Background: an optimization exercise with open tools, aiming at small area. Do not read the settings as production practice. Function was checked by simulation only, so behaviour that the tests miss may differ from the original. Not every run is shown, and edits may drop behaviour that the tests do not exercise.

==> design.v <==
`timescale 1ns / 1ns
module Bin2BCD(Binary, BCD);
   input [9:0] Binary;
   output reg [11:0] BCD;
   reg [23:0] Temp;
   integer i;
   always @(Binary) begin
      Temp = {14'd0, Binary};
      for (i = 0; i < 9; i = i + 1) begin
         Temp = Temp << 1;
         if (Temp[13:10] > 4) Temp[13:10] = Temp[13:10] + 3;
         if (Temp[17:14] > 4) Temp[17:14] = Temp[17:14] + 3;
         if (Temp[21:18] > 4) Temp[21:18] = Temp[21:18] + 3;
      end
      Temp = Temp << 1;
      BCD = Temp[21:10];
   end
endmodule
`timescale 1ns / 1ns
module LcdInterface(Rst, Clk, Go, DispType, DispTime, LCD_Data, LCD_E, LCD_RS, LCD_RW);
   input Clk, Rst;
   input Go;
   input [2:0] DispType;
   input [9:0] DispTime;
   output reg [11:8] LCD_Data;
   output reg LCD_E, LCD_RS;
   output LCD_RW;
   assign LCD_RW = 1'b0;
   reg [4:0] Slot;
   reg [3:0] Phase;
   reg [2:0] LineType;
   reg [9:0] LineTime;
   always @(posedge Clk) begin
      if (Rst) begin
         Slot <= 5'd9;
         Phase <= 4'd1;
      end
      else if (Slot == 5'd0) begin
         if (Go) Slot <= 5'd15;
      end
      else if (Phase == 4'd11) begin
         Phase <= 4'd0;
         Slot <= Slot + 5'd1;
      end
      else
         Phase <= Phase + 4'd1;
   end
   always @(posedge Clk)
      if (Slot == 5'd15 && Phase == 4'd0) begin
         LineType <= DispType;
         LineTime <= DispTime;
      end
   wire [11:0] BCD;
   Bin2BCD Bin2BCD_0 (LineTime, BCD);
   reg [7:0] Char;
   always @(*) begin
      Char = 8'h20;
      case (LineType)
         3'd0: case (Slot[3:0])    
            4'd0: Char = "R";  4'd1: Char = "e";  4'd2: Char = "a";  4'd3: Char = "c";
            4'd4: Char = "t";  4'd5: Char = "i";  4'd6: Char = "o";  4'd7: Char = "n";
            4'd8: Char = " ";  4'd9: Char = "T";  4'd10: Char = "i"; 4'd11: Char = "m";
            4'd12: Char = "e"; 4'd13: Char = "r"; 4'd14: Char = " "; 4'd15: Char = " ";
         endcase
         3'd1: case (Slot[3:0])    
            4'd0: Char = "N";  4'd1: Char = "o";  4'd2: Char = " ";  4'd3: Char = "C";
            4'd4: Char = "h";  4'd5: Char = "e";  4'd6: Char = "a";  4'd7: Char = "t";
            4'd8: Char = "i";  4'd9: Char = "n";  4'd10: Char = "g"; 4'd11: Char = "!";
            default: Char = " ";
         endcase
         3'd2: case (Slot[3:0])    
            4'd0: Char = "T";  4'd1: Char = "o";  4'd2: Char = "o";  4'd3: Char = " ";
            4'd4: Char = "S";  4'd5: Char = "l";  4'd6: Char = "o";  4'd7: Char = "w";
            4'd8: Char = "!";
            default: Char = " ";
         endcase
         3'd3: case (Slot[3:0])    
            4'd0: Char = "W";  4'd1: Char = "a";  4'd2: Char = "i";  4'd3: Char = "t";
            4'd4: Char = " ";  4'd5: Char = "f";  4'd6: Char = "o";  4'd7: Char = "r";
            4'd8: Char = " ";  4'd9: Char = "L";  4'd10: Char = "E"; 4'd11: Char = "D";
            4'd12: Char = "s"; 4'd13: Char = "."; 4'd14: Char = "."; 4'd15: Char = ".";
         endcase
         default: case (Slot[3:0])    
            4'd0: Char = "0";  4'd1: Char = ".";
            4'd2: Char = {4'h3, BCD[11:8]};
            4'd3: Char = {4'h3, BCD[7:4]};
            4'd4: Char = {4'h3, BCD[3:0]};
            4'd5: Char = " ";  4'd6: Char = "s";
            default: Char = " ";
         endcase
      endcase
   end
   always @(*) begin
      LCD_Data = 4'h0;
      LCD_E = 1'b0;
      LCD_RS = 1'b0;
      if (Slot[4]) begin
         LCD_RS = (Phase >= 4'd3 && Phase <= 4'd6);
         if (Phase == 4'd3) begin LCD_E = 1'b1; LCD_Data = Char[7:4]; end
         if (Phase == 4'd5) begin LCD_E = 1'b1; LCD_Data = Char[3:0]; end
      end
      else if (Slot == 5'd15) begin
         if (Phase == 4'd3) begin LCD_E = 1'b1; LCD_Data = 4'h8; end
         if (Phase == 4'd5) LCD_E = 1'b1;
      end
      else if (Slot != 5'd0) begin
         case ({Slot[2:0], Phase})
            {3'd1, 4'd3}: begin LCD_Data = 4'h3; end
            {3'd1, 4'd4}: begin LCD_E = 1'b1; LCD_Data = 4'h3; end
            {3'd1, 4'd5}: begin LCD_Data = 4'h3; end
            {3'd1, 4'd6}: begin LCD_E = 1'b1; LCD_Data = 4'h3; end
            {3'd1, 4'd7}: begin LCD_Data = 4'h3; end
            {3'd1, 4'd8}: begin LCD_E = 1'b1; LCD_Data = 4'h3; end
            {3'd1, 4'd9}: begin LCD_Data = 4'h3; end
            {3'd1, 4'd10}: begin LCD_Data = 4'h2; end
            {3'd1, 4'd11}: begin LCD_E = 1'b1; LCD_Data = 4'h2; end
            {3'd2, 4'd0}: begin LCD_Data = 4'h2; end
            {3'd2, 4'd1}: begin LCD_E = 1'b1; LCD_Data = 4'h2; end
            {3'd2, 4'd3}: begin LCD_E = 1'b1; LCD_Data = 4'h8; end
            {3'd2, 4'd5}: begin LCD_E = 1'b1; end
            {3'd2, 4'd7}: begin LCD_E = 1'b1; LCD_Data = 4'h6; end
            {3'd2, 4'd9}: begin LCD_E = 1'b1; end
            {3'd2, 4'd11}: begin LCD_E = 1'b1; LCD_Data = 4'hc; end
            {3'd3, 4'd1}: begin LCD_E = 1'b1; end
            {3'd3, 4'd3}: begin LCD_E = 1'b1; LCD_Data = 4'h1; end
            default: ;
         endcase
      end
   end
endmodule
`timescale 1ns / 1ns
module LCDDisplay(Clk, Rst, Cheat, Slow, Wait, ReactionTime, LCDUpdate, LCDAck, LCD_Data, LCD_E, LCD_RS, LCD_RW);
   input Clk, Rst;
   input Cheat, Slow, Wait;
   input [9:0] ReactionTime;
   input LCDUpdate;
   output reg LCDAck;
   output [11:8] LCD_Data;
   output LCD_E, LCD_RS, LCD_RW;
   localparam T_Init = 3'd0, T_Cheat = 3'd1, T_Slow = 3'd2, T_Wait = 3'd3, T_Reaction = 3'd4;
   localparam S_Wait = 3'd0,
              S_Cheat = 3'd1,
              S_Slow = 3'd2,
              S_WaitString = 3'd3,
              S_Reaction = 3'd4,
              S_LCDAck = 3'd5,
              S_Init = 3'd6;
   reg [2:0] State;
   reg [2:0] DispType;
   reg [9:0] DispTime;
   wire GO = (State == S_LCDAck) | LCDAck;
   LcdInterface LcdInterface_0 (Rst, Clk, GO, DispType, DispTime, LCD_Data, LCD_E, LCD_RS, LCD_RW);
   always @(posedge Clk) begin
      if (Rst) begin
         State <= S_Init;
         LCDAck <= 0;
         DispType <= T_Init;
      end
      else begin
         LCDAck <= (State == S_LCDAck);
         case (State)
            S_Wait: begin
               if (LCDUpdate) begin
                  if (Cheat) State <= S_Cheat;
                  else if (Slow) State <= S_Slow;
                  else if (Wait) State <= S_WaitString;
                  else State <= S_Reaction;
               end
            end
            S_Cheat, S_Slow, S_WaitString, S_Reaction: begin
               DispType <= State;
               State <= S_LCDAck;
            end
            S_LCDAck: begin
               if (!LCDUpdate) State <= S_Wait;
            end
            default: State <= S_Wait;
         endcase
      end
   end
   always @(posedge Clk)
      if (State == S_Reaction) DispTime <= ReactionTime;
endmodule
==> run.sh <==
#!/bin/bash
# synth_recipe.tcl (not shown) runs the flow's synth.tcl, then flattens the netlist and writes it again
# the make line also repeats each setting of config.mk as NAME=value (left out here)
make -C /OpenROAD-flow-scripts/flow DESIGN_CONFIG=/design/flow/config.mk WORK_HOME=/design/flow/orfs CLKGATE_MAP_FILE= SYNTH_SCRIPT=/design/flow/synth_recipe.tcl finish
==> config.mk <==
export PLATFORM = sky130hd
export DESIGN_NAME = LCDDisplay
export DESIGN_NICKNAME = LCDDisplay
export VERILOG_FILES = /design/flow/design.v
export SDC_FILE = /design/flow/constraint.sdc
export NUM_CORES = 4
export LEC_CHECK = 0
export CAP_MARGIN = 20
export CORE_MARGIN = 2
export CORE_UTILIZATION = 40
export SLEW_MARGIN = 20
==> constraint.sdc <==
create_clock -name core_clock -period 10.0 [get_ports {Clk}]
set_input_delay 2.0000 -clock core_clock [delete_from_list [all_inputs] [get_ports {Clk}]]
set_output_delay 2.0000 -clock core_clock [all_outputs]
set_load 0.01 [all_outputs]
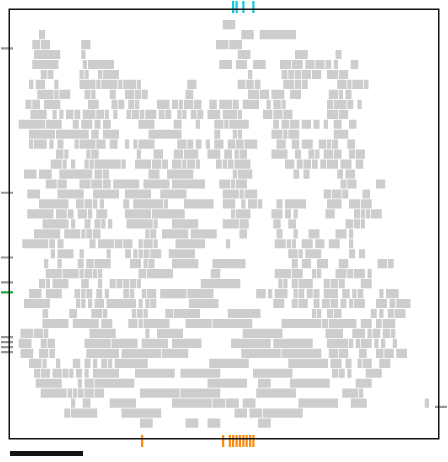
**Above:** run 1 (I/O pins on the die edge).
The bar under the picture is 20 um long. Pins as bars across the die edge, other pins in gray.
Key: `LCDAck` = green [pins 1, direction output, edge left]; `ReactionTime` = orange [pins 10, direction input, edge bottom]; `LCD_Data` = cyan [pins 4, direction output, edge top]
All pins by edge: 10 bottom, 9 left, 4 top, 1 right.
Buffers on Ports: 22
Die X: 117 um

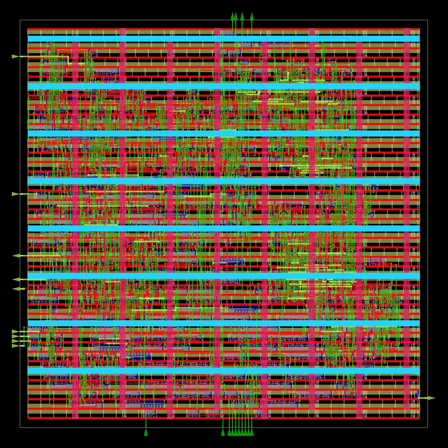
**Above:** run 1 (the whole layout, all layers).
final wirelength: 13300 um
final instance area: 0.00571 mm^2
Post-Route Utilization: 0.456
non-filler cells in the finished layout: 790

==> summary.txt, run 1 <==
The multi-input gate share of the layout cell area is 0.570. The number of clock buffers in the layout came out at 9. The area fraction in compound gates after synthesis is 0.266. The highest net fanout along the worst path came out at 13. The highest clock rate is 107 MHz. The count of nets after finishing is 659. The count of distinct cell types in the synthesized netlist came out at 84.

The share of the clock period used by the worst path is 0.933. The wire length per cell after detailed routing came out at 16.8 um. The worst path buffer plus inverter count came out at 4. The start-to-end type of the worst setup path is register to primary output.

The number of diodes added for antenna fixing is 0. The worst pin sits at a relative slew slack of 0.309. The top cell types in the final layout, fill and taps aside, are nand2_1 (62), nor2_1 (56), dfxtp_1 (44). The share of final layout cell area taken by clock buffers and inverters came out at 0.0537. The die area is 0.0137 mm^2. The tree is rooted in a clkbuf_16.

The area added between synthesis and finish is 12.0%. The most critical setup path has its startpoint at LcdInterface_0.LineTime[7]. For met1 alone, demand over resource in global routing was 0.263. In this run the top signal layer used is met4. The summed negative setup slack over all endpoints came out at 0 ps. The worst path in the final design needs a cycle of 9330 ps, including I/O delays and setup. The fraction of area in registers is 0.275. The setup skew after layout is 6.03 ps. Of all the cell area in the finished design, non-clock buffers hold 0.0438.

The number of global-route vias before repair was 4456. The length in cells of the worst reg-to-reg path is 12. The global-route wire length before repair is 22000 um.

The count of H-tree levels built during CTS came out at 3. The first routing iteration left 394 violations. The layer flagged by global routing as most heavily used is met2.

The area of the core region is 0.0125 mm^2. The count of final hold-check violations is 0. For this run, global-route usage on met2 was measured as 0.349. The area share of the largest cell type after synthesis is 0.173. The number of buffers inserted during clock tree synthesis came out at 9. The flow ran to the end and the layout has no timing, DRC or antenna violations. Detailed routing inserted a total of 4715 vias. The last weighted congestion value of the routability-driven placer came out at 0.928. Across the whole layout, storage elements account for 0.00157 mm^2. The total number of cells along the worst setup path is 27. The final setup violation count came out at 0. The endpoint of the worst setup timing path is LCD_Data[9]. The placed cell area is 0.00540 mm^2. Of the total synthesized cell area, the portion taken by full adders, half adders and majority gates is 0.0736. The hold path startpoint is DispTime[0]. Of the total synthesized cell area, the portion taken by AND, OR, NAND and NOR gates is 0.220.

The multi-input logic cell count is 479. The synthesized design spends more area on one cell type than any other, namely dfxtp_1.

In this design, the critical path's most frequently occurring cell is ha_1. The post-CTS setup repair buffer count came out at 0. In the final design, more cell area goes to multi-input combinational cells than to any other class.

The startpoint class of the critical path is a register. The clock slew at the register clock pins of the worst setup and hold paths came out at 60 ps. The worst hold path was traced through 0 stages. In this run the critical register-to-register path is launched from LcdInterface_0.Slot[1].

The all-layer global routing usage is 0.204.
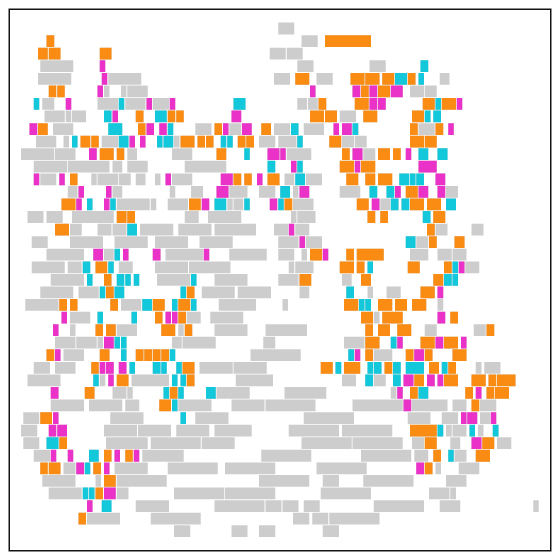
**Above:** run 1 (gate-type map).
Key: NAND gates = cyan [cells 105]; NOR gates = magenta [cells 99, where spread over the die]; inverting AOI/OAI gates = orange [cells 160]

--- run 2 (changed files replaced; the others as in run 1) ---
removed: run.sh
==> design.v <==
`timescale 1ns / 1ns
module Bin2BCD(Ring, Step, Next);
   input [11:0] Ring;
   input [3:0] Step;
   output [11:0] Next;
   function [3:0] fix;
      input [3:0] d;
      begin
         fix[3] = d[3] | (d[2] & d[1]) | (d[2] & d[0]);
         fix[2] = (d[3] & d[0]) | (d[2] & ~d[1] & ~d[0]);
         fix[1] = (d[3] & ~d[0]) | (~d[2] & d[1]) | (d[1] & d[0]);
         fix[0] = (d[3] & ~d[0]) | (~d[3] & ~d[2] & d[0]) | (d[2] & d[1] & ~d[0]);
      end
   endfunction
   wire [3:0] Ones = {Ring[1:0], Ring[11:10]};
   wire [3:0] Tens = Ring[5:2];
   wire [3:0] FixOnes = (Step >= 4'd3) ? fix(Ones) : Ones;
   wire [3:0] FixTens = (Step >= 4'd7) ? fix(Tens) : Tens;
   wire [3:0] FixHund = fix({1'b0, Ring[8:6]});
   wire [2:0] Hund = (Step == 4'd10) ? FixHund[2:0] : Ring[8:6];
   wire [11:0] Fixed = {FixOnes[1:0], Ring[9], Hund, FixTens, FixOnes[3:2]};
   assign Next = {Fixed[10:0], Fixed[11]};
endmodule
`timescale 1ns / 1ns
module LcdInterface(Rst, Clk, Go, DispType, DispTime, LCD_Data, LCD_E, LCD_RS, LCD_RW);
   input Clk, Rst;
   input Go;
   input [2:0] DispType;
   input [9:0] DispTime;
   output reg [11:8] LCD_Data;
   output reg LCD_E, LCD_RS;
   output LCD_RW;
   assign LCD_RW = 1'b0;
   reg [4:0] Slot;
   reg [3:0] Phase;
   reg [2:0] LineType;
   reg [11:0] Digits;
   always @(posedge Clk) begin
      if (Rst) begin
         Slot <= 5'd9;
         Phase <= 4'd1;
      end
      else if (Slot == 5'd0) begin
         if (Go) Slot <= 5'd15;
      end
      else if (Phase == 4'd11) begin
         Phase <= 4'd0;
         Slot <= Slot + 5'd1;
      end
      else
         Phase <= Phase + 4'd1;
   end
   wire Load = (Slot == 5'd15) && (Phase == 4'd0);
   wire Step = (Slot == 5'd15) && (Phase != 4'd0) && (Phase != 4'd11);
   wire [11:0] NextDigits;
   Bin2BCD Bin2BCD_0 (Digits, Phase, NextDigits);
   always @(posedge Clk)
      if (Load) begin
         LineType <= DispType;
         Digits <= {2'b00, DispTime};
      end
      else if (Step)
         Digits <= NextDigits;
   wire [11:0] BCD = {Digits[9:0], Digits[11:10]};
   localparam [127:0] InitString = "Reaction Timer  ",
                      CheatString = "No Cheating!    ",
                      SlowString = "Too Slow!       ",
                      WaitString = "Wait for LEDs...",
                      ReactionString = "0.000 s         ";
   wire [3:0] Idx = ~Slot[3:0];    
   reg [7:0] Char;
   always @(*) begin
      case (LineType)
         3'd0: Char = InitString[{Idx, 3'b000} +: 8];
         3'd1: Char = CheatString[{Idx, 3'b000} +: 8];
         3'd2: Char = SlowString[{Idx, 3'b000} +: 8];
         3'd3: Char = WaitString[{Idx, 3'b000} +: 8];
         default: begin
            Char = ReactionString[{Idx, 3'b000} +: 8];
            if (Slot[3:0] == 4'd2) Char[3:0] = BCD[11:8];
            if (Slot[3:0] == 4'd3) Char[3:0] = BCD[7:4];
            if (Slot[3:0] == 4'd4) Char[3:0] = BCD[3:0];
         end
      endcase
   end
   always @(*) begin
      LCD_Data = 4'h0;
      LCD_E = 1'b0;
      LCD_RS = 1'b0;
      if (Slot[4]) begin
         LCD_RS = (Phase >= 4'd3 && Phase <= 4'd6);
         if (Phase == 4'd3) begin LCD_E = 1'b1; LCD_Data = Char[7:4]; end
         if (Phase == 4'd5) begin LCD_E = 1'b1; LCD_Data = Char[3:0]; end
      end
      else if (Slot == 5'd15) begin
         if (Phase == 4'd3) begin LCD_E = 1'b1; LCD_Data = 4'h8; end
         if (Phase == 4'd5) LCD_E = 1'b1;
      end
      else if (Slot != 5'd0) begin
         case ({Slot[2:0], Phase})
            {3'd1, 4'd3}: begin LCD_Data = 4'h3; end
            {3'd1, 4'd4}: begin LCD_E = 1'b1; LCD_Data = 4'h3; end
            {3'd1, 4'd5}: begin LCD_Data = 4'h3; end
            {3'd1, 4'd6}: begin LCD_E = 1'b1; LCD_Data = 4'h3; end
            {3'd1, 4'd7}: begin LCD_Data = 4'h3; end
            {3'd1, 4'd8}: begin LCD_E = 1'b1; LCD_Data = 4'h3; end
            {3'd1, 4'd9}: begin LCD_Data = 4'h3; end
            {3'd1, 4'd10}: begin LCD_Data = 4'h2; end
            {3'd1, 4'd11}: begin LCD_E = 1'b1; LCD_Data = 4'h2; end
            {3'd2, 4'd0}: begin LCD_Data = 4'h2; end
            {3'd2, 4'd1}: begin LCD_E = 1'b1; LCD_Data = 4'h2; end
            {3'd2, 4'd3}: begin LCD_E = 1'b1; LCD_Data = 4'h8; end
            {3'd2, 4'd5}: begin LCD_E = 1'b1; end
            {3'd2, 4'd7}: begin LCD_E = 1'b1; LCD_Data = 4'h6; end
            {3'd2, 4'd9}: begin LCD_E = 1'b1; end
            {3'd2, 4'd11}: begin LCD_E = 1'b1; LCD_Data = 4'hc; end
            {3'd3, 4'd1}: begin LCD_E = 1'b1; end
            {3'd3, 4'd3}: begin LCD_E = 1'b1; LCD_Data = 4'h1; end
            default: ;
         endcase
      end
   end
endmodule
`timescale 1ns / 1ns
module LCDDisplay(Clk, Rst, Cheat, Slow, Wait, ReactionTime, LCDUpdate, LCDAck, LCD_Data, LCD_E, LCD_RS, LCD_RW);
   input Clk, Rst;
   input Cheat, Slow, Wait;
   input [9:0] ReactionTime;
   input LCDUpdate;
   output reg LCDAck;
   output [11:8] LCD_Data;
   output LCD_E, LCD_RS, LCD_RW;
   localparam T_Init = 3'd0, T_Cheat = 3'd1, T_Slow = 3'd2, T_Wait = 3'd3, T_Reaction = 3'd4;
   localparam S_Wait = 3'd0,
              S_Cheat = 3'd1,
              S_Slow = 3'd2,
              S_WaitString = 3'd3,
              S_Reaction = 3'd4,
              S_LCDAck = 3'd5,
              S_Init = 3'd6;
   reg [2:0] State;
   reg [2:0] DispType;
   reg [9:0] DispTime;
   wire GO = (State == S_LCDAck) | LCDAck;
   LcdInterface LcdInterface_0 (Rst, Clk, GO, DispType, DispTime, LCD_Data, LCD_E, LCD_RS, LCD_RW);
   always @(posedge Clk) begin
      if (Rst) begin
         State <= S_Init;
         LCDAck <= 0;
         DispType <= T_Init;
      end
      else begin
         LCDAck <= (State == S_LCDAck);
         case (State)
            S_Wait: begin
               if (LCDUpdate) begin
                  if (Cheat) State <= S_Cheat;
                  else if (Slow) State <= S_Slow;
                  else if (Wait) State <= S_WaitString;
                  else State <= S_Reaction;
               end
            end
            S_Cheat, S_Slow, S_WaitString, S_Reaction: begin
               DispType <= State;
               State <= S_LCDAck;
            end
            S_LCDAck: begin
               if (!LCDUpdate) State <= S_Wait;
            end
            default: State <= S_Wait;
         endcase
      end
   end
   always @(posedge Clk)
      if (State == S_Reaction) DispTime <= ReactionTime;
endmodule
==> flow/run.sh <==
#!/bin/bash
# Layout flow: the standard ORFS flow (standard.sh), with three changes
# that only affect how the logic is mapped to cells:
#  - synthesis maps the logic with an area-oriented ABC script (abc_area.script
#    here) instead of ORFS's delay-oriented one with up-sizing;
#  - Yosys's full/half-adder extraction is skipped (ADDER_MAP_FILE empty), so
#    ABC sees the counters as plain logic;
#  - the port buffers are the smallest buffer, sky130_fd_sc_hd__buf_1.
# Everything else (synthesis script, floorplan, power grid, tap cells,
# placement, CTS, routing) is ORFS's, run through standard.sh.
set -euo pipefail
W=$PWD
rm -rf "$W/scripts"
cp -r "$FLOW_HOME/scripts" "$W/scripts"
cp "$W/flow/abc_area.script" "$W/scripts/abc_area.script"
bash standard.sh SCRIPTS_DIR="$W/scripts" ABC_AREA=1 ADDER_MAP_FILE= \
  "BUFFER_PORTS_ARGS=-buffer_cell sky130_fd_sc_hd__buf_1" finish > "$W/flow.log" 2>&1
==> flow/abc_area.script <==
strash
dc2
dch -f
map -a
topo
==> standard.sh <==
#!/bin/bash
# synth_recipe.tcl (not shown) runs the flow's synth.tcl, then flattens the netlist and writes it again
# the make line also repeats each setting of config.mk as NAME=value (left out here)
make -C /OpenROAD-flow-scripts/flow DESIGN_CONFIG=/design/flow/config.mk WORK_HOME=/design/flow/orfs CLKGATE_MAP_FILE= SYNTH_SCRIPT=/design/flow/synth_recipe.tcl "${@:-finish}"
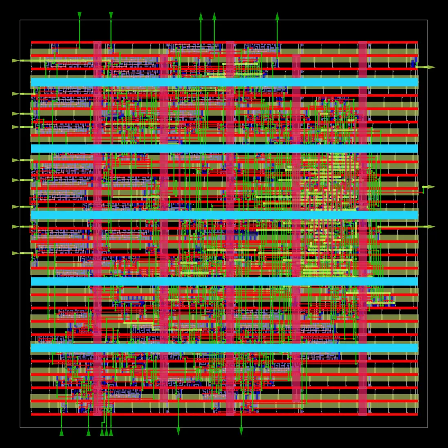
**Above:** run 2 (the whole layout, all layers).
final instance area: 0.00281 mm^2
Die Area: 0.00696 mm^2
non-filler cells in the finished layout: 463
Post-Route Utilization: 0.467

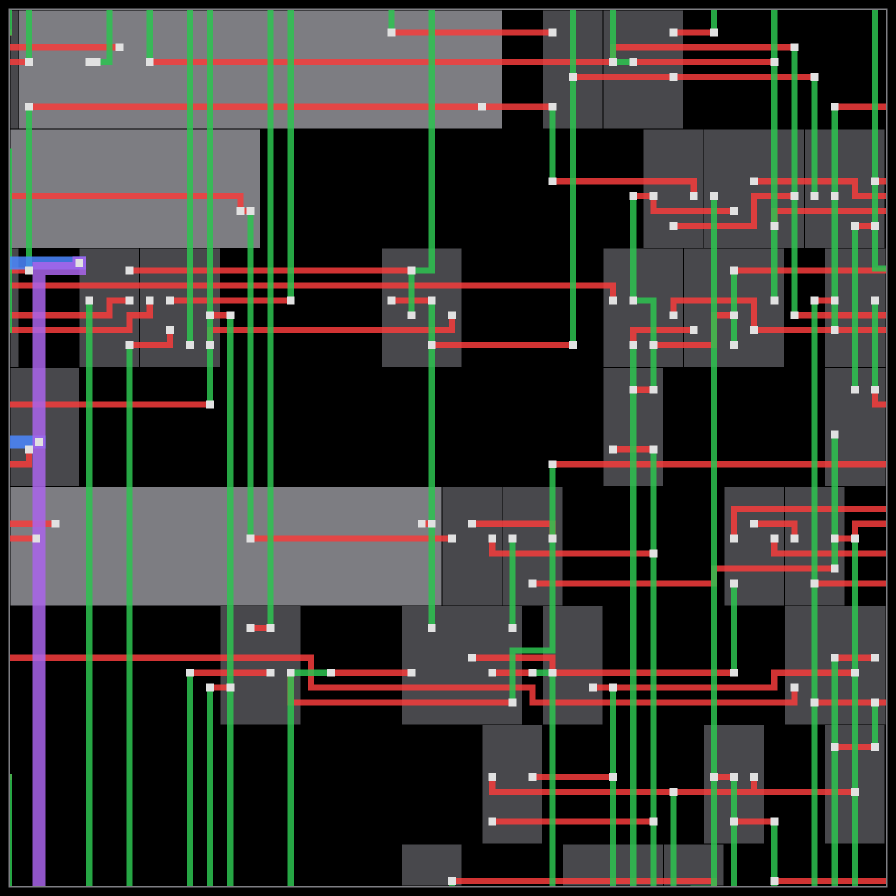
**Above:** run 2 (zoomed window).
Region (32, 48) to (52, 68) um. Cells in gray, sequential cells in the stronger gray; small squares are vias.
Key: metal 1 = red; metal 2 = green; metal 3 = blue; metal 4 = purple
Netlist names of flops here include `LcdInterface_0.Digits` (2). 27 logic cells have their middle in the window. Most frequent: nand2_1 (5), clkinv_1 (4), o21ai_0 (4). Sequential cells in the window: 3.

==> run 2 against run 1 <==
Compared with the run above:
- register-to-register slack gained 980 ps
- first-iteration DRC count shrank 38%
- core utilization grew 1.1 points
- global-route usage grew 0.57 points
- worst hold slack gained 52 ps
- still clean
- worst setup slack gained 4300 ps
- flip-flop and latch count shrank 26
- final area shrank 51%
- largest cell class unchanged
- clock skew shrank 2.0 ps
==> summary.txt, run 2 <==
On the worst path, the slowest cell contributes a delay of 600 ps. The gate count after technology mapping is 358. The clock slew at the register clock pins of the worst setup and hold paths came out at 80 ps (+20 ps).

The fraction of area in registers is 0.374 (+0.0985). The worst hold slack is 465 ps. The post-CTS setup repair buffer count came out at 0 (unchanged). After legalization and detailed placement, the total HPWL measured 5450 um.

The depth of the worst hold-timing path came out at 0 (unchanged). The commonest cells after synthesis are nor2_1 (77), clkinv_1 (57), nand2_1 (45). The critical path startpoint is LcdInterface_0.Slot[2]. The first detailed-routing pass took 9 iterations. The clock tree buffer depth came out at 2. In the post-synthesis netlist, the biggest area contributors are edfxtp_1 (27%), dfxtp_1 (14%), nor2_1 (11%). In this design, the critical path's most frequently occurring cell is clkinv_1. The number of DRC markers after the initial detailed-route iteration is 243 (-38%).

The last weighted congestion value of the routability-driven placer is 1.04 (+12%). The global routing met3 resource utilization came out at 0.0356. The number of global-route vias before repair is 2530 (-43%). The length in cells of the worst reg-to-reg path is 11 (-1).

The synthesized-area fraction occupied by adder cells came out at 0 (-0.0736). The number of max-cap violations came out at 0. By area, the combinational part of the netlist is dominated by compound AO/OA/AOI/OAI gates. The number of diodes added for antenna fixing is 0 (unchanged). The routed length on met1 came out at 3190 um. The largest area contributor in the netlist is edfxtp_1. The library cell with the highest instance count after synthesis is nor2_1. The count of nets after finishing came out at 403 (-39%). The global-route track usage on met2 is 0.342 (-0.00711).

The number of pins with negative max-slew slack in the final report is 0. The share of final layout cell area taken by clock buffers and inverters came out at 0.0392 (-0.0145). The multi-input logic cell count was 259 (-46%).

Synthesis inferred 41 register bits. TritonCTS built the clock tree. The worst register-to-register path ends at LcdInterface_0.Digits[10]. By area, the class that comes first in the final layout consists of multi-input combinational cells. The detailed-route via count is 2643 (-44%). For the worst-skew pair, the clock arrives at the later sink with an insertion delay of 300 ps.

The wire length per cell after detailed routing is 15.4 um (-8.2%). The number of buffers inserted during clock tree synthesis is 5 (-4). The start-to-end type of the worst setup path is register to primary output. The total number of cells along the worst setup path is 11 (-59%). In this run the most critical hold path is launched from DispType[2].

In this run the remaining antenna-violating nets after routing total 0. The routed wire length on met2 is 3220 um. The total number of clock tree sinks is 41.

The area taken by flip-flops and latches came out at 0.00105 mm^2 (-33%). The post-synthesis simple-gate area fraction came out at 0.238 (+0.0182). Non-clock buffers in the final layout number 23. The run finished with no timing, DRC or antenna violations. The synthesized cell area came out at 0.00252 mm^2. The I/O pin total is 24. For this configuration, the core starts out at a cell density of 0.419. The area added between synthesis and finish is 11.3%.

The highest clock rate came out at 198 MHz (+85%). The most critical setup path has its endpoint at LCD_Data[9]. The maximum number of pins on one net before global-route repair is 21. Each instance of the synthesized netlist takes up on average 7.05 um^2. The count of inverters not on the clock network in the layout came out at 57. The multi-input combinational cells in the finished layout cover a total of 0.00125 mm^2.

During synthesis, Yosys emitted a total of 3 warnings. The post-synthesis async set-or-reset flop share came out at 0. met2 is the most crowded layer. The met3 wire length came out at 483 um. The area share of the largest cell type after synthesis came to 0.274 (+0.101). The global-route wire length before repair is 11900 um (-46%).

The total number of sequential cells is 41. The smallest setup slack after layout came out at 4960 ps. The per-cell via count in the routed design came out at 5.71. The main flop type after synthesis is edfxtp_1. The path with the worst hold slack has its endpoint at LcdInterface_0.LineType[2].

The count of distinct cell types in the synthesized netlist is 29 (-65%). In this run the critical register-to-register path is launched from LcdInterface_0.Slot[0]. In the final layout, the registers with the most flip-flops are DispTime (10), LcdInterface_0.Digits (10), LcdInterface_0.Slot (5). Setup repair after global routing left no endpoint under its margin. The post-synthesis mux area share came out at 0.

The number of clock buffers in the layout came out at 5 (-4). The final setup violation count came out at 0 (unchanged). The highest net fanout along the worst path came out at 12 (-1). The worst path buffer plus inverter count is 4 (unchanged). The library cells used most frequently in the layout, excluding fill and tap cells, are nor2_1 (77), clkinv_1 (58), nand2_1 (45). The area of the core region is 0.00603 mm^2 (-52%). In this run the worst hold path is classified as register to register.

The worst setup path is launched from a register. The routed wire length came out at 7140 um (-46%). The cell at the root of the clock tree is clkbuf_8.

The cell family contributing the most delay on the critical path is buffers and inverters. The overall die height is 83.5 um. Of the total synthesized cell area, the portion taken by XOR and XNOR cells is 0. The met1 usage in global routing is 0.278 (+0.0151). The area fraction in compound gates after synthesis came out at 0.256 (-0.00988). The count of final hold-check violations is 0 (unchanged). The slowest library cell on the worst path is dfxtp_1.

The initial antenna violation count is 0. STA puts the critical path data arrival time at 3040 ps. The horizontal die dimension is 83.5 um (-29%). Across all register-to-register paths, the minimum setup slack is 6620 ps.

The all-layer global routing usage came out at 0.210 (+0.00573). The count of H-tree levels built during CTS came out at 2 (-1). The placed cell area came to 0.00270 mm^2 (-50%). The post-CTS resize count is 0.

The actual transition at the worst max-transition pin is 836 ps. The number of buffers inserted by port buffering is 22 (unchanged). Yosys mapped a number of flops with a built-in enable equal to 23. The synthesized netlist net count came out at 374. The number of hold buffers added after cts is 0. The setup skew after layout is 4.03 ps (-2.00 ps). Signal routing reaches up to met4. The required arrival time at the worst endpoint came out at 8000 ps. The headroom to the max-slew limit came out at 0.441 (+0.131). The clock period minus final worst setup slack came to 5040 ps (-4290 ps).

Of the cells placed in the final design, the portion with a size suffix greater than 1 is 0.0309. The fraction of area in non-clock buffers was 0.0320 (-0.0118). The signal on the critical path passes through clkinv_1, nor2_1, clkinv_1, nor2_1, clkinv_1, o21ai_0, o22ai_1, nand2_1, o2111ai_1, a221o_2, buf_1.

The number of filler cells placed in the layout came out at 627. The summed negative setup slack over all endpoints is 0 ps (unchanged). The share of the clock period used by the worst path is 0.504 (-0.429). The sequential-to-total area share from yosys stat came out at 0.416.
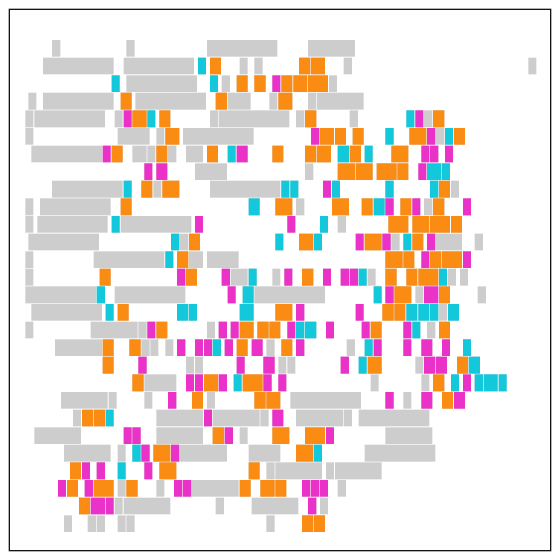
**Above:** run 2 (gate-type map).
Key: NAND gates = cyan [cells 58]; NOR gates = magenta [cells 89]; inverting AOI/OAI gates = orange [cells 107]
leading cell type in the layout, fill and taps excluded: nor2_1
fraction of standard cell area in multi-input logic: 0.445

==> run 2 -> run 3 <==
--- a/flow/run.sh
+++ b/flow/run.sh
@@ -16,2 +16,3 @@
 bash standard.sh SCRIPTS_DIR="$W/scripts" ABC_AREA=1 ADDER_MAP_FILE= \
-  "BUFFER_PORTS_ARGS=-buffer_cell sky130_fd_sc_hd__buf_1" finish > "$W/flow.log" 2>&1
+  "BUFFER_PORTS_ARGS=-buffer_cell sky130_fd_sc_hd__buf_1" \
+  "CTS_ARGS=-sink_clustering_enable -repair_clock_nets -dont_use_dummy_load -buf_list sky130_fd_sc_hd__clkbuf_8 -sink_clustering_size 50 -sink_clustering_max_diameter 500" finish > "$W/flow.log" 2>&1
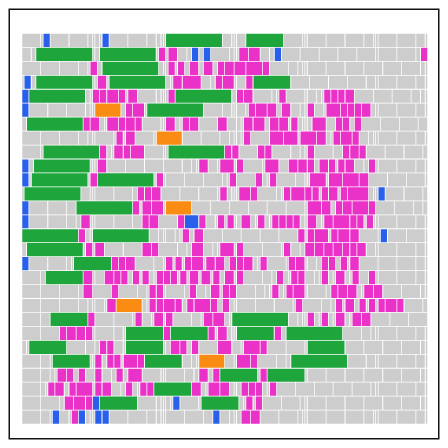
**Above:** run 3 (cell classes on the final placement).
Fill, decap, tap and diode cells in gray.
Key: other buffers and delay cells = blue [cells 23, share of their area 3.4%]; clock drivers = orange [cells 5, share of their area 2.6%]; combinational and other logic = magenta [cells 316, share of their area 55%]; flops = green [cells 41, share of their area 39%]

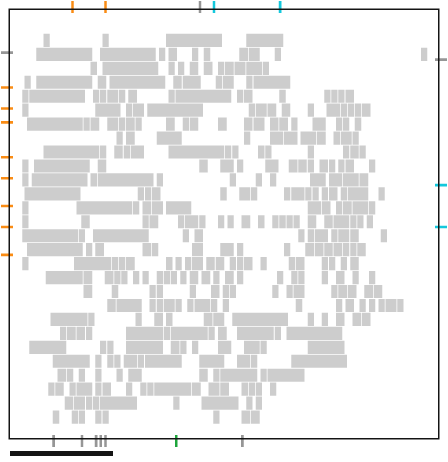
**Above:** run 3 (I/O pins on the die edge).
The bar under the picture is 20 um long. Pins as bars across the die edge, other pins in gray.
Key: `ReactionTime` = orange [pins 10, direction input, edge 8 left, 2 top]; `LCD_Data` = cyan [pins 4, direction output, edge 2 top, 2 right]; `LCDAck` = green [pins 1, direction output, edge bottom]
All pins by edge: 9 left, 7 bottom, 5 top, 3 right.
die boundary height: 83.5 um
Die X: 83.5 um

==> run 3 against run 2 <==
Compared with the run above:
- still clean
- die area did not move
- final area is 1.5% lower
- worst hold slack better by 6.8 ps
- critical path type unchanged
- critical endpoint unchanged
==> summary.txt, run 3 <==
The start-to-end type of the worst setup path is register to primary output. The number of clock buffers in the layout came out at 5 (unchanged). The worst path buffer plus inverter count was 4 (unchanged).

The all-layer global routing usage came to 0.209 (-0.000417). The synthesized flop and latch total came out at 41 (unchanged). The multi-input logic cell count was 259 (unchanged).

Setup repair after global routing left no endpoint under its margin. The number of max-cap violations came out at 0 (unchanged). The main flop type after synthesis is edfxtp_1. The number of buffers inserted by port buffering is 22 (unchanged). The required arrival time at the worst endpoint is 8000 ps (about the same). The summed negative setup slack over all endpoints came out at 0 ps (unchanged). The post-synthesis async set-or-reset flop share was 0 (unchanged). The starting density of the core came out at 0.419 (unchanged).

The total iterations of the first detailed-routing run came out at 7 (-2). The area occupied by multi-input gates came out at 0.00125 mm^2 (unchanged). The endpoint identified for the worst register-to-register timing path is LcdInterface_0.Digits[11].

The global-route wire length before repair came out at 11900 um (-0.23%). The detailed-route via count came out at 2642 (-0.038%). The depth of the worst hold-timing path is 0 (unchanged). The share of final layout cell area taken by clock buffers and inverters is 0.0248 (-0.0143).

The count of nets left with antenna violations after detail routing is 0 (unchanged). The met3 wire length is 465 um (-3.7%). The multi-input gate share of the layout cell area was 0.452 (+0.00664).

The post-CTS setup repair buffer count came to 0 (unchanged). The clock latency of the later-clocked register in the worst-skew pair came out at 300 ps (about the same). The fraction of area in non-clock buffers came out at 0.0325 (+0.000478). The synthesized cell area was 0.00252 mm^2 (unchanged). The highest net fanout along the worst path came out at 12 (unchanged). The total number of cells along the worst setup path came out at 11 (unchanged).

The synthesized netlist net count is 374 (unchanged). The count of final hold-check violations is 0 (unchanged). The met1 usage in global routing is 0.278 (unchanged). The run finished with no timing, DRC or antenna violations. The fraction of layout cells with a size suffix above 1 is 0.0260 (-0.00495). The clock slew at the register clock pins of the worst setup and hold paths came to 70 ps (about the same). After synthesis, the largest family of logic cells by area is compound AO/OA/AOI/OAI gates. The slowest stage of the critical path belongs to the cell dfxtp_1. The post-layout instance count excluding filler cells is 460 (-0.65%). The clock tree buffer depth came out at 2 (unchanged). The signal on the critical path passes through clkinv_1, nor2_1, clkinv_1, nor2_1, clkinv_1, o21ai_0, o22ai_1, nand2_1, o2111ai_1, a221o_2, buf_1. The worst-case register-to-register setup slack came to 6610 ps (about the same). The arrival time reported for the critical path endpoint came out at 3050 ps (about the same). The worst setup path is launched from a register.

edfxtp_1 takes more of the synthesized area than any other cell. The top cell types in the final layout, fill and taps aside, are nor2_1 (77), clkinv_1 (57), nand2_1 (45). The setup skew after layout is 13.0 ps (+8.94 ps). The last weighted congestion value of the routability-driven placer came to 1.04 (unchanged). Yosys instantiated no cell more often than nor2_1. The routed wire length on met2 is 3150 um (-2.3%).

The total number of sequential cells was 41 (unchanged). Among cell families on the critical path, the largest total delay comes from buffers and inverters. The number of pins with negative max-slew slack in the final report is 0 (unchanged). The count of H-tree levels built during CTS came out at 2 (unchanged).

Ranked by total cell area, the synthesized netlist is headed by edfxtp_1 (27%), dfxtp_1 (14%), nor2_1 (11%). The global routing met3 resource utilization is 0.0356 (unchanged). The sequential-to-total area share from yosys stat is 0.416 (unchanged). Routed signal wires occupy layers up through met4. The post-synthesis simple-gate area fraction is 0.238 (unchanged). The count of distinct cell types in the synthesized netlist is 29 (unchanged). The number of buffers inserted during clock tree synthesis is 5 (unchanged). The length in cells of the worst reg-to-reg path is 10 (-1).

The mean instance size in the synthesized netlist came out at 7.05 um^2 (unchanged). The number of DRC markers after the initial detailed-route iteration is 276 (+14%). The largest registers in the layout are DispTime (10), LcdInterface_0.Digits (10), LcdInterface_0.Slot (5). The placed cell area came out at 0.00270 mm^2 (unchanged). The die area is 0.00696 mm^2 (unchanged). The number of diodes added for antenna fixing came out at 0 (unchanged). The cell at the root of the clock tree is clkbuf_8. The maximum single-stage delay on the critical path came to 610 ps (about the same).

The share of the clock period used by the worst path came to 0.505 (about the same).
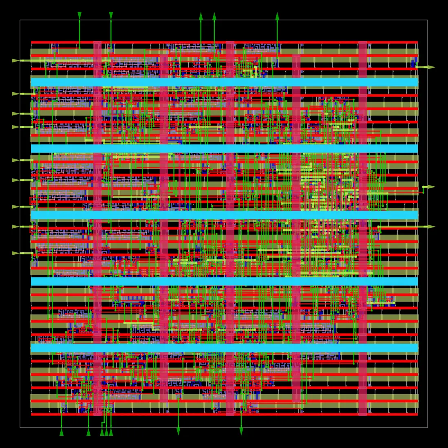
**Above:** run 3 (the whole layout, all layers).
number of core rows: 28
Post-Route Utilization: 0.460
final wirelength: 7090 um

==> run 3 -> run 4 <==
--- a/flow/run.sh
+++ b/flow/run.sh
@@ -17,2 +17,2 @@
   "BUFFER_PORTS_ARGS=-buffer_cell sky130_fd_sc_hd__buf_1" \
-  "CTS_ARGS=-sink_clustering_enable -repair_clock_nets -dont_use_dummy_load -buf_list sky130_fd_sc_hd__clkbuf_8 -sink_clustering_size 50 -sink_clustering_max_diameter 500" finish > "$W/flow.log" 2>&1
+  "CTS_ARGS=-sink_clustering_enable -repair_clock_nets -dont_use_dummy_load -buf_list sky130_fd_sc_hd__clkbuf_4" finish > "$W/flow.log" 2>&1
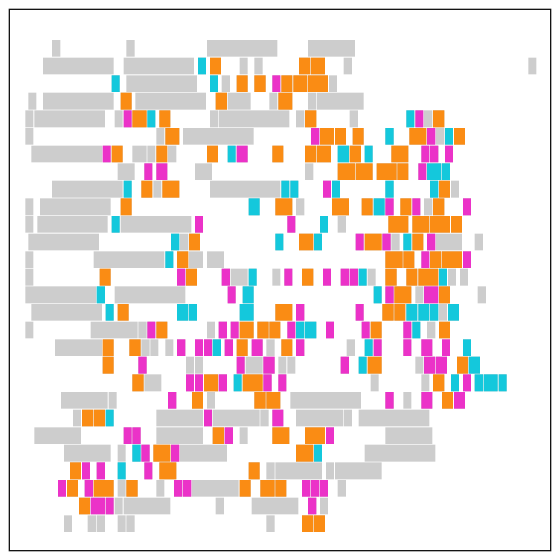
**Above:** run 4 (gate-type map).
Key: NAND gates = cyan [cells 58]; NOR gates = magenta [cells 89]; inverting AOI/OAI gates = orange [cells 107]

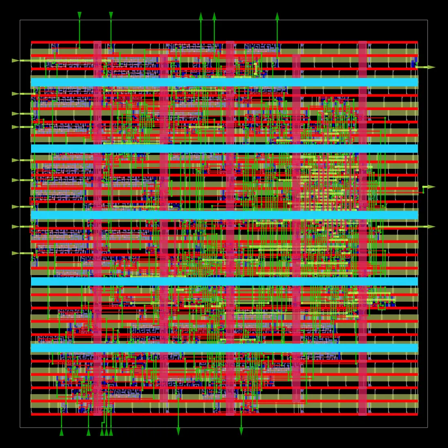
**Above:** run 4 (the whole layout, all layers).
final instance area: 0.00274 mm^2
final wirelength: 7080 um
Post-Route Utilization: 0.455
num ports: 24
non-filler cells in the finished layout: 460

==> run 4 against run 3 <==
Compared with the run above:
- synthesized cell count did not move
- wire length down 0.14%
- sequential share of layout area grew 0.43 points
- maximum frequency is 0.73% lower
- synthesized area unchanged
- first-iteration DRC count decreased by 8.7%
- critical endpoint unchanged
==> summary.txt, run 4 <==
The wire length per cell after detailed routing is 15.4 um. The number of buffers inserted during clock tree synthesis is 5 (unchanged). The multi-input logic cell count is 259 (unchanged).

The capturing point of the worst reg2reg path is LcdInterface_0.Digits[11]. The count of inverters not on the clock network in the layout is 57. The count of final hold-check violations came out at 0 (unchanged). The summed negative setup slack over all endpoints came to 0 ps (unchanged). The global routing met3 resource utilization was 0.0356 (unchanged). The number of pins with negative max-slew slack in the final report is 0 (unchanged). The starting density of the core is 0.419 (unchanged). The main flop type after synthesis is edfxtp_1. In the final design database the tool counted 403 nets.

Setup repair after global routing left no endpoint under its margin. The area share of the largest cell type after synthesis came out at 0.274. In this run the worst setup path begins at LcdInterface_0.Slot[2]. The most numerous cell type found on the critical path is clkinv_1. The worst-case hold path end point is LcdInterface_0.LineType[2].

The number of warning messages in the yosys log is 3. The largest registers in the layout are DispTime (10), LcdInterface_0.Digits (10), LcdInterface_0.Slot (5). The post-synthesis simple-gate area fraction came out at 0.238 (unchanged). The worst-case register-to-register setup slack came out at 6630 ps (+20 ps). The depth of the worst hold-timing path is 0 (unchanged). The overall die height is 83.5 um (unchanged).

The floorplan row count came out at 28 (unchanged). The count of H-tree levels built during CTS came out at 2 (unchanged). The count of inserted tapcells came out at 75. The placed cell area is 0.00270 mm^2 (unchanged). The number of DRC markers after the initial detailed-route iteration is 252 (-8.7%). The synthesized flop and latch total is 41 (unchanged). The worst setup path is captured at a primary output. The HPWL after detailed placement is 5450 um.

Summed over all layers, the global routing overflow is 0. The global-route wire length before repair came to 11900 um (about the same). The maximum single-stage delay on the critical path is 620 ps (about the same). The met3 wire length came to 502 um (+8.0%). The share of final layout cell area taken by clock buffers and inverters is 0.0137 (-0.0111). The signal on the critical path passes through clkinv_1, nor2_1, clkinv_1, nor2_1, clkinv_1, o21ai_0, o22ai_1, nand2_1, o2111ai_1, a221o_2, buf_1. The area fraction in compound gates after synthesis came out at 0.256. CTS placed an instance of clkbuf_4 at the clock tree root.

The cell family contributing the most delay on the critical path is buffers and inverters. The synthesized netlist net count came out at 374 (unchanged). The highest clock rate came out at 197 MHz.

The setup skew after layout is 20.4 ps (+7.42 ps). The post-CTS setup repair buffer count came to 0 (unchanged).

edfxtp_1 takes more of the synthesized area than any other cell. The arrival time reported for the critical path endpoint came to 3080 ps (+30 ps). The synthesized cell area came out at 0.00252 mm^2 (unchanged). The area taken by flip-flops and latches came out at 0.00105 mm^2. Ranked by instance count, the synthesized netlist is headed by nor2_1 (77), clkinv_1 (57), nand2_1 (45). The die area was 0.00696 mm^2 (unchanged). The horizontal die dimension came out at 83.5 um (unchanged). The number of enable-type register cells in the synthesized netlist came out at 23.

The length in cells of the worst reg-to-reg path is 10 (unchanged). The highest layer touched by signal routing is met4. The total number of cells along the worst setup path is 11 (unchanged). The area occupied by multi-input gates is 0.00125 mm^2 (unchanged). The number of max-cap violations is 0 (unchanged). The count of distinct cell types in the synthesized netlist is 29 (unchanged). The largest family of logic cells by synthesized area is compound AO/OA/AOI/OAI gates. The highest net fanout along the worst path came out at 12 (unchanged). The share of the clock period used by the worst path is 0.508 (+0.00369). The run finished with no timing, DRC or antenna violations. The sequential-to-total area share from yosys stat is 0.416 (unchanged). The total iterations of the first detailed-routing run is 6 (-1).

The worst path buffer plus inverter count came out at 4 (unchanged). The library cell with the highest instance count after synthesis is nor2_1. Of the total synthesized cell area, the portion taken by full adders, half adders and majority gates is 0. The total number of clock tree sinks is 41. The detailed-route via count came out at 2645 (+0.11%).

The largest individual stage delay along the critical path comes from the cell dfxtp_1. The number of clock buffers in the layout came out at 5 (unchanged).

The critical path in this run is classified as register to primary output. The number of filler cells placed in the layout came out at 631. The routed wire length on met2 is 3200 um (+1.8%).

By area the synthesized netlist is led by edfxtp_1 (27%), dfxtp_1 (14%), nor2_1 (11%). The count of nets left with antenna violations after detail routing is 0 (unchanged). The top cell types in the final layout, fill and taps aside, are nor2_1 (77), clkinv_1 (57), nand2_1 (45). The all-layer global routing usage is 0.208 (-0.00104). STA classifies the critical path startpoint as a register. The total number of sequential cells is 41 (unchanged). The worst setup slack before clock tree synthesis is 5370 ps. The clock tree buffer depth came out at 2 (unchanged). The met1 usage in global routing came out at 0.278 (unchanged). The post-synthesis async set-or-reset flop share came out at 0 (unchanged).

The multi-input gate share of the layout cell area came out at 0.457 (+0.00516). The number of buffers inserted by port buffering is 22 (unchanged). The number of diodes added for antenna fixing came out at 0 (unchanged). The final setup violation count came out at 0.

The fraction of layout cells with a size suffix above 1 came out at 0.0260 (unchanged). The clock latency of the later-clocked register in the worst-skew pair came out at 340 ps (+40 ps). The gate count after technology mapping came out at 358. The mean instance size in the synthesized netlist is 7.05 um^2 (unchanged).

The last weighted congestion value of the routability-driven placer is 1.04 (unchanged). The detailed-route DRC error count is 0. The fraction of area in non-clock buffers came out at 0.0329 (+0.000371). The clock slew at the register clock pins of the worst setup and hold paths is 110 ps (+40 ps).

The required arrival time at the worst endpoint is 8000 ps (about the same). Non-clock buffers in the final layout number 23.
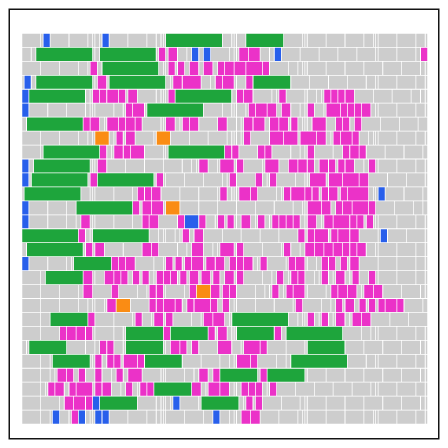
**Above:** run 4 (cell classes on the final placement).
Fill, decap, tap and diode cells in gray.
Key: flops = green [cells 41, share of their area 40%]; clock drivers = orange [cells 5, share of their area 1.4%]; other buffers and delay cells = blue [cells 23, share of their area 3.4%]; combinational and other logic = magenta [cells 316, share of their area 55%]
core region area: 0.00603 mm^2
Seq/total area: 0.384

==> run 4 -> run 5 <==
==> run.sh (new file) <==
#!/bin/bash
# synth_recipe.tcl (not shown) runs the flow's synth.tcl, then flattens the netlist and writes it again
# the make line also repeats each setting of config.mk as NAME=value (left out here)
make -C /OpenROAD-flow-scripts/flow DESIGN_CONFIG=/design/flow/config.mk WORK_HOME=/design/flow/orfs CLKGATE_MAP_FILE= SYNTH_SCRIPT=/design/flow/synth_recipe.tcl finish
--- a/config.mk
+++ b/config.mk
@@ -7,2 +7,3 @@
 export LEC_CHECK = 0
+export ABC_AREA = 1
 export CAP_MARGIN = 20
removed: flow/run.sh
removed: flow/abc_area.script
removed: standard.sh
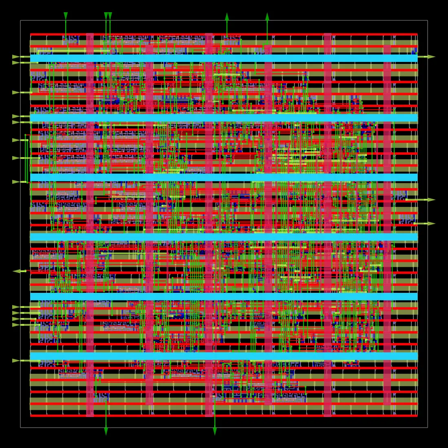
**Above:** run 5 (the whole layout, all layers).
final instance area: 0.00352 mm^2
Post-Route Utilization: 0.458

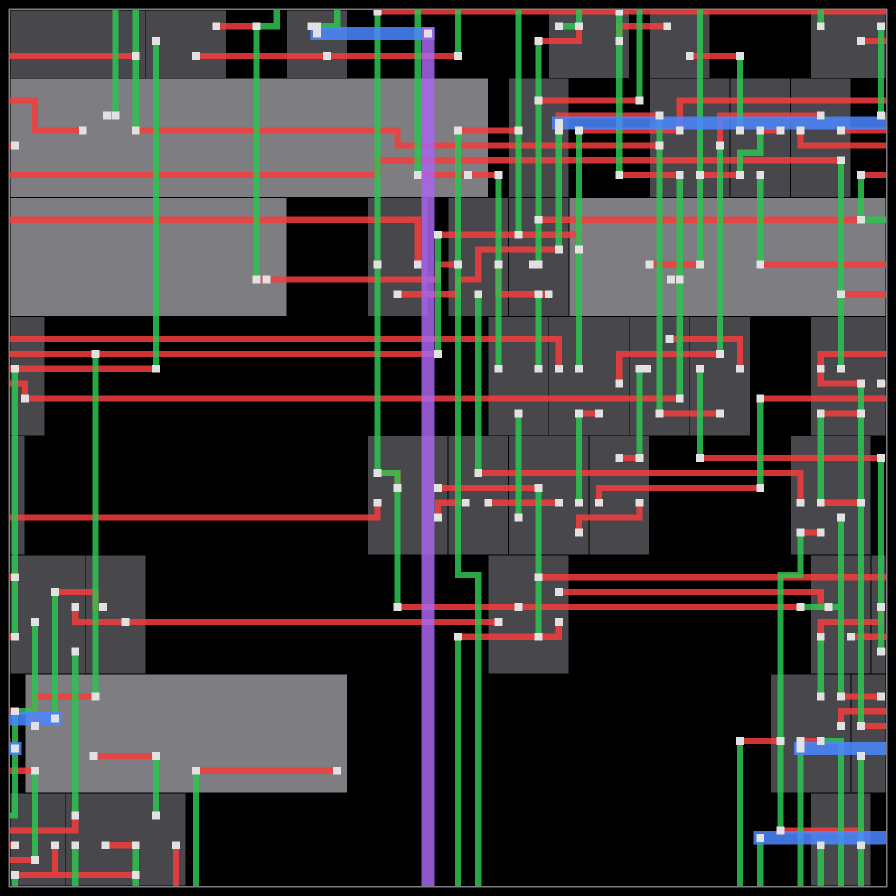
**Above:** run 5 (zoomed window).
Region (36, 55) to (56, 75) um. Cells in gray, sequential cells in the stronger gray; small squares are vias.
Key: metal 2 = green; metal 4 = purple; metal 3 = blue; metal 1 = red
Most frequent: inv_1 (8), nand2_1 (8), o21ai_0 (5). Sequential cells in the window: 4. Netlist names of flops here include `LcdInterface_0.Digits` (3). 35 logic cells have their middle in the window.

==> run 5 against run 4 <==
Compared with the run above:
- wire length rose by 20%
- non-clock buffer count fell by 1
- synthesized area rose by 25%
- critical path depth did not move
- count of clock-buffer cells in the layout did not move
- still clean
- final area rose by 29%
- highest routed layer unchanged
- die area rose by 24%
- largest cell class unchanged
==> summary.txt, run 5 <==
The detailed-route via count came out at 3132 (+18%). The run finished with no timing, DRC or antenna violations. The number of filler cells placed in the layout is 812 (+29%). The total number of cells along the worst setup path is 11 (unchanged).

Sorting the synthesized cells by area gives the leading types as edfxtp_1 (22%), nand2_1 (16%), dfxtp_1 (11%). The slowest library cell on the worst path is dfxtp_1. The fraction of layout cells with a size suffix above 1 is 0.0513 (+0.0254). The synthesized cell area is 0.00317 mm^2 (+25%). The met3 wire length is 402 um (-20%). The area share of the largest cell type after synthesis is 0.218 (-0.0554). The area of the core region was 0.00769 mm^2 (+28%). The worst-case hold path end point is LcdInterface_0.LineType[2]. The post-synthesis async set-or-reset flop share is 0 (unchanged). The synthesized-area fraction occupied by adder cells is 0.0593 (+0.0593). Once the clock tree was built, the resizer swapped 0 gates to a different size.

The detailed-placement wirelength estimate came to 6610 um (+21%). The starting density of the core is 0.412 (-0.00724). The area occupied by multi-input gates came out at 0.00179 mm^2 (+43%).

The clock tree buffer depth is 2 (unchanged). For this run, the leading register cell type out of synthesis is edfxtp_1. The count of H-tree levels built during CTS came out at 2 (unchanged). The largest family of logic cells by synthesized area is simple AND/OR/NAND/NOR gates.

The area fraction in compound gates after synthesis is 0.153 (-0.103). The all-layer global routing usage is 0.206 (-0.00250). The depth of the worst hold-timing path came to 0 (unchanged). The fraction of area in non-clock buffers came out at 0.0625 (+0.0296).

The worst-case register-to-register setup slack was 6880 ps (+250 ps). The share of final layout cell area taken by clock buffers and inverters was 0.0320 (+0.0183). The floorplan row count came out at 32 (+14%). The gate count after technology mapping came out at 472 (+32%). The clock slew at the register clock pins of the worst setup and hold paths is 80 ps (-30 ps).

The count of inserted tapcells is 102 (+36%). The met1 usage in global routing was 0.263 (-0.0148). The count of distinct cell types in the synthesized netlist came out at 38 (+31%). The number of buffers inserted by port buffering is 22 (unchanged). The routed wire length is 8520 um (+20%). The largest registers in the layout are DispTime (10), LcdInterface_0.Digits (10), LcdInterface_0.Slot (5). The maximum single-stage delay on the critical path is 900 ps (+280 ps). The die area was 0.00864 mm^2 (+24%). The fraction of area in registers is 0.298 (-0.0854). The post-synthesis simple-gate area fraction came to 0.347 (+0.109). In this run the top signal layer used is met4. The number of signal-net buffers in the layout came out at 22 (-4.3%). The number of hold buffers added after CTS was 0. The placed cell area is 0.00341 mm^2 (+26%). The post-CTS setup repair buffer count came out at 0 (unchanged). The multi-input logic cell count is 359 (+39%).

The number of DRC markers after the initial detailed-route iteration came out at 180 (-29%). The wire length per cell after detailed routing came out at 14.5 um (-6.0%).

The required arrival time at the worst endpoint is 8000 ps (about the same). The start-to-end type of the worst setup path is register to primary output. The overall die height came to 93.0 um (+11%). met2 is the most crowded layer.

Setup repair after global routing left no endpoint under its margin. The setup skew after layout is 7.08 ps (-13.3 ps). The multi-input gate share of the layout cell area is 0.509 (+0.0516).

Traced cell by cell, the critical path runs through inv_2, nor2_1, ha_1, nor2_1, nand2_1, inv_1, nand2_1, nor2_1, a21oi_1, nand2_1, clkdlybuf4s50_1. The horizontal die dimension came out at 93.0 um (+11%). After synthesis, the most frequently instantiated cells are nand2_1 (136), inv_1 (51), nor2_1 (50).

The number of diodes added for antenna fixing is 0 (unchanged). The top cell types in the final layout, fill and taps aside, are nand2_1 (136), inv_1 (51), nor2_1 (50). The number of buffers inserted during clock tree synthesis is 5 (unchanged).

The global-route track usage on met2 came out at 0.335. The post-layout instance count excluding filler cells was 589 (+28%). In this run the worst hold path is classified as register to register. The I/O pin total was 24 (unchanged). The number of clock buffers in the layout is 5 (unchanged). The critical path startpoint is LcdInterface_0.Slot[3]. The count of final hold-check violations is 0 (unchanged). The total number of clock tree sinks is 41 (unchanged). Dividing the detail-routed via count by the number of cells gives 5.32. The highest net fanout along the worst path came to 24 (+12). The count of nets left with antenna violations after detail routing is 0 (unchanged).

The number of enable-type register cells in the synthesized netlist is 23 (unchanged). By area, multi-input combinational cells come first. The detailed-route DRC error count is 0 (unchanged).

The highest clock rate is 198 MHz (+0.52%). The last weighted congestion value of the routability-driven placer is 0.981 (-5.5%). The total global routing overflow was 0 (unchanged). The share of the clock period used by the worst path was 0.506 (-0.00264). Grouping stages by cell kind, the critical path spends the most delay in buffers and inverters.

The global routing met3 resource utilization is 0.0220 (-0.0136). The worst setup slack before clock tree synthesis is 5310 ps (-62.8 ps). The summed negative setup slack over all endpoints was 0 ps (unchanged).

The worst path buffer plus inverter count is 3 (-1). The area added between synthesis and finish came out at 11.3%. The count of nets after finishing came out at 517 (+28%).

The actual transition at the worst max-transition pin came out at 965 ps. The length in cells of the worst reg-to-reg path is 7 (-3). The total number of sequential cells was 41 (unchanged). The sequential-to-total area share from yosys stat is 0.332 (-0.0842).

The root buffer cell chosen for the clock tree is clkbuf_8. The smallest setup slack after layout came out at 4940 ps. The total iterations of the first detailed-routing run was 5 (-1).

The global-route wire length before repair came out at 14000 um (+17%). The routed wire length on met2 came to 3860 um (+21%). The final setup violation count was 0 (unchanged).

The mean instance size in the synthesized netlist is 6.71 um^2 (-4.9%). The synthesized flop and latch total came out at 41 (unchanged). The arrival time reported for the critical path endpoint is 3060 ps (-20 ps). The number of pins with negative max-slew slack in the final report is 0 (unchanged). The number of warning messages in the yosys log was 3 (unchanged). The number of cells in the design after placement is 581. STA classifies the critical path endpoint as a primary output. The clock latency of the later-clocked register in the worst-skew pair came out at 300 ps (-40 ps). By instance count, the leading cell after synthesis is nand2_1.

The worst hold slack came out at 439 ps. STA classifies the critical path startpoint as a register. The synthesized netlist net count came out at 503 (+34%). The count of inverters not on the clock network in the layout came out at 57 (unchanged). The area taken by flip-flops and latches is 0.00105 mm^2 (unchanged). The number of max-cap violations came out at 0 (unchanged). The largest area contributor in the netlist is edfxtp_1. The clock period minus final worst setup slack came out at 5060 ps.
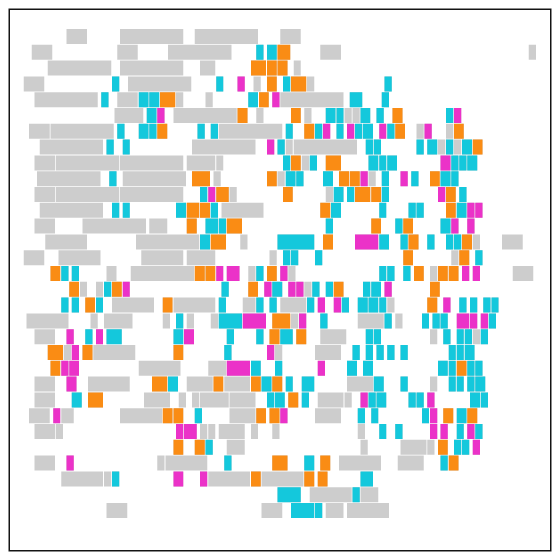
**Above:** run 5 (gate-type map).
Key: NOR gates = magenta [cells 61]; NAND gates = cyan [cells 190]; inverting AOI/OAI gates = orange [cells 86]

==> run 6: a larger rewrite; changed files in full <==
removed: run.sh
==> design.v <==
`timescale 1ns / 1ns
module Bin2BCD(Clk, Load, Binary, En, Step, Ring);
   input Clk;
   input Load;
   input [11:0] Binary;
   input En;
   input [3:0] Step;
   output reg [11:0] Ring;
   wire [3:0] Ones = {Ring[1:0], Ring[11:10]};
   wire [3:0] Tens = Ring[5:2];
   wire [2:0] Hund = Ring[8:6];
   wire AddOnes = En && (Step >= 4'd3) && (Ones > 4'd4);
   wire AddTens = En && (Step >= 4'd7) && (Tens > 4'd4);
   wire [3:0] FixOnes = Ones + {2'b00, AddOnes, AddOnes};
   wire [3:0] FixTens = Tens + {2'b00, AddTens, AddTens};
   wire [2:0] FixHund = Hund & ~{3{En && (Step == 4'd10) && (Hund == 3'd5)}};
   wire [11:0] Fixed = {FixOnes[1:0], Ring[9], FixHund, FixTens, FixOnes[3:2]};
   always @(posedge Clk)
      if (Load) Ring <= Binary;
      else Ring <= {Fixed[10:0], Fixed[11]};
endmodule
`timescale 1ns / 1ns
module LcdInterface(Rst, Clk, Go, DispReact, DispTime, LCD_Data, LCD_E, LCD_RS, LCD_RW);
   input Clk, Rst;
   input Go;
   input DispReact;
   input [9:0] DispTime;
   output reg [11:8] LCD_Data;
   output reg LCD_E, LCD_RS;
   output LCD_RW;
   assign LCD_RW = 1'b0;
   reg [4:0] Slot;
   reg [3:0] Phase;
   reg LineReact;
   always @(posedge Clk) begin
      if (Rst) begin
         Slot <= 5'd9;
         Phase <= 4'd1;
      end
      else if (Slot == 5'd0) begin
         if (Go) Slot <= 5'd15;
      end
      else if (Phase == 4'd11) begin
         Phase <= 4'd0;
         Slot <= Slot + 5'd1;
      end
      else
         Phase <= Phase + 4'd1;
   end
   wire Load = (Slot == 5'd15) && (Phase == 4'd0);
   wire [11:0] Digits;
   Bin2BCD Bin2BCD_0 (Clk, Load, {DispTime[1:0] & {2{~DispReact}}, DispTime},
                      (Slot == 5'd15) && LineReact && (Phase != 4'd11), Phase, Digits);
   always @(posedge Clk)
      if (Load) LineReact <= DispReact;
   wire [1:0] LineCode = Digits[3:2];
   localparam [127:0] InitString = "Reaction Timer  ",
                      CheatString = "No Cheating!    ",
                      SlowString = "Too Slow!       ",
                      WaitString = "Wait for LEDs...",
                      ReactionString = "0.000 s         ";
   wire [3:0] Idx = ~Slot[3:0];    
   reg [7:0] Char;
   always @(*) begin
      if (LineReact) begin
         Char = ReactionString[{Idx, 3'b000} +: 8];
         if (Slot[3:0] == 4'd2) Char[3:0] = Digits[3:0];
         if (Slot[3:0] == 4'd3) Char[3:0] = Digits[11:8];
         if (Slot[3:0] == 4'd4) Char[3:0] = Digits[7:4];
      end
      else case (LineCode)
         2'd0: Char = InitString[{Idx, 3'b000} +: 8];
         2'd1: Char = CheatString[{Idx, 3'b000} +: 8];
         2'd2: Char = SlowString[{Idx, 3'b000} +: 8];
         default: Char = WaitString[{Idx, 3'b000} +: 8];
      endcase
   end
   always @(*) begin
      LCD_Data = 4'h0;
      LCD_E = 1'b0;
      LCD_RS = 1'b0;
      if (Slot[4]) begin
         LCD_RS = (Phase >= 4'd3 && Phase <= 4'd6);
         if (Phase == 4'd3) begin LCD_E = 1'b1; LCD_Data = Char[7:4]; end
         if (Phase == 4'd5) begin LCD_E = 1'b1; LCD_Data = Char[3:0]; end
      end
      else if (Slot == 5'd15) begin
         if (Phase == 4'd3) begin LCD_E = 1'b1; LCD_Data = 4'h8; end
         if (Phase == 4'd5) LCD_E = 1'b1;
      end
      else if (Slot != 5'd0) begin
         case ({Slot[2:0], Phase})
            {3'd1, 4'd3}: begin LCD_Data = 4'h3; end
            {3'd1, 4'd4}: begin LCD_E = 1'b1; LCD_Data = 4'h3; end
            {3'd1, 4'd5}: begin LCD_Data = 4'h3; end
            {3'd1, 4'd6}: begin LCD_E = 1'b1; LCD_Data = 4'h3; end
            {3'd1, 4'd7}: begin LCD_Data = 4'h3; end
            {3'd1, 4'd8}: begin LCD_E = 1'b1; LCD_Data = 4'h3; end
            {3'd1, 4'd9}: begin LCD_Data = 4'h3; end
            {3'd1, 4'd10}: begin LCD_Data = 4'h2; end
            {3'd1, 4'd11}: begin LCD_E = 1'b1; LCD_Data = 4'h2; end
            {3'd2, 4'd0}: begin LCD_Data = 4'h2; end
            {3'd2, 4'd1}: begin LCD_E = 1'b1; LCD_Data = 4'h2; end
            {3'd2, 4'd3}: begin LCD_E = 1'b1; LCD_Data = 4'h8; end
            {3'd2, 4'd5}: begin LCD_E = 1'b1; end
            {3'd2, 4'd7}: begin LCD_E = 1'b1; LCD_Data = 4'h6; end
            {3'd2, 4'd9}: begin LCD_E = 1'b1; end
            {3'd2, 4'd11}: begin LCD_E = 1'b1; LCD_Data = 4'hc; end
            {3'd3, 4'd1}: begin LCD_E = 1'b1; end
            {3'd3, 4'd3}: begin LCD_E = 1'b1; LCD_Data = 4'h1; end
            default: ;
         endcase
      end
   end
endmodule
`timescale 1ns / 1ns
module LCDDisplay(Clk, Rst, Cheat, Slow, Wait, ReactionTime, LCDUpdate, LCDAck, LCD_Data, LCD_E, LCD_RS, LCD_RW);
   input Clk, Rst;
   input Cheat, Slow, Wait;
   input [9:0] ReactionTime;
   input LCDUpdate;
   output reg LCDAck;
   output [11:8] LCD_Data;
   output LCD_E, LCD_RS, LCD_RW;
   localparam M_Init = 2'd0, M_Cheat = 2'd1, M_Slow = 2'd2, M_Wait = 2'd3;
   localparam S_Wait = 3'd0,
              S_LCDAck = 3'd1,
              S_Init = 3'd2,
              S_Reaction = {1'b1, M_Init},
              S_Cheat = {1'b1, M_Cheat},
              S_Slow = {1'b1, M_Slow},
              S_WaitString = {1'b1, M_Wait};
   reg [2:0] State;
   reg DispReact;
   reg [9:0] DispTime;
   wire GO = (State == S_LCDAck) | LCDAck;
   LcdInterface LcdInterface_0 (Rst, Clk, GO, DispReact, DispTime, LCD_Data, LCD_E, LCD_RS, LCD_RW);
   always @(posedge Clk) begin
      if (Rst) begin
         State <= S_Init;
         LCDAck <= 0;
      end
      else begin
         LCDAck <= (State == S_LCDAck);
         case (State)
            S_Wait: begin
               if (LCDUpdate) begin
                  if (Cheat) State <= S_Cheat;
                  else if (Slow) State <= S_Slow;
                  else if (Wait) State <= S_WaitString;
                  else State <= S_Reaction;
               end
            end
            S_LCDAck: begin
               if (!LCDUpdate) State <= S_Wait;
            end
            S_Init: State <= S_Wait;
            default: State <= S_LCDAck;    
         endcase
      end
   end
   always @(posedge Clk) begin
      if (Rst) begin
         DispReact <= 0;
         DispTime[1:0] <= M_Init;
      end
      else if (State[2]) begin
         DispReact <= (State == S_Reaction);
         DispTime[1:0] <= (State == S_Reaction) ? ReactionTime[1:0] : State[1:0];
      end
   end
   always @(posedge Clk)
      if (State == S_Reaction) DispTime[9:2] <= ReactionTime[9:2];
endmodule
==> flow/run.sh <==
#!/bin/bash
# Layout flow: the standard ORFS flow (standard.sh), with four changes
# that only affect which cells make up the layout:
#  - synthesis maps the logic with an area-oriented ABC script (abc_area.script
#    here) instead of ORFS's delay-oriented one with up-sizing;
#  - Yosys's full/half-adder extraction is skipped (ADDER_MAP_FILE empty), so
#    ABC sees the counters as plain logic;
#  - the port buffers are the smallest buffer, sky130_fd_sc_hd__buf_1;
#  - clock tree synthesis uses sky130_fd_sc_hd__clkbuf_8 and adds no dummy
#    loads.
# Everything else (synthesis script, floorplan, power grid, tap cells,
# placement, CTS, routing) is ORFS's, run through standard.sh.
set -euo pipefail
W=$PWD
rm -rf "$W/scripts"
cp -r "$FLOW_HOME/scripts" "$W/scripts"
cp "$W/flow/abc_area.script" "$W/scripts/abc_area.script"
bash standard.sh SCRIPTS_DIR="$W/scripts" ABC_AREA=1 ADDER_MAP_FILE= \
  "BUFFER_PORTS_ARGS=-buffer_cell sky130_fd_sc_hd__buf_1" \
  "CTS_ARGS=-sink_clustering_enable -repair_clock_nets -dont_use_dummy_load -buf_list sky130_fd_sc_hd__clkbuf_16 -sink_clustering_size 50 -sink_clustering_max_diameter 1000" finish > "$W/flow.log" 2>&1
==> flow/abc_area.script <==
strash
&get -n
&deepsyn -T 60
&put
dch -f
map -a
topo
==> standard.sh <==
#!/bin/bash
# synth_recipe.tcl (not shown) runs the flow's synth.tcl, then flattens the netlist and writes it again
# the make line also repeats each setting of config.mk as NAME=value (left out here)
make -C /OpenROAD-flow-scripts/flow DESIGN_CONFIG=/design/flow/config.mk WORK_HOME=/design/flow/orfs CLKGATE_MAP_FILE= SYNTH_SCRIPT=/design/flow/synth_recipe.tcl "${@:-finish}"
==> config.mk <==
export PLATFORM = sky130hd
export DESIGN_NAME = LCDDisplay
export DESIGN_NICKNAME = LCDDisplay
export VERILOG_FILES = /design/flow/design.v
export SDC_FILE = /design/flow/constraint.sdc
export NUM_CORES = 4
export LEC_CHECK = 0
export CAP_MARGIN = 20
export CORE_MARGIN = 2
export CORE_UTILIZATION = 40
export SLEW_MARGIN = 20
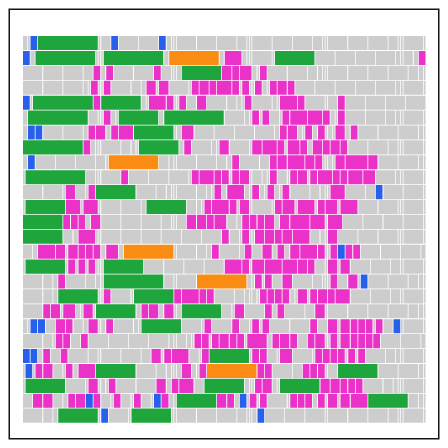
**Above:** run 6 (cell classes on the final placement).
Fill, decap, tap and diode cells in gray.
Key: clock drivers = orange [cells 5, share of their area 5.2%]; combinational and other logic = magenta [cells 286, share of their area 57%]; other buffers and delay cells = blue [cells 22, share of their area 3.4%]; flops = green [cells 37, share of their area 35%]
Post-Route Utilization: 0.477
final instance area: 0.00248 mm^2

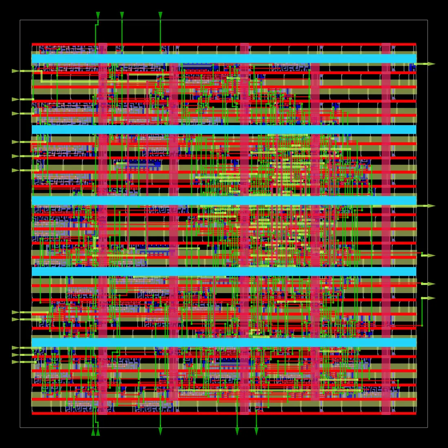
**Above:** run 6 (the whole layout, all layers).
number of core rows: 26
Die X: 78.1 um
final wirelength: 6390 um
non-filler cells in the finished layout: 420
die boundary height: 78.1 um

==> run 6 against run 5 <==
Compared with the run above:
- clock skew increased by 6.9 ps
- count of clock-buffer cells in the layout unchanged
- non-clock buffer count unchanged
- register-to-register slack got worse by 380 ps
- synthesized cell count decreased by 31%
- critical path depth decreased by 1
- via count decreased by 23%
- final cell count decreased by 29%
- global-route usage increased by 1.5 points
- sequential share of layout area increased by 3.6 points
- critical endpoint is now LCD_Data[11]
- highest routed layer unchanged
==> summary.txt, run 6 <==
The area added between synthesis and finish came out at 13.1%. The final setup violation count is 0 (unchanged). The actual transition at the worst max-transition pin is 767 ps (-199 ps). The worst-case hold path end point is LcdInterface_0.Bin2BCD_0.Ring[8].

The startpoint identified for the worst hold timing path is DispTime[8]. The sequential-to-total area share from yosys stat is 0.378 (+0.0461). The number of signal-net buffers in the layout came out at 22 (unchanged). Setup repair after global routing left no endpoint under its margin. The detailed-route DRC error count came out at 0 (unchanged). The library cell used most frequently in the layout, excluding fill and tap cells, is nor2_1. The synthesized netlist net count came out at 340 (-32%). The count of inserted tapcells came out at 70 (-31%). The clock tree buffer depth is 2 (unchanged). The slowest library cell on the worst path is dfxtp_1. The worst setup slack before clock tree synthesis came out at 5450 ps (+138 ps). The global-route wire length before repair came to 10600 um (-24%).

The synthesized flop and latch total is 37 (-9.8%). The gate count after technology mapping came out at 324 (-31%). The count of nets left with antenna violations after detail routing came out at 0 (unchanged). The total iterations of the first detailed-routing run was 5 (unchanged).

The number of DRC markers after the initial detailed-route iteration is 375 (+110%). The count of distinct cell types in the synthesized netlist is 34 (-11%). The post-synthesis async set-or-reset flop share is 0 (unchanged).

In the layout the commonest cells are nor2_1 (70), clkinv_1 (55), nand2_1 (43). The cell family contributing the most delay on the critical path is buffers and inverters. The length in cells of the worst reg-to-reg path came out at 16 (+9).

In this run the worst hold path is classified as register to register. The count of inverters not on the clock network in the layout came to 55 (-3.5%). The area taken by flip-flops and latches came out at 831 um^2 (-21%). The post-CTS setup repair buffer count is 0 (unchanged). The global-route track usage on met2 came out at 0.351 (+0.0157).

The number of cells in the design after placement came out at 415 (-29%). The total number of sequential cells is 37 (-9.8%). The area of the core region came out at 0.00520 mm^2 (-32%). The total global routing overflow came out at 0 (unchanged). The met3 wire length is 457 um (+14%).

The number of filler cells placed in the layout is 534 (-34%). The area fraction in compound gates after synthesis was 0.269 (+0.115). The worst hold slack was 443 ps (+4.06 ps). The starting density of the core is 0.422 (+0.0103). The clock period minus final worst setup slack was 4960 ps (-100 ps).

The multi-input logic cell count came to 231 (-36%). The worst path buffer plus inverter count is 4 (+1). Yosys attributes the largest share of cell area to dfxtp_1 (26%), edfxtp_1 (12%), nor2_1 (12%). The highest clock rate is 202 MHz (+2.0%). The arrival time reported for the critical path endpoint is 2960 ps (-100 ps).

The number of enable-type register cells in the synthesized netlist is 9 (-61%). The number of buffers inserted by port buffering came out at 22 (unchanged). The wire length per cell after detailed routing is 15.2 um (+5.1%). In this run the worst setup path begins at LcdInterface_0.Slot[0].

The met1 usage in global routing came to 0.289 (+0.0258). The per-cell via count in the routed design came out at 5.76 (+8.4%). The count of final hold-check violations came out at 0 (unchanged). The fraction of area in registers is 0.334 (+0.0360).

The worst setup path is of the register to primary output kind. The highest net fanout along the worst path is 12 (-50%). The headroom to the max-slew limit came out at 0.487.

The share of final layout cell area taken by clock buffers and inverters came out at 0.0504 (+0.0184). The number of flip-flops in the largest register is 12. The worst-case register-to-register setup slack came out at 6500 ps (-380 ps). The number of global-route vias before repair is 2194.

The summed negative setup slack over all endpoints came out at 0 ps (unchanged). The tree is rooted in a clkbuf_16. The last weighted congestion value of the routability-driven placer came out at 1.01 (+2.6%). The setup skew after layout came to 14.0 ps (+6.89 ps). The all-layer global routing usage was 0.220 (+0.0145).

The uppermost layer routed is met4. The detailed-route via count is 2420 (-23%). The number of pins with negative max-slew slack in the final report came out at 0 (unchanged).

The depth of the worst hold-timing path came out at 2 (+2). The commonest cells after synthesis are nor2_1 (70), clkinv_1 (55), nand2_1 (43). The global routing met3 resource utilization came out at 0.0333 (+0.0114). The flow ran to the end and the layout has no timing, DRC or antenna violations. The smallest setup slack after layout is 5040 ps (+100 ps). The detailed-placement wirelength estimate was 4970 um (-25%). By instance count, the leading cell after synthesis is nor2_1. The number of max-cap violations came out at 0 (unchanged). The number of clock buffers in the layout came out at 5 (unchanged).

STA classifies the critical path startpoint as a register. The total number of cells along the worst setup path is 10 (-1). The synthesized cell area came out at 0.00220 mm^2 (-31%).

The die area was 0.00610 mm^2 (-29%). The number of hold buffers added after cts is 0 (unchanged). The main flop type after synthesis is dfxtp_1. The layer flagged by global routing as most heavily used is met2. The fraction of area in non-clock buffers came out at 0.0332 (-0.0293). The count of H-tree levels built during CTS is 2 (unchanged). The area occupied by multi-input gates is 0.00115 mm^2 (-36%).

The share of the clock period used by the worst path came out at 0.496 (-0.0100). The clock latency of the later-clocked register in the worst-skew pair is 280 ps (-20 ps). Of the total synthesized cell area, the portion taken by XOR and XNOR cells is 0.0159. Traced cell by cell, the critical path runs through clkinv_1, nor2_1, clkinv_1, nor2_1, clkinv_1, nor2_1, nor2_1, o22ai_1, a32o_1, buf_1. The largest registers in the layout are LcdInterface_0.Bin2BCD_0.Ring (12), DispTime (10), LcdInterface_0.Slot (5). The clock slew at the register clock pins of the worst setup and hold paths is 60 ps (-20 ps).

The post-synthesis simple-gate area fraction came to 0.238 (-0.109). The fraction of layout cells with a size suffix above 1 is 0.0171 (-0.0342). The area share of the largest cell type after synthesis is 0.255 (+0.0369). The post-CTS resize count is 0 (unchanged).

The I/O pin total is 24 (unchanged). The number of diodes added for antenna fixing came out at 0 (unchanged). The synthesized-area fraction occupied by adder cells is 0 (-0.0593). After synthesis, the largest family of logic cells by area is compound AO/OA/AOI/OAI gates. The placed cell area came out at 0.00236 mm^2 (-31%). The maximum single-stage delay on the critical path came out at 570 ps (-330 ps). The initial antenna violation count came out at 0. The count of nets after finishing is 368 (-29%). The total number of clock tree sinks is 37 (-9.8%). The worst setup path is captured at a primary output.

The mean instance size in the synthesized netlist was 6.78 um^2 (+1.1%). The clock tree from TritonCTS is yes. The routed wire length on met2 is 2790 um (-28%). The number of warning messages in the yosys log was 3 (unchanged). The detailed router put a total of 2860 um of wire on met1. The multi-input gate share of the layout cell area came to 0.464 (-0.0451). The cell class ranked first by area is multi-input combinational cells. The number of buffers inserted during clock tree synthesis came out at 5 (unchanged). By instance count, the cell type seen most on the critical path is nor2_1. The required arrival time at the worst endpoint came out at 8000 ps (about the same).

The largest area contributor in the netlist is dfxtp_1.
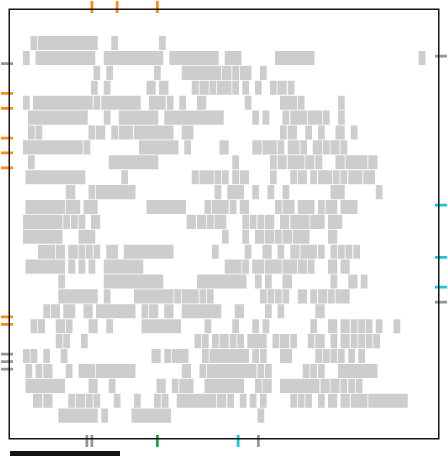
**Above:** run 6 (I/O pins on the die edge).
The bar under the picture is 20 um long. Pins as bars across the die edge, other pins in gray.
Key: `LCD_Data` = cyan [pins 4, direction output, edge 3 right, 1 bottom]; `ReactionTime` = orange [pins 10, direction input, edge 7 left, 3 top]; `LCDAck` = green [pins 1, direction output, edge bottom]
All pins by edge: 11 left, 5 bottom, 5 right, 3 top.

==> run 6 -> run 7 <==
--- a/flow/run.sh
+++ b/flow/run.sh
@@ -19,2 +19,2 @@
   "BUFFER_PORTS_ARGS=-buffer_cell sky130_fd_sc_hd__buf_1" \
-  "CTS_ARGS=-sink_clustering_enable -repair_clock_nets -dont_use_dummy_load -buf_list sky130_fd_sc_hd__clkbuf_16 -sink_clustering_size 50 -sink_clustering_max_diameter 1000" finish > "$W/flow.log" 2>&1
+  "CTS_ARGS=-sink_clustering_enable -repair_clock_nets -dont_use_dummy_load -buf_list sky130_fd_sc_hd__clkbuf_8 -sink_clustering_size 50 -sink_clustering_max_diameter 500" finish > "$W/flow.log" 2>&1
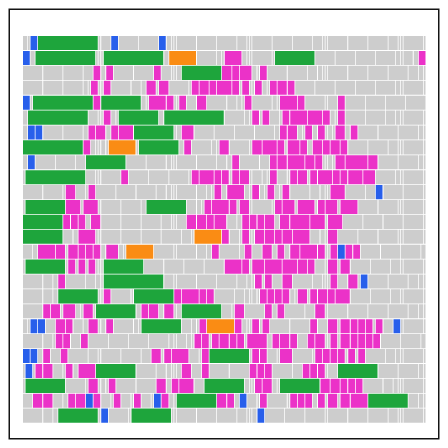
**Above:** run 7 (cell classes on the final placement).
Fill, decap, tap and diode cells in gray.
Key: flops = green [cells 37, share of their area 35%]; combinational and other logic = magenta [cells 286, share of their area 58%]; clock drivers = orange [cells 5, share of their area 2.9%]; other buffers and delay cells = blue [cells 22, share of their area 3.5%]
Seq/total area: 0.342
final instance area: 0.00243 mm^2
core region area: 0.00520 mm^2
Post-Route Utilization: 0.467

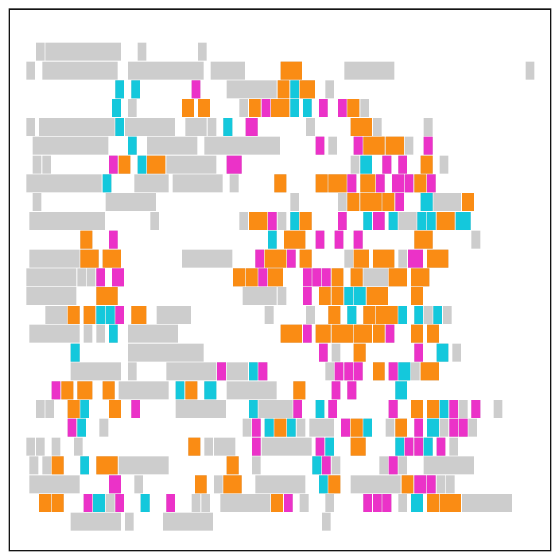
**Above:** run 7 (gate-type map).
Key: NOR gates = magenta [cells 78]; NAND gates = cyan [cells 54, where spread over the die]; inverting AOI/OAI gates = orange [cells 90]
fraction of standard cell area in multi-input logic: 0.474

==> run 7 against run 6 <==
Compared with the run above:
- still clean on timing, DRC and antenna
- via count increased by 0.29%
- largest cell class unchanged
- register-to-register slack got worse by 20 ps
- synthesized cell count unchanged
- core utilization decreased by 1.1 points
- critical endpoint unchanged
- maximum frequency decreased by 1.4%
- count of clock-buffer cells in the layout unchanged
==> summary.txt, run 7 <==
The count of H-tree levels built during CTS is 2 (unchanged). The multi-input logic cell count came out at 231 (unchanged). The count of inserted tapcells is 70 (unchanged). The clock tree buffer depth was 2 (unchanged). The mean instance size in the synthesized netlist came out at 6.78 um^2 (unchanged).

The number of max-cap violations is 0 (unchanged). The area share of the largest cell type after synthesis came to 0.255 (unchanged). After global routing, the most crowded layer is met2. The number of signal-net buffers in the layout is 22 (unchanged). The synthesized netlist net count came out at 340 (unchanged). The overall die height is 78.1 um (unchanged). The area fraction in compound gates after synthesis came out at 0.269 (unchanged). The routed wire length came to 6400 um (+0.22%). The detailed router used layers up to and including met4. The total number of clock tree sinks was 37 (unchanged). Leaving out fill and tap cells, the most frequent cell in the layout is nor2_1.

The headroom to the max-slew limit came out at 0.489 (+0.00199). The number of buffers inserted during clock tree synthesis is 5 (unchanged). The area share of xor/xnor cells in the synthesized design was 0.0159 (unchanged). The count of distinct cell types in the synthesized netlist was 34 (unchanged).

After synthesis, the largest family of logic cells by area is compound AO/OA/AOI/OAI gates. The highest clock rate came out at 199 MHz (-1.4%). STA classifies the critical path endpoint as a primary output.

The share of final layout cell area taken by clock buffers and inverters came out at 0.0283 (-0.0220). The most used flip-flop cell after synthesis is dfxtp_1.

The global-route track usage on met2 is 0.341 (-0.0103). The detailed-route DRC error count came to 0 (unchanged). The synthesized cell area came out at 0.00220 mm^2 (unchanged).

The run finished with no timing, DRC or antenna violations. The share of the clock period used by the worst path was 0.503 (+0.00694). The placed cell area came out at 0.00236 mm^2 (unchanged). The worst hold path begins at DispTime[8]. The worst hold slack came out at 444 ps (+1.66 ps). The global-route wire length before repair is 10600 um (about the same). The depth of the worst hold-timing path came out at 2 (unchanged). The post-CTS resize count is 0 (unchanged). The clock period minus final worst setup slack is 5030 ps (+69.4 ps). The worst path buffer plus inverter count is 4 (unchanged). In the final layout, the registers with the most flip-flops are LcdInterface_0.Bin2BCD_0.Ring (12), DispTime (10), LcdInterface_0.Slot (5). The sequential-to-total area share from yosys stat is 0.378 (unchanged). STA classifies the critical path startpoint as a register.

The all-layer global routing usage came out at 0.220 (-0.000244). The final setup violation count is 0 (unchanged). The wire length per cell after detailed routing is 15.2 um (+0.22%). The met3 wire length was 542 um (+19%). The fraction of layout cells with a size suffix above 1 is 0.0171 (unchanged).

The count of final hold-check violations is 0 (unchanged). The cell at the root of the clock tree is clkbuf_8. The total global routing overflow is 0 (unchanged).

The routed length on met1 came out at 2780 um (-2.9%). The post-synthesis simple-gate area fraction came out at 0.238 (unchanged). The commonest cells after synthesis are nor2_1 (70), clkinv_1 (55), nand2_1 (43). The per-cell via count in the routed design came to 5.78 (+0.29%). Setup repair after global routing left no endpoint under its margin. The number of hold buffers added after cts is 0 (unchanged). The last weighted congestion value of the routability-driven placer came out at 1.01 (unchanged). The number of flip-flops in the largest register came to 12 (unchanged). The detailed-route via count is 2427 (+0.29%).

The slowest stage of the critical path is the dfxtp_1 cell. The area taken by flip-flops and latches came out at 831 um^2 (unchanged). The number of warning messages in the yosys log came out at 3 (unchanged).

The number of diodes added for antenna fixing came out at 0 (unchanged). The clock tree from TritonCTS is yes. The worst hold path belongs to the class register to register. The count of inverters not on the clock network in the layout was 55 (unchanged).
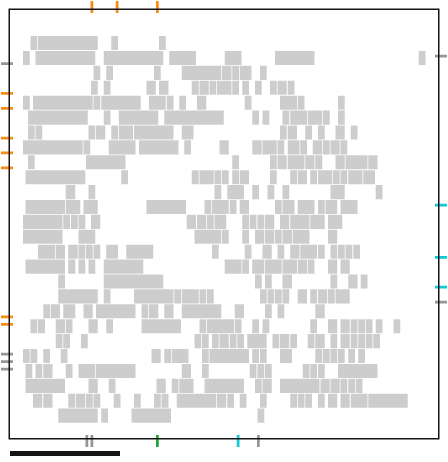
**Above:** run 7 (I/O pins on the die edge).
The bar under the picture is 20 um long. Pins as bars across the die edge, other pins in gray.
Key: `LCD_Data` = cyan [pins 4, direction output, edge 3 right, 1 bottom]; `LCDAck` = green [pins 1, direction output, edge bottom]; `ReactionTime` = orange [pins 10, direction input, edge 7 left, 3 top]
All pins by edge: 11 left, 5 bottom, 5 right, 3 top.

==> run 7 -> run 8 <==
--- a/design.v
+++ b/design.v
@@ -8,2 +8,12 @@
    output reg [11:0] Ring;
+   function [3:0] fix;
+      input [3:0] d;
+      input Add;
+      begin
+         fix[3] = d[3] | Add;
+         fix[2] = (~Add & d[2]) | (Add & d[3] & d[0]);
+         fix[1] = (~Add & d[1]) | (Add & ((d[2] & d[1] & d[0]) | (d[3] & ~d[0])));
+         fix[0] = (~Add & d[0]) | (Add & ~d[0] & (d[3] | (d[2] & d[1])));
+      end
+   endfunction
    wire [3:0] Ones = {Ring[1:0], Ring[11:10]};
@@ -11,7 +21,7 @@
    wire [2:0] Hund = Ring[8:6];
-   wire AddOnes = En && (Step >= 4'd3) && (Ones > 4'd4);
-   wire AddTens = En && (Step >= 4'd7) && (Tens > 4'd4);
-   wire [3:0] FixOnes = Ones + {2'b00, AddOnes, AddOnes};
-   wire [3:0] FixTens = Tens + {2'b00, AddTens, AddTens};
-   wire [2:0] FixHund = Hund & ~{3{En && (Step == 4'd10) && (Hund == 3'd5)}};
+   wire AddOnes = En & (Step >= 4'd3) & (Ones[3] | (Ones[2] & (Ones[1] | Ones[0])));
+   wire AddTens = En & (Step >= 4'd7) & (Tens[3] | (Tens[2] & (Tens[1] | Tens[0])));
+   wire [3:0] FixOnes = fix(Ones, AddOnes);
+   wire [3:0] FixTens = fix(Tens, AddTens);
+   wire [2:0] FixHund = Hund & ~{3{En & (Step == 4'd10) & Hund[2] & ~Hund[1] & Hund[0]}};
    wire [11:0] Fixed = {FixOnes[1:0], Ring[9], FixHund, FixTens, FixOnes[3:2]};
--- a/flow/run.sh
+++ b/flow/run.sh
@@ -19,2 +19,2 @@
   "BUFFER_PORTS_ARGS=-buffer_cell sky130_fd_sc_hd__buf_1" \
-  "CTS_ARGS=-sink_clustering_enable -repair_clock_nets -dont_use_dummy_load -buf_list sky130_fd_sc_hd__clkbuf_8 -sink_clustering_size 50 -sink_clustering_max_diameter 500" finish > "$W/flow.log" 2>&1
+  "CTS_ARGS=-repair_clock_nets -dont_use_dummy_load -buf_list sky130_fd_sc_hd__clkbuf_8" finish > "$W/flow.log" 2>&1
==> flow/abc_area.script (replaced) <==
strash
dc2
dch -f
map -a
topo
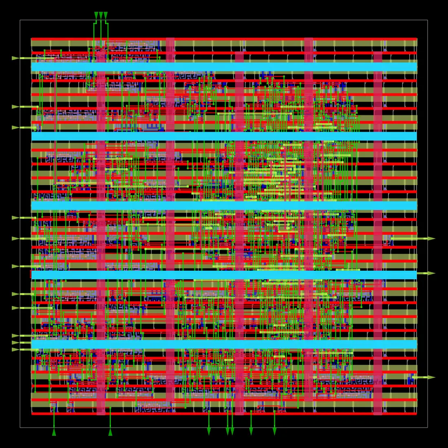
**Above:** run 8 (the whole layout, all layers).
non-filler cells in the finished layout: 449
Die Area: 0.00638 mm^2
final wirelength: 6750 um
number of core rows: 27

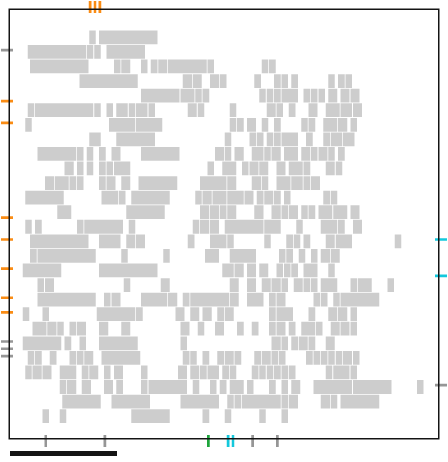
**Above:** run 8 (I/O pins on the die edge).
The bar under the picture is 20 um long. Pins as bars across the die edge, other pins in gray.
Key: `LCDAck` = green [pins 1, direction output, edge bottom]; `LCD_Data` = cyan [pins 4, direction output, edge 2 right, 2 bottom]; `ReactionTime` = orange [pins 10, direction input, edge 7 left, 3 top]
All pins by edge: 11 left, 7 bottom, 3 right, 3 top.
Die X: 79.9 um
die boundary height: 79.9 um

==> run 8 against run 7 <==
Compared with the run above:
- largest cell class unchanged
- sequential share of layout area fell by 1.5 points
- still clean on timing, DRC and antenna
- wire length rose by 5.3%
- via count rose by 6.6%
==> summary.txt, run 8 <==
The run finished with no timing, DRC or antenna violations. After synthesis, the cell types taking the most area are dfxtp_1 (24%), nor2_1 (12%), edfxtp_1 (12%). The cell sitting at the root of the clock tree is a clkbuf_8. The clock tree buffer depth came out at 2 (unchanged). The cell class ranked first by area is multi-input combinational cells.

The multi-input logic cell count came out at 257 (+11%). The length in cells of the worst reg-to-reg path came out at 15. The area share of the largest cell type after synthesis is 0.243 (-0.0119). The worst path buffer plus inverter count came out at 4 (unchanged).

The count of nets left with antenna violations after detail routing is 0. The total iterations of the first detailed-routing run came out at 9. The post-CTS setup repair buffer count is 0. The library cell with the highest instance count after synthesis is nor2_1. The count of inserted tapcells is 72 (+2.9%). The smallest setup slack after layout came out at 4900 ps. The mean instance size in the synthesized netlist is 6.57 um^2 (-3.2%). In this run, the number of DRC markers left after iteration 0 of detailed routing was 506. In this design, the largest share of critical-path delay is due to buffers and inverters. The post-synthesis async set-or-reset flop share came out at 0. The cell occurring most often along the worst timing path is clkinv_1. Port buffering added 22 buffers. The placed cell area is 0.00247 mm^2 (+4.7%). The number of signal-net buffers in the layout is 22 (unchanged). The total number of cells along the worst setup path came out at 10. The number of warning messages in the yosys log is 3 (unchanged). The count of nets after finishing came out at 395. The synthesized netlist net count came out at 367 (+7.9%). The area added between synthesis and finish is 10.2%. Setup repair after global routing left no endpoint under its margin.

The initial antenna violation count came out at 0. The area occupied by multi-input gates came out at 0.00126 mm^2. The I/O pin total came out at 24. The last weighted congestion value of the routability-driven placer is 0.932 (-7.4%). The routed wire length on met2 came out at 3070 um. The slowest library cell on the worst path is dfxtp_1. For the pin with the worst max-slew slack, the measured transition is 827 ps. The number of buffers inserted during clock tree synthesis came out at 5 (unchanged).

The worst-case hold path end point is LcdInterface_0.Bin2BCD_0.Ring[4]. The number of diodes added for antenna fixing came to 0 (unchanged). At the worst endpoint, the required time is 8000 ps. The starting density of the core is 0.416.

Timing analysis after detailed placement gives a worst setup slack of 5370 ps. The total number of clock tree sinks is 37 (unchanged). The maximum number of pins on one net before global-route repair came out at 17. Ranked by flip-flop count, first place goes to LcdInterface_0.Bin2BCD_0.Ring.

The number of max-cap violations came out at 0 (unchanged). The per-cell via count in the routed design was 5.76 (-0.25%). TritonCTS built the clock tree. The setup skew after layout is 6.35 ps. The total global routing overflow came to 0 (unchanged).

The number of pins with negative max-slew slack in the final report came to 0. The final setup violation count came out at 0 (unchanged). Once placement completed, the tool counted placed cells totaling 444.

Signal routing reaches up to met4.

The worst hold path begins at DispTime[4]. The area of the core region is 0.00554 mm^2 (+6.4%). The share of final layout cell area taken by clock buffers and inverters came out at 0.0271 (-0.00123). The count of final hold-check violations is 0 (unchanged). The layer with the highest usage is met2.

The critical path is of the register to primary output type. The largest family of logic cells by synthesized area is compound AO/OA/AOI/OAI gates. The total number of sequential cells came out at 37.

The library cell used most frequently in the layout, excluding fill and tap cells, is nor2_1. The utilization after layout came out at 0.458 (-0.00837). The clock slew at the register clock pins of the worst setup and hold paths came out at 70 ps.

The number of global-route vias before repair came out at 2322. Yosys mapped a number of flops with a built-in enable equal to 9. The area share of xor/xnor cells in the synthesized design is 0 (-0.0159). In this run the critical register-to-register path is captured at LcdInterface_0.Bin2BCD_0.Ring[0]. The count of H-tree levels built during CTS came out at 2 (unchanged). The largest area contributor in the netlist is dfxtp_1.

In the layout the commonest cells are nor2_1 (73), clkinv_1 (56), nand2_1 (43). The critical path starts at LcdInterface_0.Slot[2].

The arrival time reported for the critical path endpoint came out at 3100 ps. The fraction of area in registers is 0.327 (-0.0148). The met3 wire length came to 549 um (+1.3%).

The summed negative setup slack over all endpoints is 0 ps. The maximum single-stage delay on the critical path came out at 520 ps.

The fraction of layout cells with a size suffix above 1 is 0.0159 (-0.00123). The depth of the worst hold-timing path came out at 2 (unchanged). The largest registers in the layout are LcdInterface_0.Bin2BCD_0.Ring (12), DispTime (10), LcdInterface_0.Slot (5). The sequential-to-total area share from yosys stat came out at 0.360 (-0.0177).

The share of the clock period used by the worst path is 0.510 (+0.00722). Traced cell by cell, the critical path runs through clkinv_1, nor2_1, clkinv_1, nor2_1, clkinv_1, nor3_1, o21ai_0, a21oi_1, o21ai_0, buf_1. The synthesized cell area came out at 0.00230 mm^2 (+4.9%). The global-route track usage on met2 came out at 0.353 (+0.0128). The fraction of final cell area spent on non-clock buffers in this run is 0.0325.

The area fraction in compound gates after synthesis came out at 0.301 (+0.0320). Counting the fill cells in the layout gives 608. The tightest min-delay check is of the register to register type.

The highest clock rate came to 196 MHz (-1.4%). The routed length on met1 came out at 2990 um (+7.7%). The number of hold buffers added after cts is 0 (unchanged). The all-layer global routing usage was 0.225 (+0.00473). The critical path capture point type is a primary output. The main flop type after synthesis is dfxtp_1.

The global-route wire length before repair came out at 11200 um (+5.6%). The area of all placed cells without fillers is 0.00254 mm^2 (+4.5%).

The wire length per cell after detailed routing is 15.0 um (-1.5%). The post-synthesis simple-gate area fraction is 0.238 (-0.000256).

The post-CTS resize count is 0 (unchanged). The area taken by flip-flops and latches came out at 831 um^2 (unchanged). Along the worst path, the maximum fanout reaches 11. In the synthesized netlist, the number of instances is 351.

The count of distinct cell types in the synthesized netlist came out at 26 (-24%). The worst hold slack is 456 ps (+11.7 ps). The count of inverters not on the clock network in the layout came out at 56 (+1.8%). The detailed-route DRC error count was 0 (unchanged). The worst-case register-to-register setup slack is 6520 ps. The source of the worst register-to-register timing path is LcdInterface_0.Slot[1]. After synthesis, the share of cell area in mux cells is 0.00489. The number of flip-flops in the largest register is 12 (unchanged). Of the total synthesized cell area, the portion taken by full adders, half adders and majority gates is 0. By count the netlist is led by nor2_1 (73), clkinv_1 (56), nand2_1 (43). The clock period minus final worst setup slack is 5100 ps (+72.2 ps).

The headroom to the max-slew limit came to 0.444 (-0.0450). The endpoint of the worst setup timing path is LCD_Data[9].

After layout, the clock buffer instance count stands at 5. The detailed-placement wirelength estimate is 5240 um. The multi-input gate share of the layout cell area was 0.495 (+0.0203). The startpoint class of the critical path is a register. In the global route stage, met1 resource usage came out at 0.304.

In the global route stage, met3 resource usage came out at 0.0452. The detailed-route via count came out at 2588 (+6.6%). The clock latency of the later-clocked register in the worst-skew pair is 290 ps. The synthesized flop and latch total is 37.
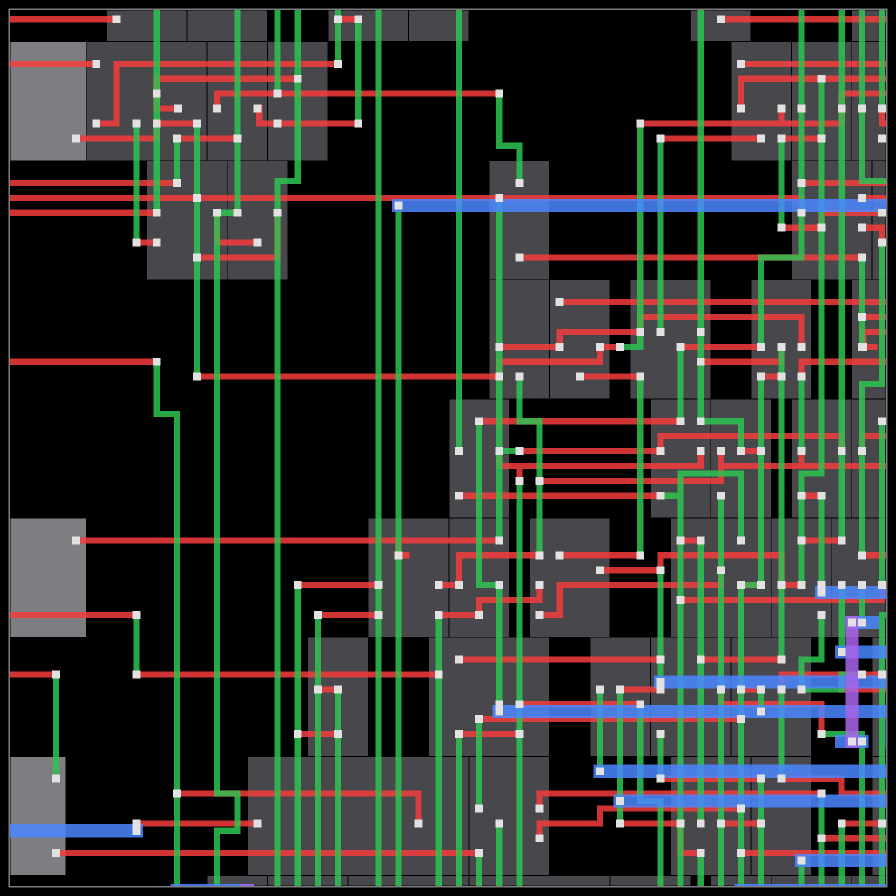
**Above:** run 8 (zoomed window).
Region (30, 46) to (50, 66) um. Cells in gray, sequential cells in the stronger gray; small squares are vias.
Key: metal 3 = blue; metal 2 = green; metal 4 = purple; metal 1 = red
Most frequent: nor2_1 (11), clkinv_1 (6), o21ai_0 (5). 35 logic cells have their middle in the window. Sequential cells in the window: 0.

==> run 8 -> run 9 <==
--- a/flow/run.sh
+++ b/flow/run.sh
@@ -19,2 +19,2 @@
   "BUFFER_PORTS_ARGS=-buffer_cell sky130_fd_sc_hd__buf_1" \
-  "CTS_ARGS=-repair_clock_nets -dont_use_dummy_load -buf_list sky130_fd_sc_hd__clkbuf_8" finish > "$W/flow.log" 2>&1
+  "CTS_ARGS=-sink_clustering_enable -repair_clock_nets -dont_use_dummy_load -buf_list sky130_fd_sc_hd__clkbuf_8 -sink_clustering_size 40 -sink_clustering_max_diameter 1000 -sink_buffer_max_cap_derate 1.0" finish > "$W/flow.log" 2>&1
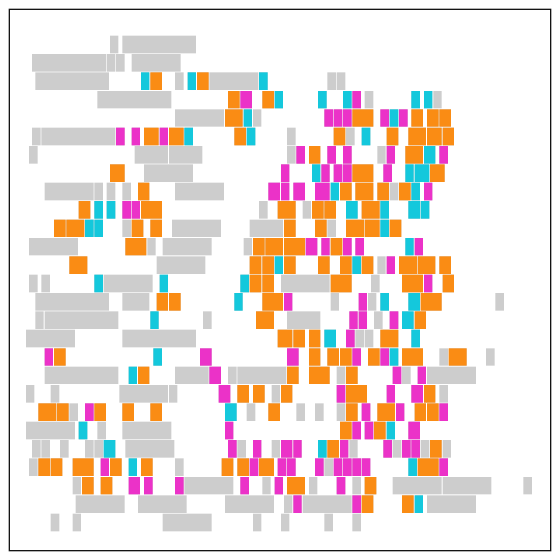
**Above:** run 9 (gate-type map).
Key: inverting AOI/OAI gates = orange [cells 117, where spread over the die]; NAND gates = cyan [cells 52]; NOR gates = magenta [cells 86]

==> run 9 against run 8 <==
Compared with the run above:
- maximum frequency unchanged
- via count is the same
- non-clock buffer count did not move
- flip-flop and latch count unchanged
- worst setup slack unchanged
- sequential share of layout area did not move
- worst hold slack unchanged
- global-route usage unchanged
- first-iteration DRC count unchanged
==> summary.txt, run 9 <==
The synthesized cell area is 0.00230 mm^2 (unchanged). The last weighted congestion value of the routability-driven placer came out at 0.932 (unchanged). The number of enable-type register cells in the synthesized netlist was 9 (unchanged). The worst hold slack is 456 ps (unchanged).

Setup repair after global routing left no endpoint under its margin. The global routing met3 resource utilization is 0.0452 (unchanged). The total iterations of the first detailed-routing run is 9 (unchanged). The clock slew at the register clock pins of the worst setup and hold paths was 70 ps (about the same). The global-route wire length before repair is 11200 um (unchanged). The number of buffers inserted by port buffering is 22 (unchanged). The multi-input logic cell count is 257 (unchanged). The total global routing overflow is 0 (unchanged). The detailed-route via count came out at 2588 (unchanged). Among all stages on the critical path, the largest delay is contributed by dfxtp_1.

The final setup violation count came to 0 (unchanged). The count of inverters not on the clock network in the layout is 56 (unchanged). The routed wire length on met2 came to 3070 um (unchanged). The count of final hold-check violations is 0 (unchanged).

The critical path is of the register to primary output type. The floorplan row count came out at 27 (unchanged). The gate count after technology mapping came out at 351 (unchanged). The smallest setup slack after layout came to 4900 ps (unchanged). The critical path capture point type is a primary output. The count of nets left with antenna violations after detail routing came out at 0 (unchanged).

The maximum number of pins on one net before global-route repair came out at 17 (unchanged). The number of clock buffers in the layout was 5 (unchanged). The worst hold path belongs to the class register to register. The area share of the largest cell type after synthesis is 0.243 (unchanged). The number of warning messages in the yosys log is 3 (unchanged). More flip-flops sit in one register than any other, and that register is LcdInterface_0.Bin2BCD_0.Ring. The most numerous cell type found on the critical path is clkinv_1.

The die area came to 0.00638 mm^2 (unchanged). The detailed-placement wirelength estimate was 5240 um (unchanged). The depth of the worst hold-timing path was 2 (unchanged). The number of buffers inserted during clock tree synthesis came to 5 (unchanged). For hold timing, the worst endpoint is LcdInterface_0.Bin2BCD_0.Ring[4]. The number of cells in the design after placement is 444 (unchanged). Of all cell types, the one taking the most synthesized area is dfxtp_1.

The number of DRC markers after the initial detailed-route iteration is 506 (unchanged). The highest net fanout along the worst path came out at 11 (unchanged). The area fraction in compound gates after synthesis came out at 0.301 (unchanged).

The mean instance size in the synthesized netlist came out at 6.57 um^2 (unchanged). The hold path startpoint is DispTime[4]. The flow ran to the end and the layout has no timing, DRC or antenna violations. The fraction of layout cells with a size suffix above 1 was 0.0159 (unchanged). The uppermost layer routed is met4.

met2 is the most crowded layer. The horizontal die dimension came to 79.9 um (unchanged). Following the worst setup path forward leads to its endpoint at LCD_Data[9]. The met1 usage in global routing came out at 0.304 (unchanged). The count of H-tree levels built during CTS came out at 2 (unchanged).

The fraction of area in registers is 0.327 (unchanged). The count of distinct cell types in the synthesized netlist came out at 26 (unchanged). The library cell with the highest instance count after synthesis is nor2_1. The number of pins with negative max-slew slack in the final report came out at 0 (unchanged).

The count of inserted tapcells came to 72 (unchanged). The synthesized-area fraction occupied by adder cells came to 0 (unchanged). The routed wire length came out at 6750 um (unchanged). The per-cell via count in the routed design is 5.76 (unchanged). The worst setup slack before clock tree synthesis came out at 5370 ps (unchanged).

The summed negative setup slack over all endpoints was 0 ps (unchanged). The synthesized flop and latch total is 37 (unchanged). The total number of cells along the worst setup path is 10 (unchanged). The share of the clock period used by the worst path is 0.510 (unchanged). Grouping stages by cell kind, the critical path spends the most delay in buffers and inverters. The total number of clock tree sinks came to 37 (unchanged). The number of global-route vias before repair is 2322 (unchanged). The post-CTS setup repair buffer count came out at 0 (unchanged). The synthesized netlist net count is 367 (unchanged). The number of signal-net buffers in the layout is 22 (unchanged). The global-route track usage on met2 came to 0.353 (unchanged). The post-synthesis simple-gate area fraction is 0.238 (unchanged).

The area occupied by multi-input gates is 0.00126 mm^2 (unchanged). The wire length per cell after detailed routing is 15.0 um (unchanged). The number of diodes added for antenna fixing came to 0 (unchanged). The initial antenna violation count came to 0 (unchanged). The capturing point of the worst reg2reg path is LcdInterface_0.Bin2BCD_0.Ring[0].
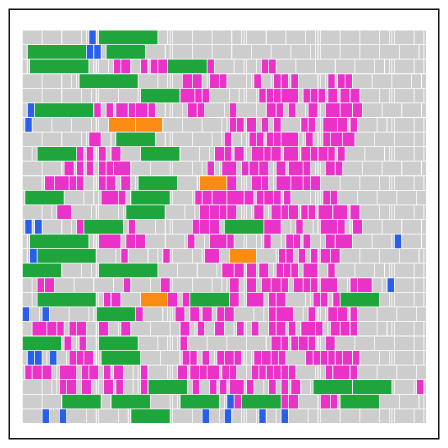
**Above:** run 9 (cell classes on the final placement).
Fill, decap, tap and diode cells in gray.
Key: flops = green [cells 37, share of their area 34%]; combinational and other logic = magenta [cells 313, share of their area 60%]; clock drivers = orange [cells 5, share of their area 2.8%]; other buffers and delay cells = blue [cells 22, share of their area 3.4%]
final instance area: 0.00254 mm^2
Post-Route Utilization: 0.458
core region area: 0.00554 mm^2

==> run 9 -> run 10 <==
--- a/flow/run.sh
+++ b/flow/run.sh
@@ -19,2 +19,2 @@
   "BUFFER_PORTS_ARGS=-buffer_cell sky130_fd_sc_hd__buf_1" \
-  "CTS_ARGS=-sink_clustering_enable -repair_clock_nets -dont_use_dummy_load -buf_list sky130_fd_sc_hd__clkbuf_8 -sink_clustering_size 40 -sink_clustering_max_diameter 1000 -sink_buffer_max_cap_derate 1.0" finish > "$W/flow.log" 2>&1
+  "CTS_ARGS=-sink_clustering_enable -repair_clock_nets -dont_use_dummy_load -buf_list sky130_fd_sc_hd__clkbuf_8 -sink_clustering_size 40 -sink_clustering_max_diameter 1000 -sink_clustering_levels 1 -sink_clustering_buffer sky130_fd_sc_hd__clkbuf_16 -root_buf sky130_fd_sc_hd__clkbuf_16" finish > "$W/flow.log" 2>&1
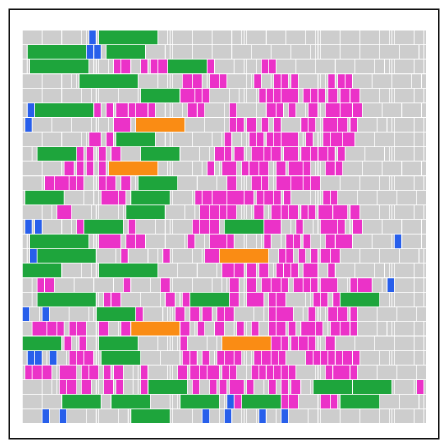
**Above:** run 10 (cell classes on the final placement).
Fill, decap, tap and diode cells in gray.
Key: other buffers and delay cells = blue [cells 22, share of their area 3.3%]; clock drivers = orange [cells 5, share of their area 5.0%]; flops = green [cells 37, share of their area 33%]; combinational and other logic = magenta [cells 313, share of their area 59%]
Seq/total area: 0.320
Post-Route Utilization: 0.468
final instance area: 0.00259 mm^2

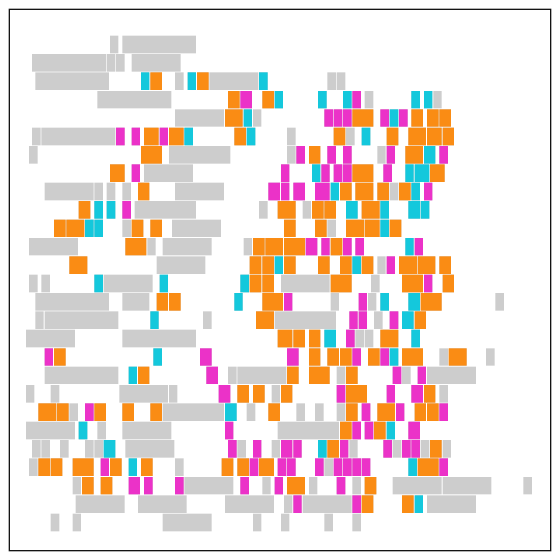
**Above:** run 10 (gate-type map).
Key: NAND gates = cyan [cells 52]; NOR gates = magenta [cells 86]; inverting AOI/OAI gates = orange [cells 117, where spread over the die]

==> run 10 against run 9 <==
Compared with the run above:
- still clean
- via count increased by 1.6%
- global-route usage grew 0.40 points
- non-clock buffer count did not move
- core utilization up 1.0 points
- clock skew up 0.57 ps
- final cell count unchanged
- register-to-register slack barely moved
==> summary.txt, run 10 <==
The last weighted congestion value of the routability-driven placer was 0.932 (unchanged). The met1 usage in global routing is 0.306 (+0.00209). The number of DRC markers after the initial detailed-route iteration came out at 549 (+8.5%).

The mean instance size in the synthesized netlist came out at 6.57 um^2 (unchanged). The global-route track usage on met2 is 0.356 (+0.00250).

The worst hold slack is 452 ps (-4.14 ps). The number of buffers inserted by port buffering is 22 (unchanged).

The synthesized flop and latch total came out at 37 (unchanged). Leaving out filler cells and counting taps, the final layout contains 449. The count of distinct cell types in the synthesized netlist is 26 (unchanged). The depth of the worst hold-timing path is 2 (unchanged).

The most common cell in the synthesized netlist is nor2_1. The start-to-end type of the worst setup path is register to primary output. The share of the clock period used by the worst path was 0.506 (-0.00417). The total number of clock tree sinks was 37 (unchanged). The summed negative setup slack over all endpoints came out at 0 ps (unchanged). The starting density of the core came out at 0.416.

The gate count after technology mapping is 351 (unchanged). The post-synthesis simple-gate area fraction is 0.238 (unchanged). The run finished with no timing, DRC or antenna violations. The number of clock buffers in the layout is 5 (unchanged). The number of warning messages in the yosys log came out at 3 (unchanged). The number of enable-type register cells in the synthesized netlist is 9 (unchanged). The maximum number of pins on one net before global-route repair was 17 (unchanged). The initial antenna violation count came out at 0 (unchanged). The number of cells in the design after placement is 444 (unchanged). Summed over all instances, the cell type with the most area after synthesis is dfxtp_1. The routed wire length is 6790 um (+0.65%).

The global-route wire length before repair came out at 11300 um (+0.74%). In this run the worst hold path is classified as register to register. The smallest setup slack after layout came out at 4940 ps (+41.7 ps). STA classifies the critical path endpoint as a primary output. The count of H-tree levels built during CTS came out at 2 (unchanged).

The post-CTS setup repair buffer count was 0 (unchanged). The number of buffers inserted during clock tree synthesis came out at 5 (unchanged). The highest layer touched by signal routing is met4. The worst setup slack before clock tree synthesis is 5370 ps (unchanged).

The path with the worst hold slack has its endpoint at LcdInterface_0.Bin2BCD_0.Ring[4]. In this run the critical register-to-register path is launched from LcdInterface_0.Slot[1].

The area of the core region came to 0.00554 mm^2 (unchanged). The die area is 0.00638 mm^2 (unchanged). The routed wire length on met2 came out at 3050 um (-0.81%).

The total number of cells along the worst setup path was 10 (unchanged). TritonCTS built the clock tree. The number of max-cap violations is 0.

The multi-input gate share of the layout cell area is 0.484. The synthesized-area fraction occupied by adder cells came to 0 (unchanged). The count of nets left with antenna violations after detail routing came to 0 (unchanged). The cell family contributing the most delay on the critical path is buffers and inverters. The clock slew at the register clock pins of the worst setup and hold paths came to 60 ps (about the same). The hold path startpoint is DispTime[4].

The number of diodes added for antenna fixing is 0 (unchanged). Setup repair after global routing left no endpoint under its margin. The highest net fanout along the worst path came out at 11 (unchanged). The detailed-placement wirelength estimate came out at 5240 um (unchanged).

The number of global-route vias before repair came out at 2351 (+1.2%). The final setup violation count came to 0 (unchanged). The number of pins with negative max-slew slack in the final report came out at 0 (unchanged).

The multi-input logic cell count is 257 (unchanged). The global routing met3 resource utilization came out at 0.0464 (+0.00113). The detailed-route via count came out at 2629 (+1.6%). In this design, the critical path's most frequently occurring cell is clkinv_1. The endpoint identified for the worst register-to-register timing path is LcdInterface_0.Bin2BCD_0.Ring[1].

LcdInterface_0.Bin2BCD_0.Ring holds more flip-flops than any other register. The post-CTS resize count came out at 0. The count of inserted tapcells was 72 (unchanged). The count of final hold-check violations is 0 (unchanged). The wire length per cell after detailed routing came out at 15.1 um (+0.65%). The critical path ends at LCD_Data[9]. The total iterations of the first detailed-routing run is 6 (-3). The synthesized netlist net count came out at 367 (unchanged). The total global routing overflow is 0 (unchanged). The synthesized cell area came out at 0.00230 mm^2 (unchanged).

The area fraction in compound gates after synthesis came out at 0.301 (unchanged). The largest individual stage delay along the critical path comes from the cell dfxtp_1. The number of signal-net buffers in the layout is 22 (unchanged). The worst path buffer plus inverter count came out at 4. The horizontal die dimension was 79.9 um (unchanged).

The fraction of layout cells with a size suffix above 1 is 0.0159 (unchanged). The count of inverters not on the clock network in the layout came out at 56 (unchanged).

The global routing stage identified its most utilized layer as met2. The floorplan row count is 27 (unchanged). The area share of the largest cell type after synthesis came out at 0.243 (unchanged).
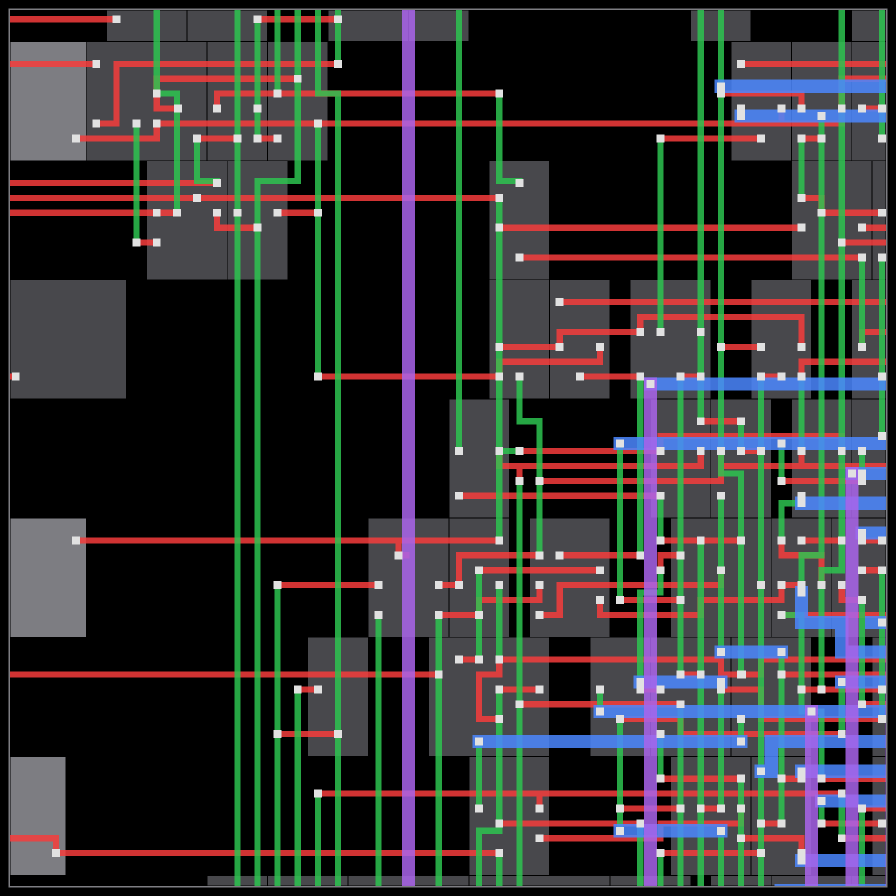
**Above:** run 10 (zoomed window).
Region (30, 46) to (50, 66) um. Cells in gray, sequential cells in the stronger gray; small squares are vias.
Key: metal 3 = blue; metal 4 = purple; metal 2 = green; metal 1 = red
Sequential cells in the window: 0. Most frequent: nor2_1 (11), clkinv_1 (6), o21ai_0 (5). 34 logic cells have their middle in the window.

==> run 10 -> run 11 <==
==> flow/run.sh (replaced) <==
#!/bin/bash
# Layout flow: the standard ORFS flow (standard.sh), with these changes,
# which only affect which cells make up the layout:
#  - synthesis maps the logic with an area-oriented ABC script (abc_area.script
#    here: deep AIG optimisation, then area mapping) instead of ORFS's
#    delay-oriented one with up-sizing. The synthesis is run three times, with
#    three random seeds for the AIG optimisation, each in its own ORFS work
#    folder (orfs_<seed>); the run with the smallest cell area is kept and the
#    layout continues from it in orfs/;
#  - Yosys's full/half-adder extraction is skipped (ADDER_MAP_FILE empty), so
#    ABC sees the counters as plain logic;
#  - the port buffers are the smallest buffer, sky130_fd_sc_hd__buf_1;
#  - clock tree synthesis uses sky130_fd_sc_hd__clkbuf_8 and adds no dummy
#    loads.
# Everything else (synthesis script, floorplan, power grid, tap cells,
# placement, routing) is ORFS's, run through standard.sh.
set -euo pipefail
W=$PWD
SEEDS="1 2 3"
for s in $SEEDS; do
  rm -rf "$W/scripts_$s" "$W/orfs_$s"
  cp -r "$FLOW_HOME/scripts" "$W/scripts_$s"
  sed "s/@SEED@/$s/" "$W/flow/abc_area.script" > "$W/scripts_$s/abc_area.script"
done
pids=""
for s in $SEEDS; do
  bash standard.sh WORK_HOME="$W/orfs_$s" SCRIPTS_DIR="$W/scripts_$s" ABC_AREA=1 \
    ADDER_MAP_FILE= synth > "$W/synth_$s.log" 2>&1 &
  pids="$pids $!"
done
for p in $pids; do wait "$p"; done
best=""
best_area=""
for s in $SEEDS; do
  a=$(grep "Chip area for module" "$W/orfs_$s/reports/sky130hd/LCDDisplay/base/synth_stat.txt" | awk '{print $NF}')
  echo "seed $s: synthesis cell area $a" | tee -a "$W/seeds.log"
  if [[ -z "$best" ]] || awk -v a="$a" -v b="$best_area" 'BEGIN { exit !(a < b) }'; then
    best=$s
    best_area=$a
  fi
done
echo "kept seed $best" | tee -a "$W/seeds.log"
rm -rf "$W/orfs"
cp -a "$W/orfs_$best" "$W/orfs"
bash standard.sh SCRIPTS_DIR="$W/scripts_$best" ABC_AREA=1 ADDER_MAP_FILE= \
  "BUFFER_PORTS_ARGS=-buffer_cell sky130_fd_sc_hd__buf_1" \
  "CTS_ARGS=-sink_clustering_enable -repair_clock_nets -dont_use_dummy_load -buf_list sky130_fd_sc_hd__clkbuf_8 -sink_clustering_size 50 -sink_clustering_max_diameter 500" \
  finish > "$W/flow.log" 2>&1
==> flow/abc_area.script (replaced) <==
strash
&get -n
&deepsyn -T 240 -S @SEED@
&put
dch -f
map -a
topo
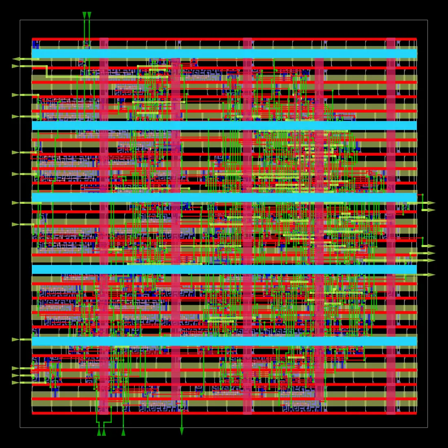
**Above:** run 11 (the whole layout, all layers).
Die Area: 0.00594 mm^2
Post-Route Utilization: 0.461
die boundary height: 77.1 um
Die X: 77.1 um

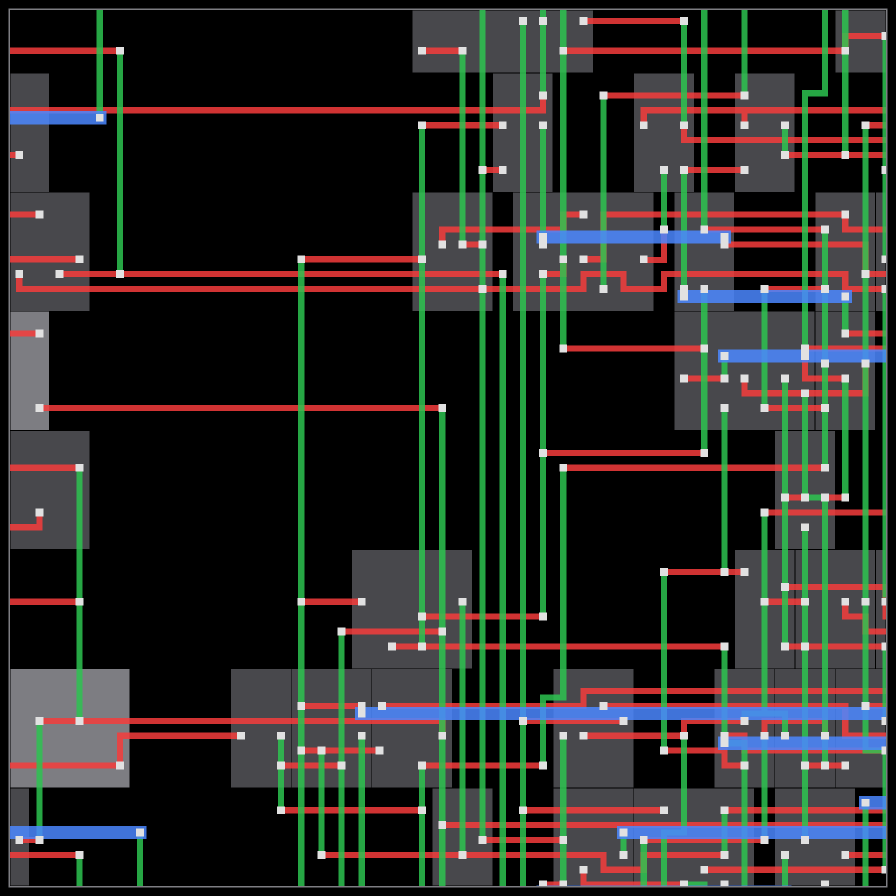
**Above:** run 11 (zoomed window).
Region (29, 44) to (49, 64) um. Cells in gray, sequential cells in the stronger gray; small squares are vias.
Key: metal 2 = green; metal 1 = red; metal 3 = blue
28 logic cells have their middle in the window. Sequential cells in the window: 0. Most frequent: clkinv_1 (7), nor2_1 (6).

==> run 11 against run 10 <==
Compared with the run above:
- highest routed layer unchanged
- sequential share of layout area is 3.1 points higher
- flip-flop and latch count stayed put
- critical path depth is 2 higher
- global-route usage is 3.4 points lower
- core utilization is 0.78 points lower
- worst hold slack worse by 17 ps
- clock skew is 1.1 ps higher
- still clean on timing, DRC and antenna
- non-clock buffer count stayed put
==> summary.txt, run 11 <==
Ranked by flip-flop count, first place goes to LcdInterface_0.Bin2BCD_0.Ring. The cell family contributing the most delay on the critical path is compound AO/OA/AOI/OAI gates. The post-layout instance count excluding filler cells is 405 (-9.8%).

The multi-input logic cell count came out at 229 (-11%). In this run the most critical hold path is launched from DispTime[8]. The last weighted congestion value of the routability-driven placer is 0.951 (+2.0%).

The number of cells in the design after placement is 400 (-9.9%). The multi-input gate share of the layout cell area is 0.481 (-0.00259).

The starting density of the core came out at 0.416 (-0.000458). The detailed-route via count is 2304 (-12%). The count of distinct cell types in the synthesized netlist is 33 (+27%).

The floorplan row count came out at 26 (-3.7%). The routed wire length is 5810 um (-14%). The highest net fanout along the worst path is 11 (unchanged).

The worst setup slack before clock tree synthesis was 5270 ps (-99.1 ps). For hold timing, the worst endpoint is LcdInterface_0.Bin2BCD_0.Ring[8]. The count of nets left with antenna violations after detail routing was 0 (unchanged). The number of signal-net buffers in the layout is 22 (unchanged). TritonCTS built the clock tree. The highest metal layer carrying signal wires in the routed design is met4.

The worst register-to-register path ends at LcdInterface_0.Bin2BCD_0.Ring[11]. The share of the clock period used by the worst path is 0.518 (+0.0122). The initial antenna violation count came out at 0 (unchanged). The number of buffers inserted by port buffering came to 22 (unchanged). The fraction of area in registers is 0.351 (+0.0308). The number of global-route vias before repair is 2015 (-14%).

The number of max-cap violations was 0 (unchanged). The largest registers in the layout are LcdInterface_0.Bin2BCD_0.Ring (12), DispTime (10), LcdInterface_0.Slot (5). The total number of cells along the worst setup path is 12 (+2).

The cell that appears most often on the critical path is o21ai_0. The count of H-tree levels built during CTS is 2 (unchanged). The number of buffers inserted during clock tree synthesis was 5 (unchanged). The summed negative setup slack over all endpoints came out at 0 ps (unchanged). The worst hold slack came out at 435 ps (-16.8 ps).

The gate count after technology mapping is 309 (-12%). The synthesized netlist net count came out at 325 (-11%). The count of inverters not on the clock network in the layout came to 42 (-25%).

Setup repair after global routing left no endpoint under its margin. The start-to-end type of the worst setup path is register to primary output. The final setup violation count came out at 0 (unchanged). The worst path buffer plus inverter count was 3 (-1).

The depth of the worst hold-timing path came out at 2 (unchanged). The clock slew at the register clock pins of the worst setup and hold paths is 70 ps (about the same). The global-route track usage on met2 is 0.316 (-0.0400). The number of enable-type register cells in the synthesized netlist is 9 (unchanged). The post-synthesis simple-gate area fraction is 0.238 (about the same). The maximum number of pins on one net before global-route repair is 18 (+1). The detailed-placement wirelength estimate came to 4520 um (-14%). The number of diodes added for antenna fixing came out at 0 (unchanged). The wire length per cell after detailed routing is 14.4 um (-5.1%). The critical path capture point type is a primary output. The layer with the highest usage is met2.

The endpoint of the worst setup timing path is LCD_Data[8]. The post-CTS resize count came out at 0 (unchanged). The synthesized cell area came to 0.00214 mm^2 (-7.3%). The count of final hold-check violations is 0 (unchanged).

The fraction of layout cells with a size suffix above 1 is 0.0179 (+0.00200). The global routing met3 resource utilization came to 0.0424 (-0.00403). The total global routing overflow came out at 0 (unchanged).

The largest area contributor in the netlist is dfxtp_1. The synthesized flop and latch total came out at 37 (unchanged). The worst hold path belongs to the class register to register. The area fraction in compound gates after synthesis is 0.277 (-0.0237). The source of the worst register-to-register timing path is LcdInterface_0.Slot[0]. The number of pins with negative max-slew slack in the final report came out at 0 (unchanged). The mean instance size in the synthesized netlist came out at 6.91 um^2 (+5.3%).

The post-CTS setup repair buffer count was 0 (unchanged). The number of warning messages in the yosys log came to 3 (unchanged). The flow ran to the end and the layout has no timing, DRC or antenna violations. The synthesized-area fraction occupied by adder cells is 0 (unchanged). For this design, the slowest cell found on the critical path is dfxtp_1. The global-route wire length before repair came out at 9380 um (-17%).
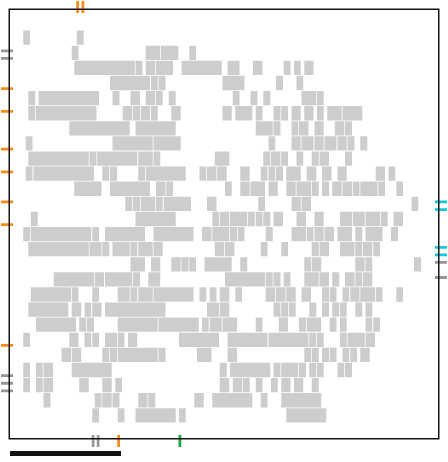
**Above:** run 11 (I/O pins on the die edge).
The bar under the picture is 20 um long. Pins as bars across the die edge, other pins in gray.
Key: `LCD_Data` = cyan [pins 4, direction output, edge right]; `ReactionTime` = orange [pins 10, direction input, edge 7 left, 2 top, 1 bottom]; `LCDAck` = green [pins 1, direction output, edge bottom]
All pins by edge: 12 left, 6 right, 4 bottom, 2 top.

## separate check: timing with driven ports
No port has a modelled driver above. Below, the same layouts with a new extraction and two added sets of constraints. Step 1: set_driving_cell puts a clkbuf_16 on Clk and a buf_2 on each other input, an assumption about the parent block. Step 2 adds t to the input delays and takes it off the output delays; t is the mean of the earliest and latest rising clock arrival at the registers after step 1. Input paths then give back, and output paths get back, about the clock's delay inside the block. Three values: ideal ports, drivers, drivers and shift; two values: the first two.
run	t, ns	setup slack, ns	worst slew at a driven data input, ns	pins driven straight from the clock port
run 1	0.366	0.668 / 0.630 / 0.996	0.03	1
run 2	0.323	4.956 / 4.928 / 5.251	0.03	1
run 3	0.318	4.955 / 4.927 / 5.245	0.03	1
run 4	0.357	4.918 / 4.892 / 5.250	0.03	1
run 5	0.324	4.944 / 4.916 / 5.239	0.03	1
run 6	0.304	5.044 / 5.012 / 5.316	0.03	1
run 7	0.304	4.975 / 4.947 / 5.251	0.03	1
run 8	0.309	4.903 / 4.876 / 5.185	0.03	1
run 9	0.309	4.903 / 4.876 / 5.185	0.03	1
run 10	0.311	4.944 / 4.909 / 5.220	0.03	1
run 11	0.300	4.822 / 4.798 / 5.098	0.03	1
After both steps setup and hold are still met in every run listed.
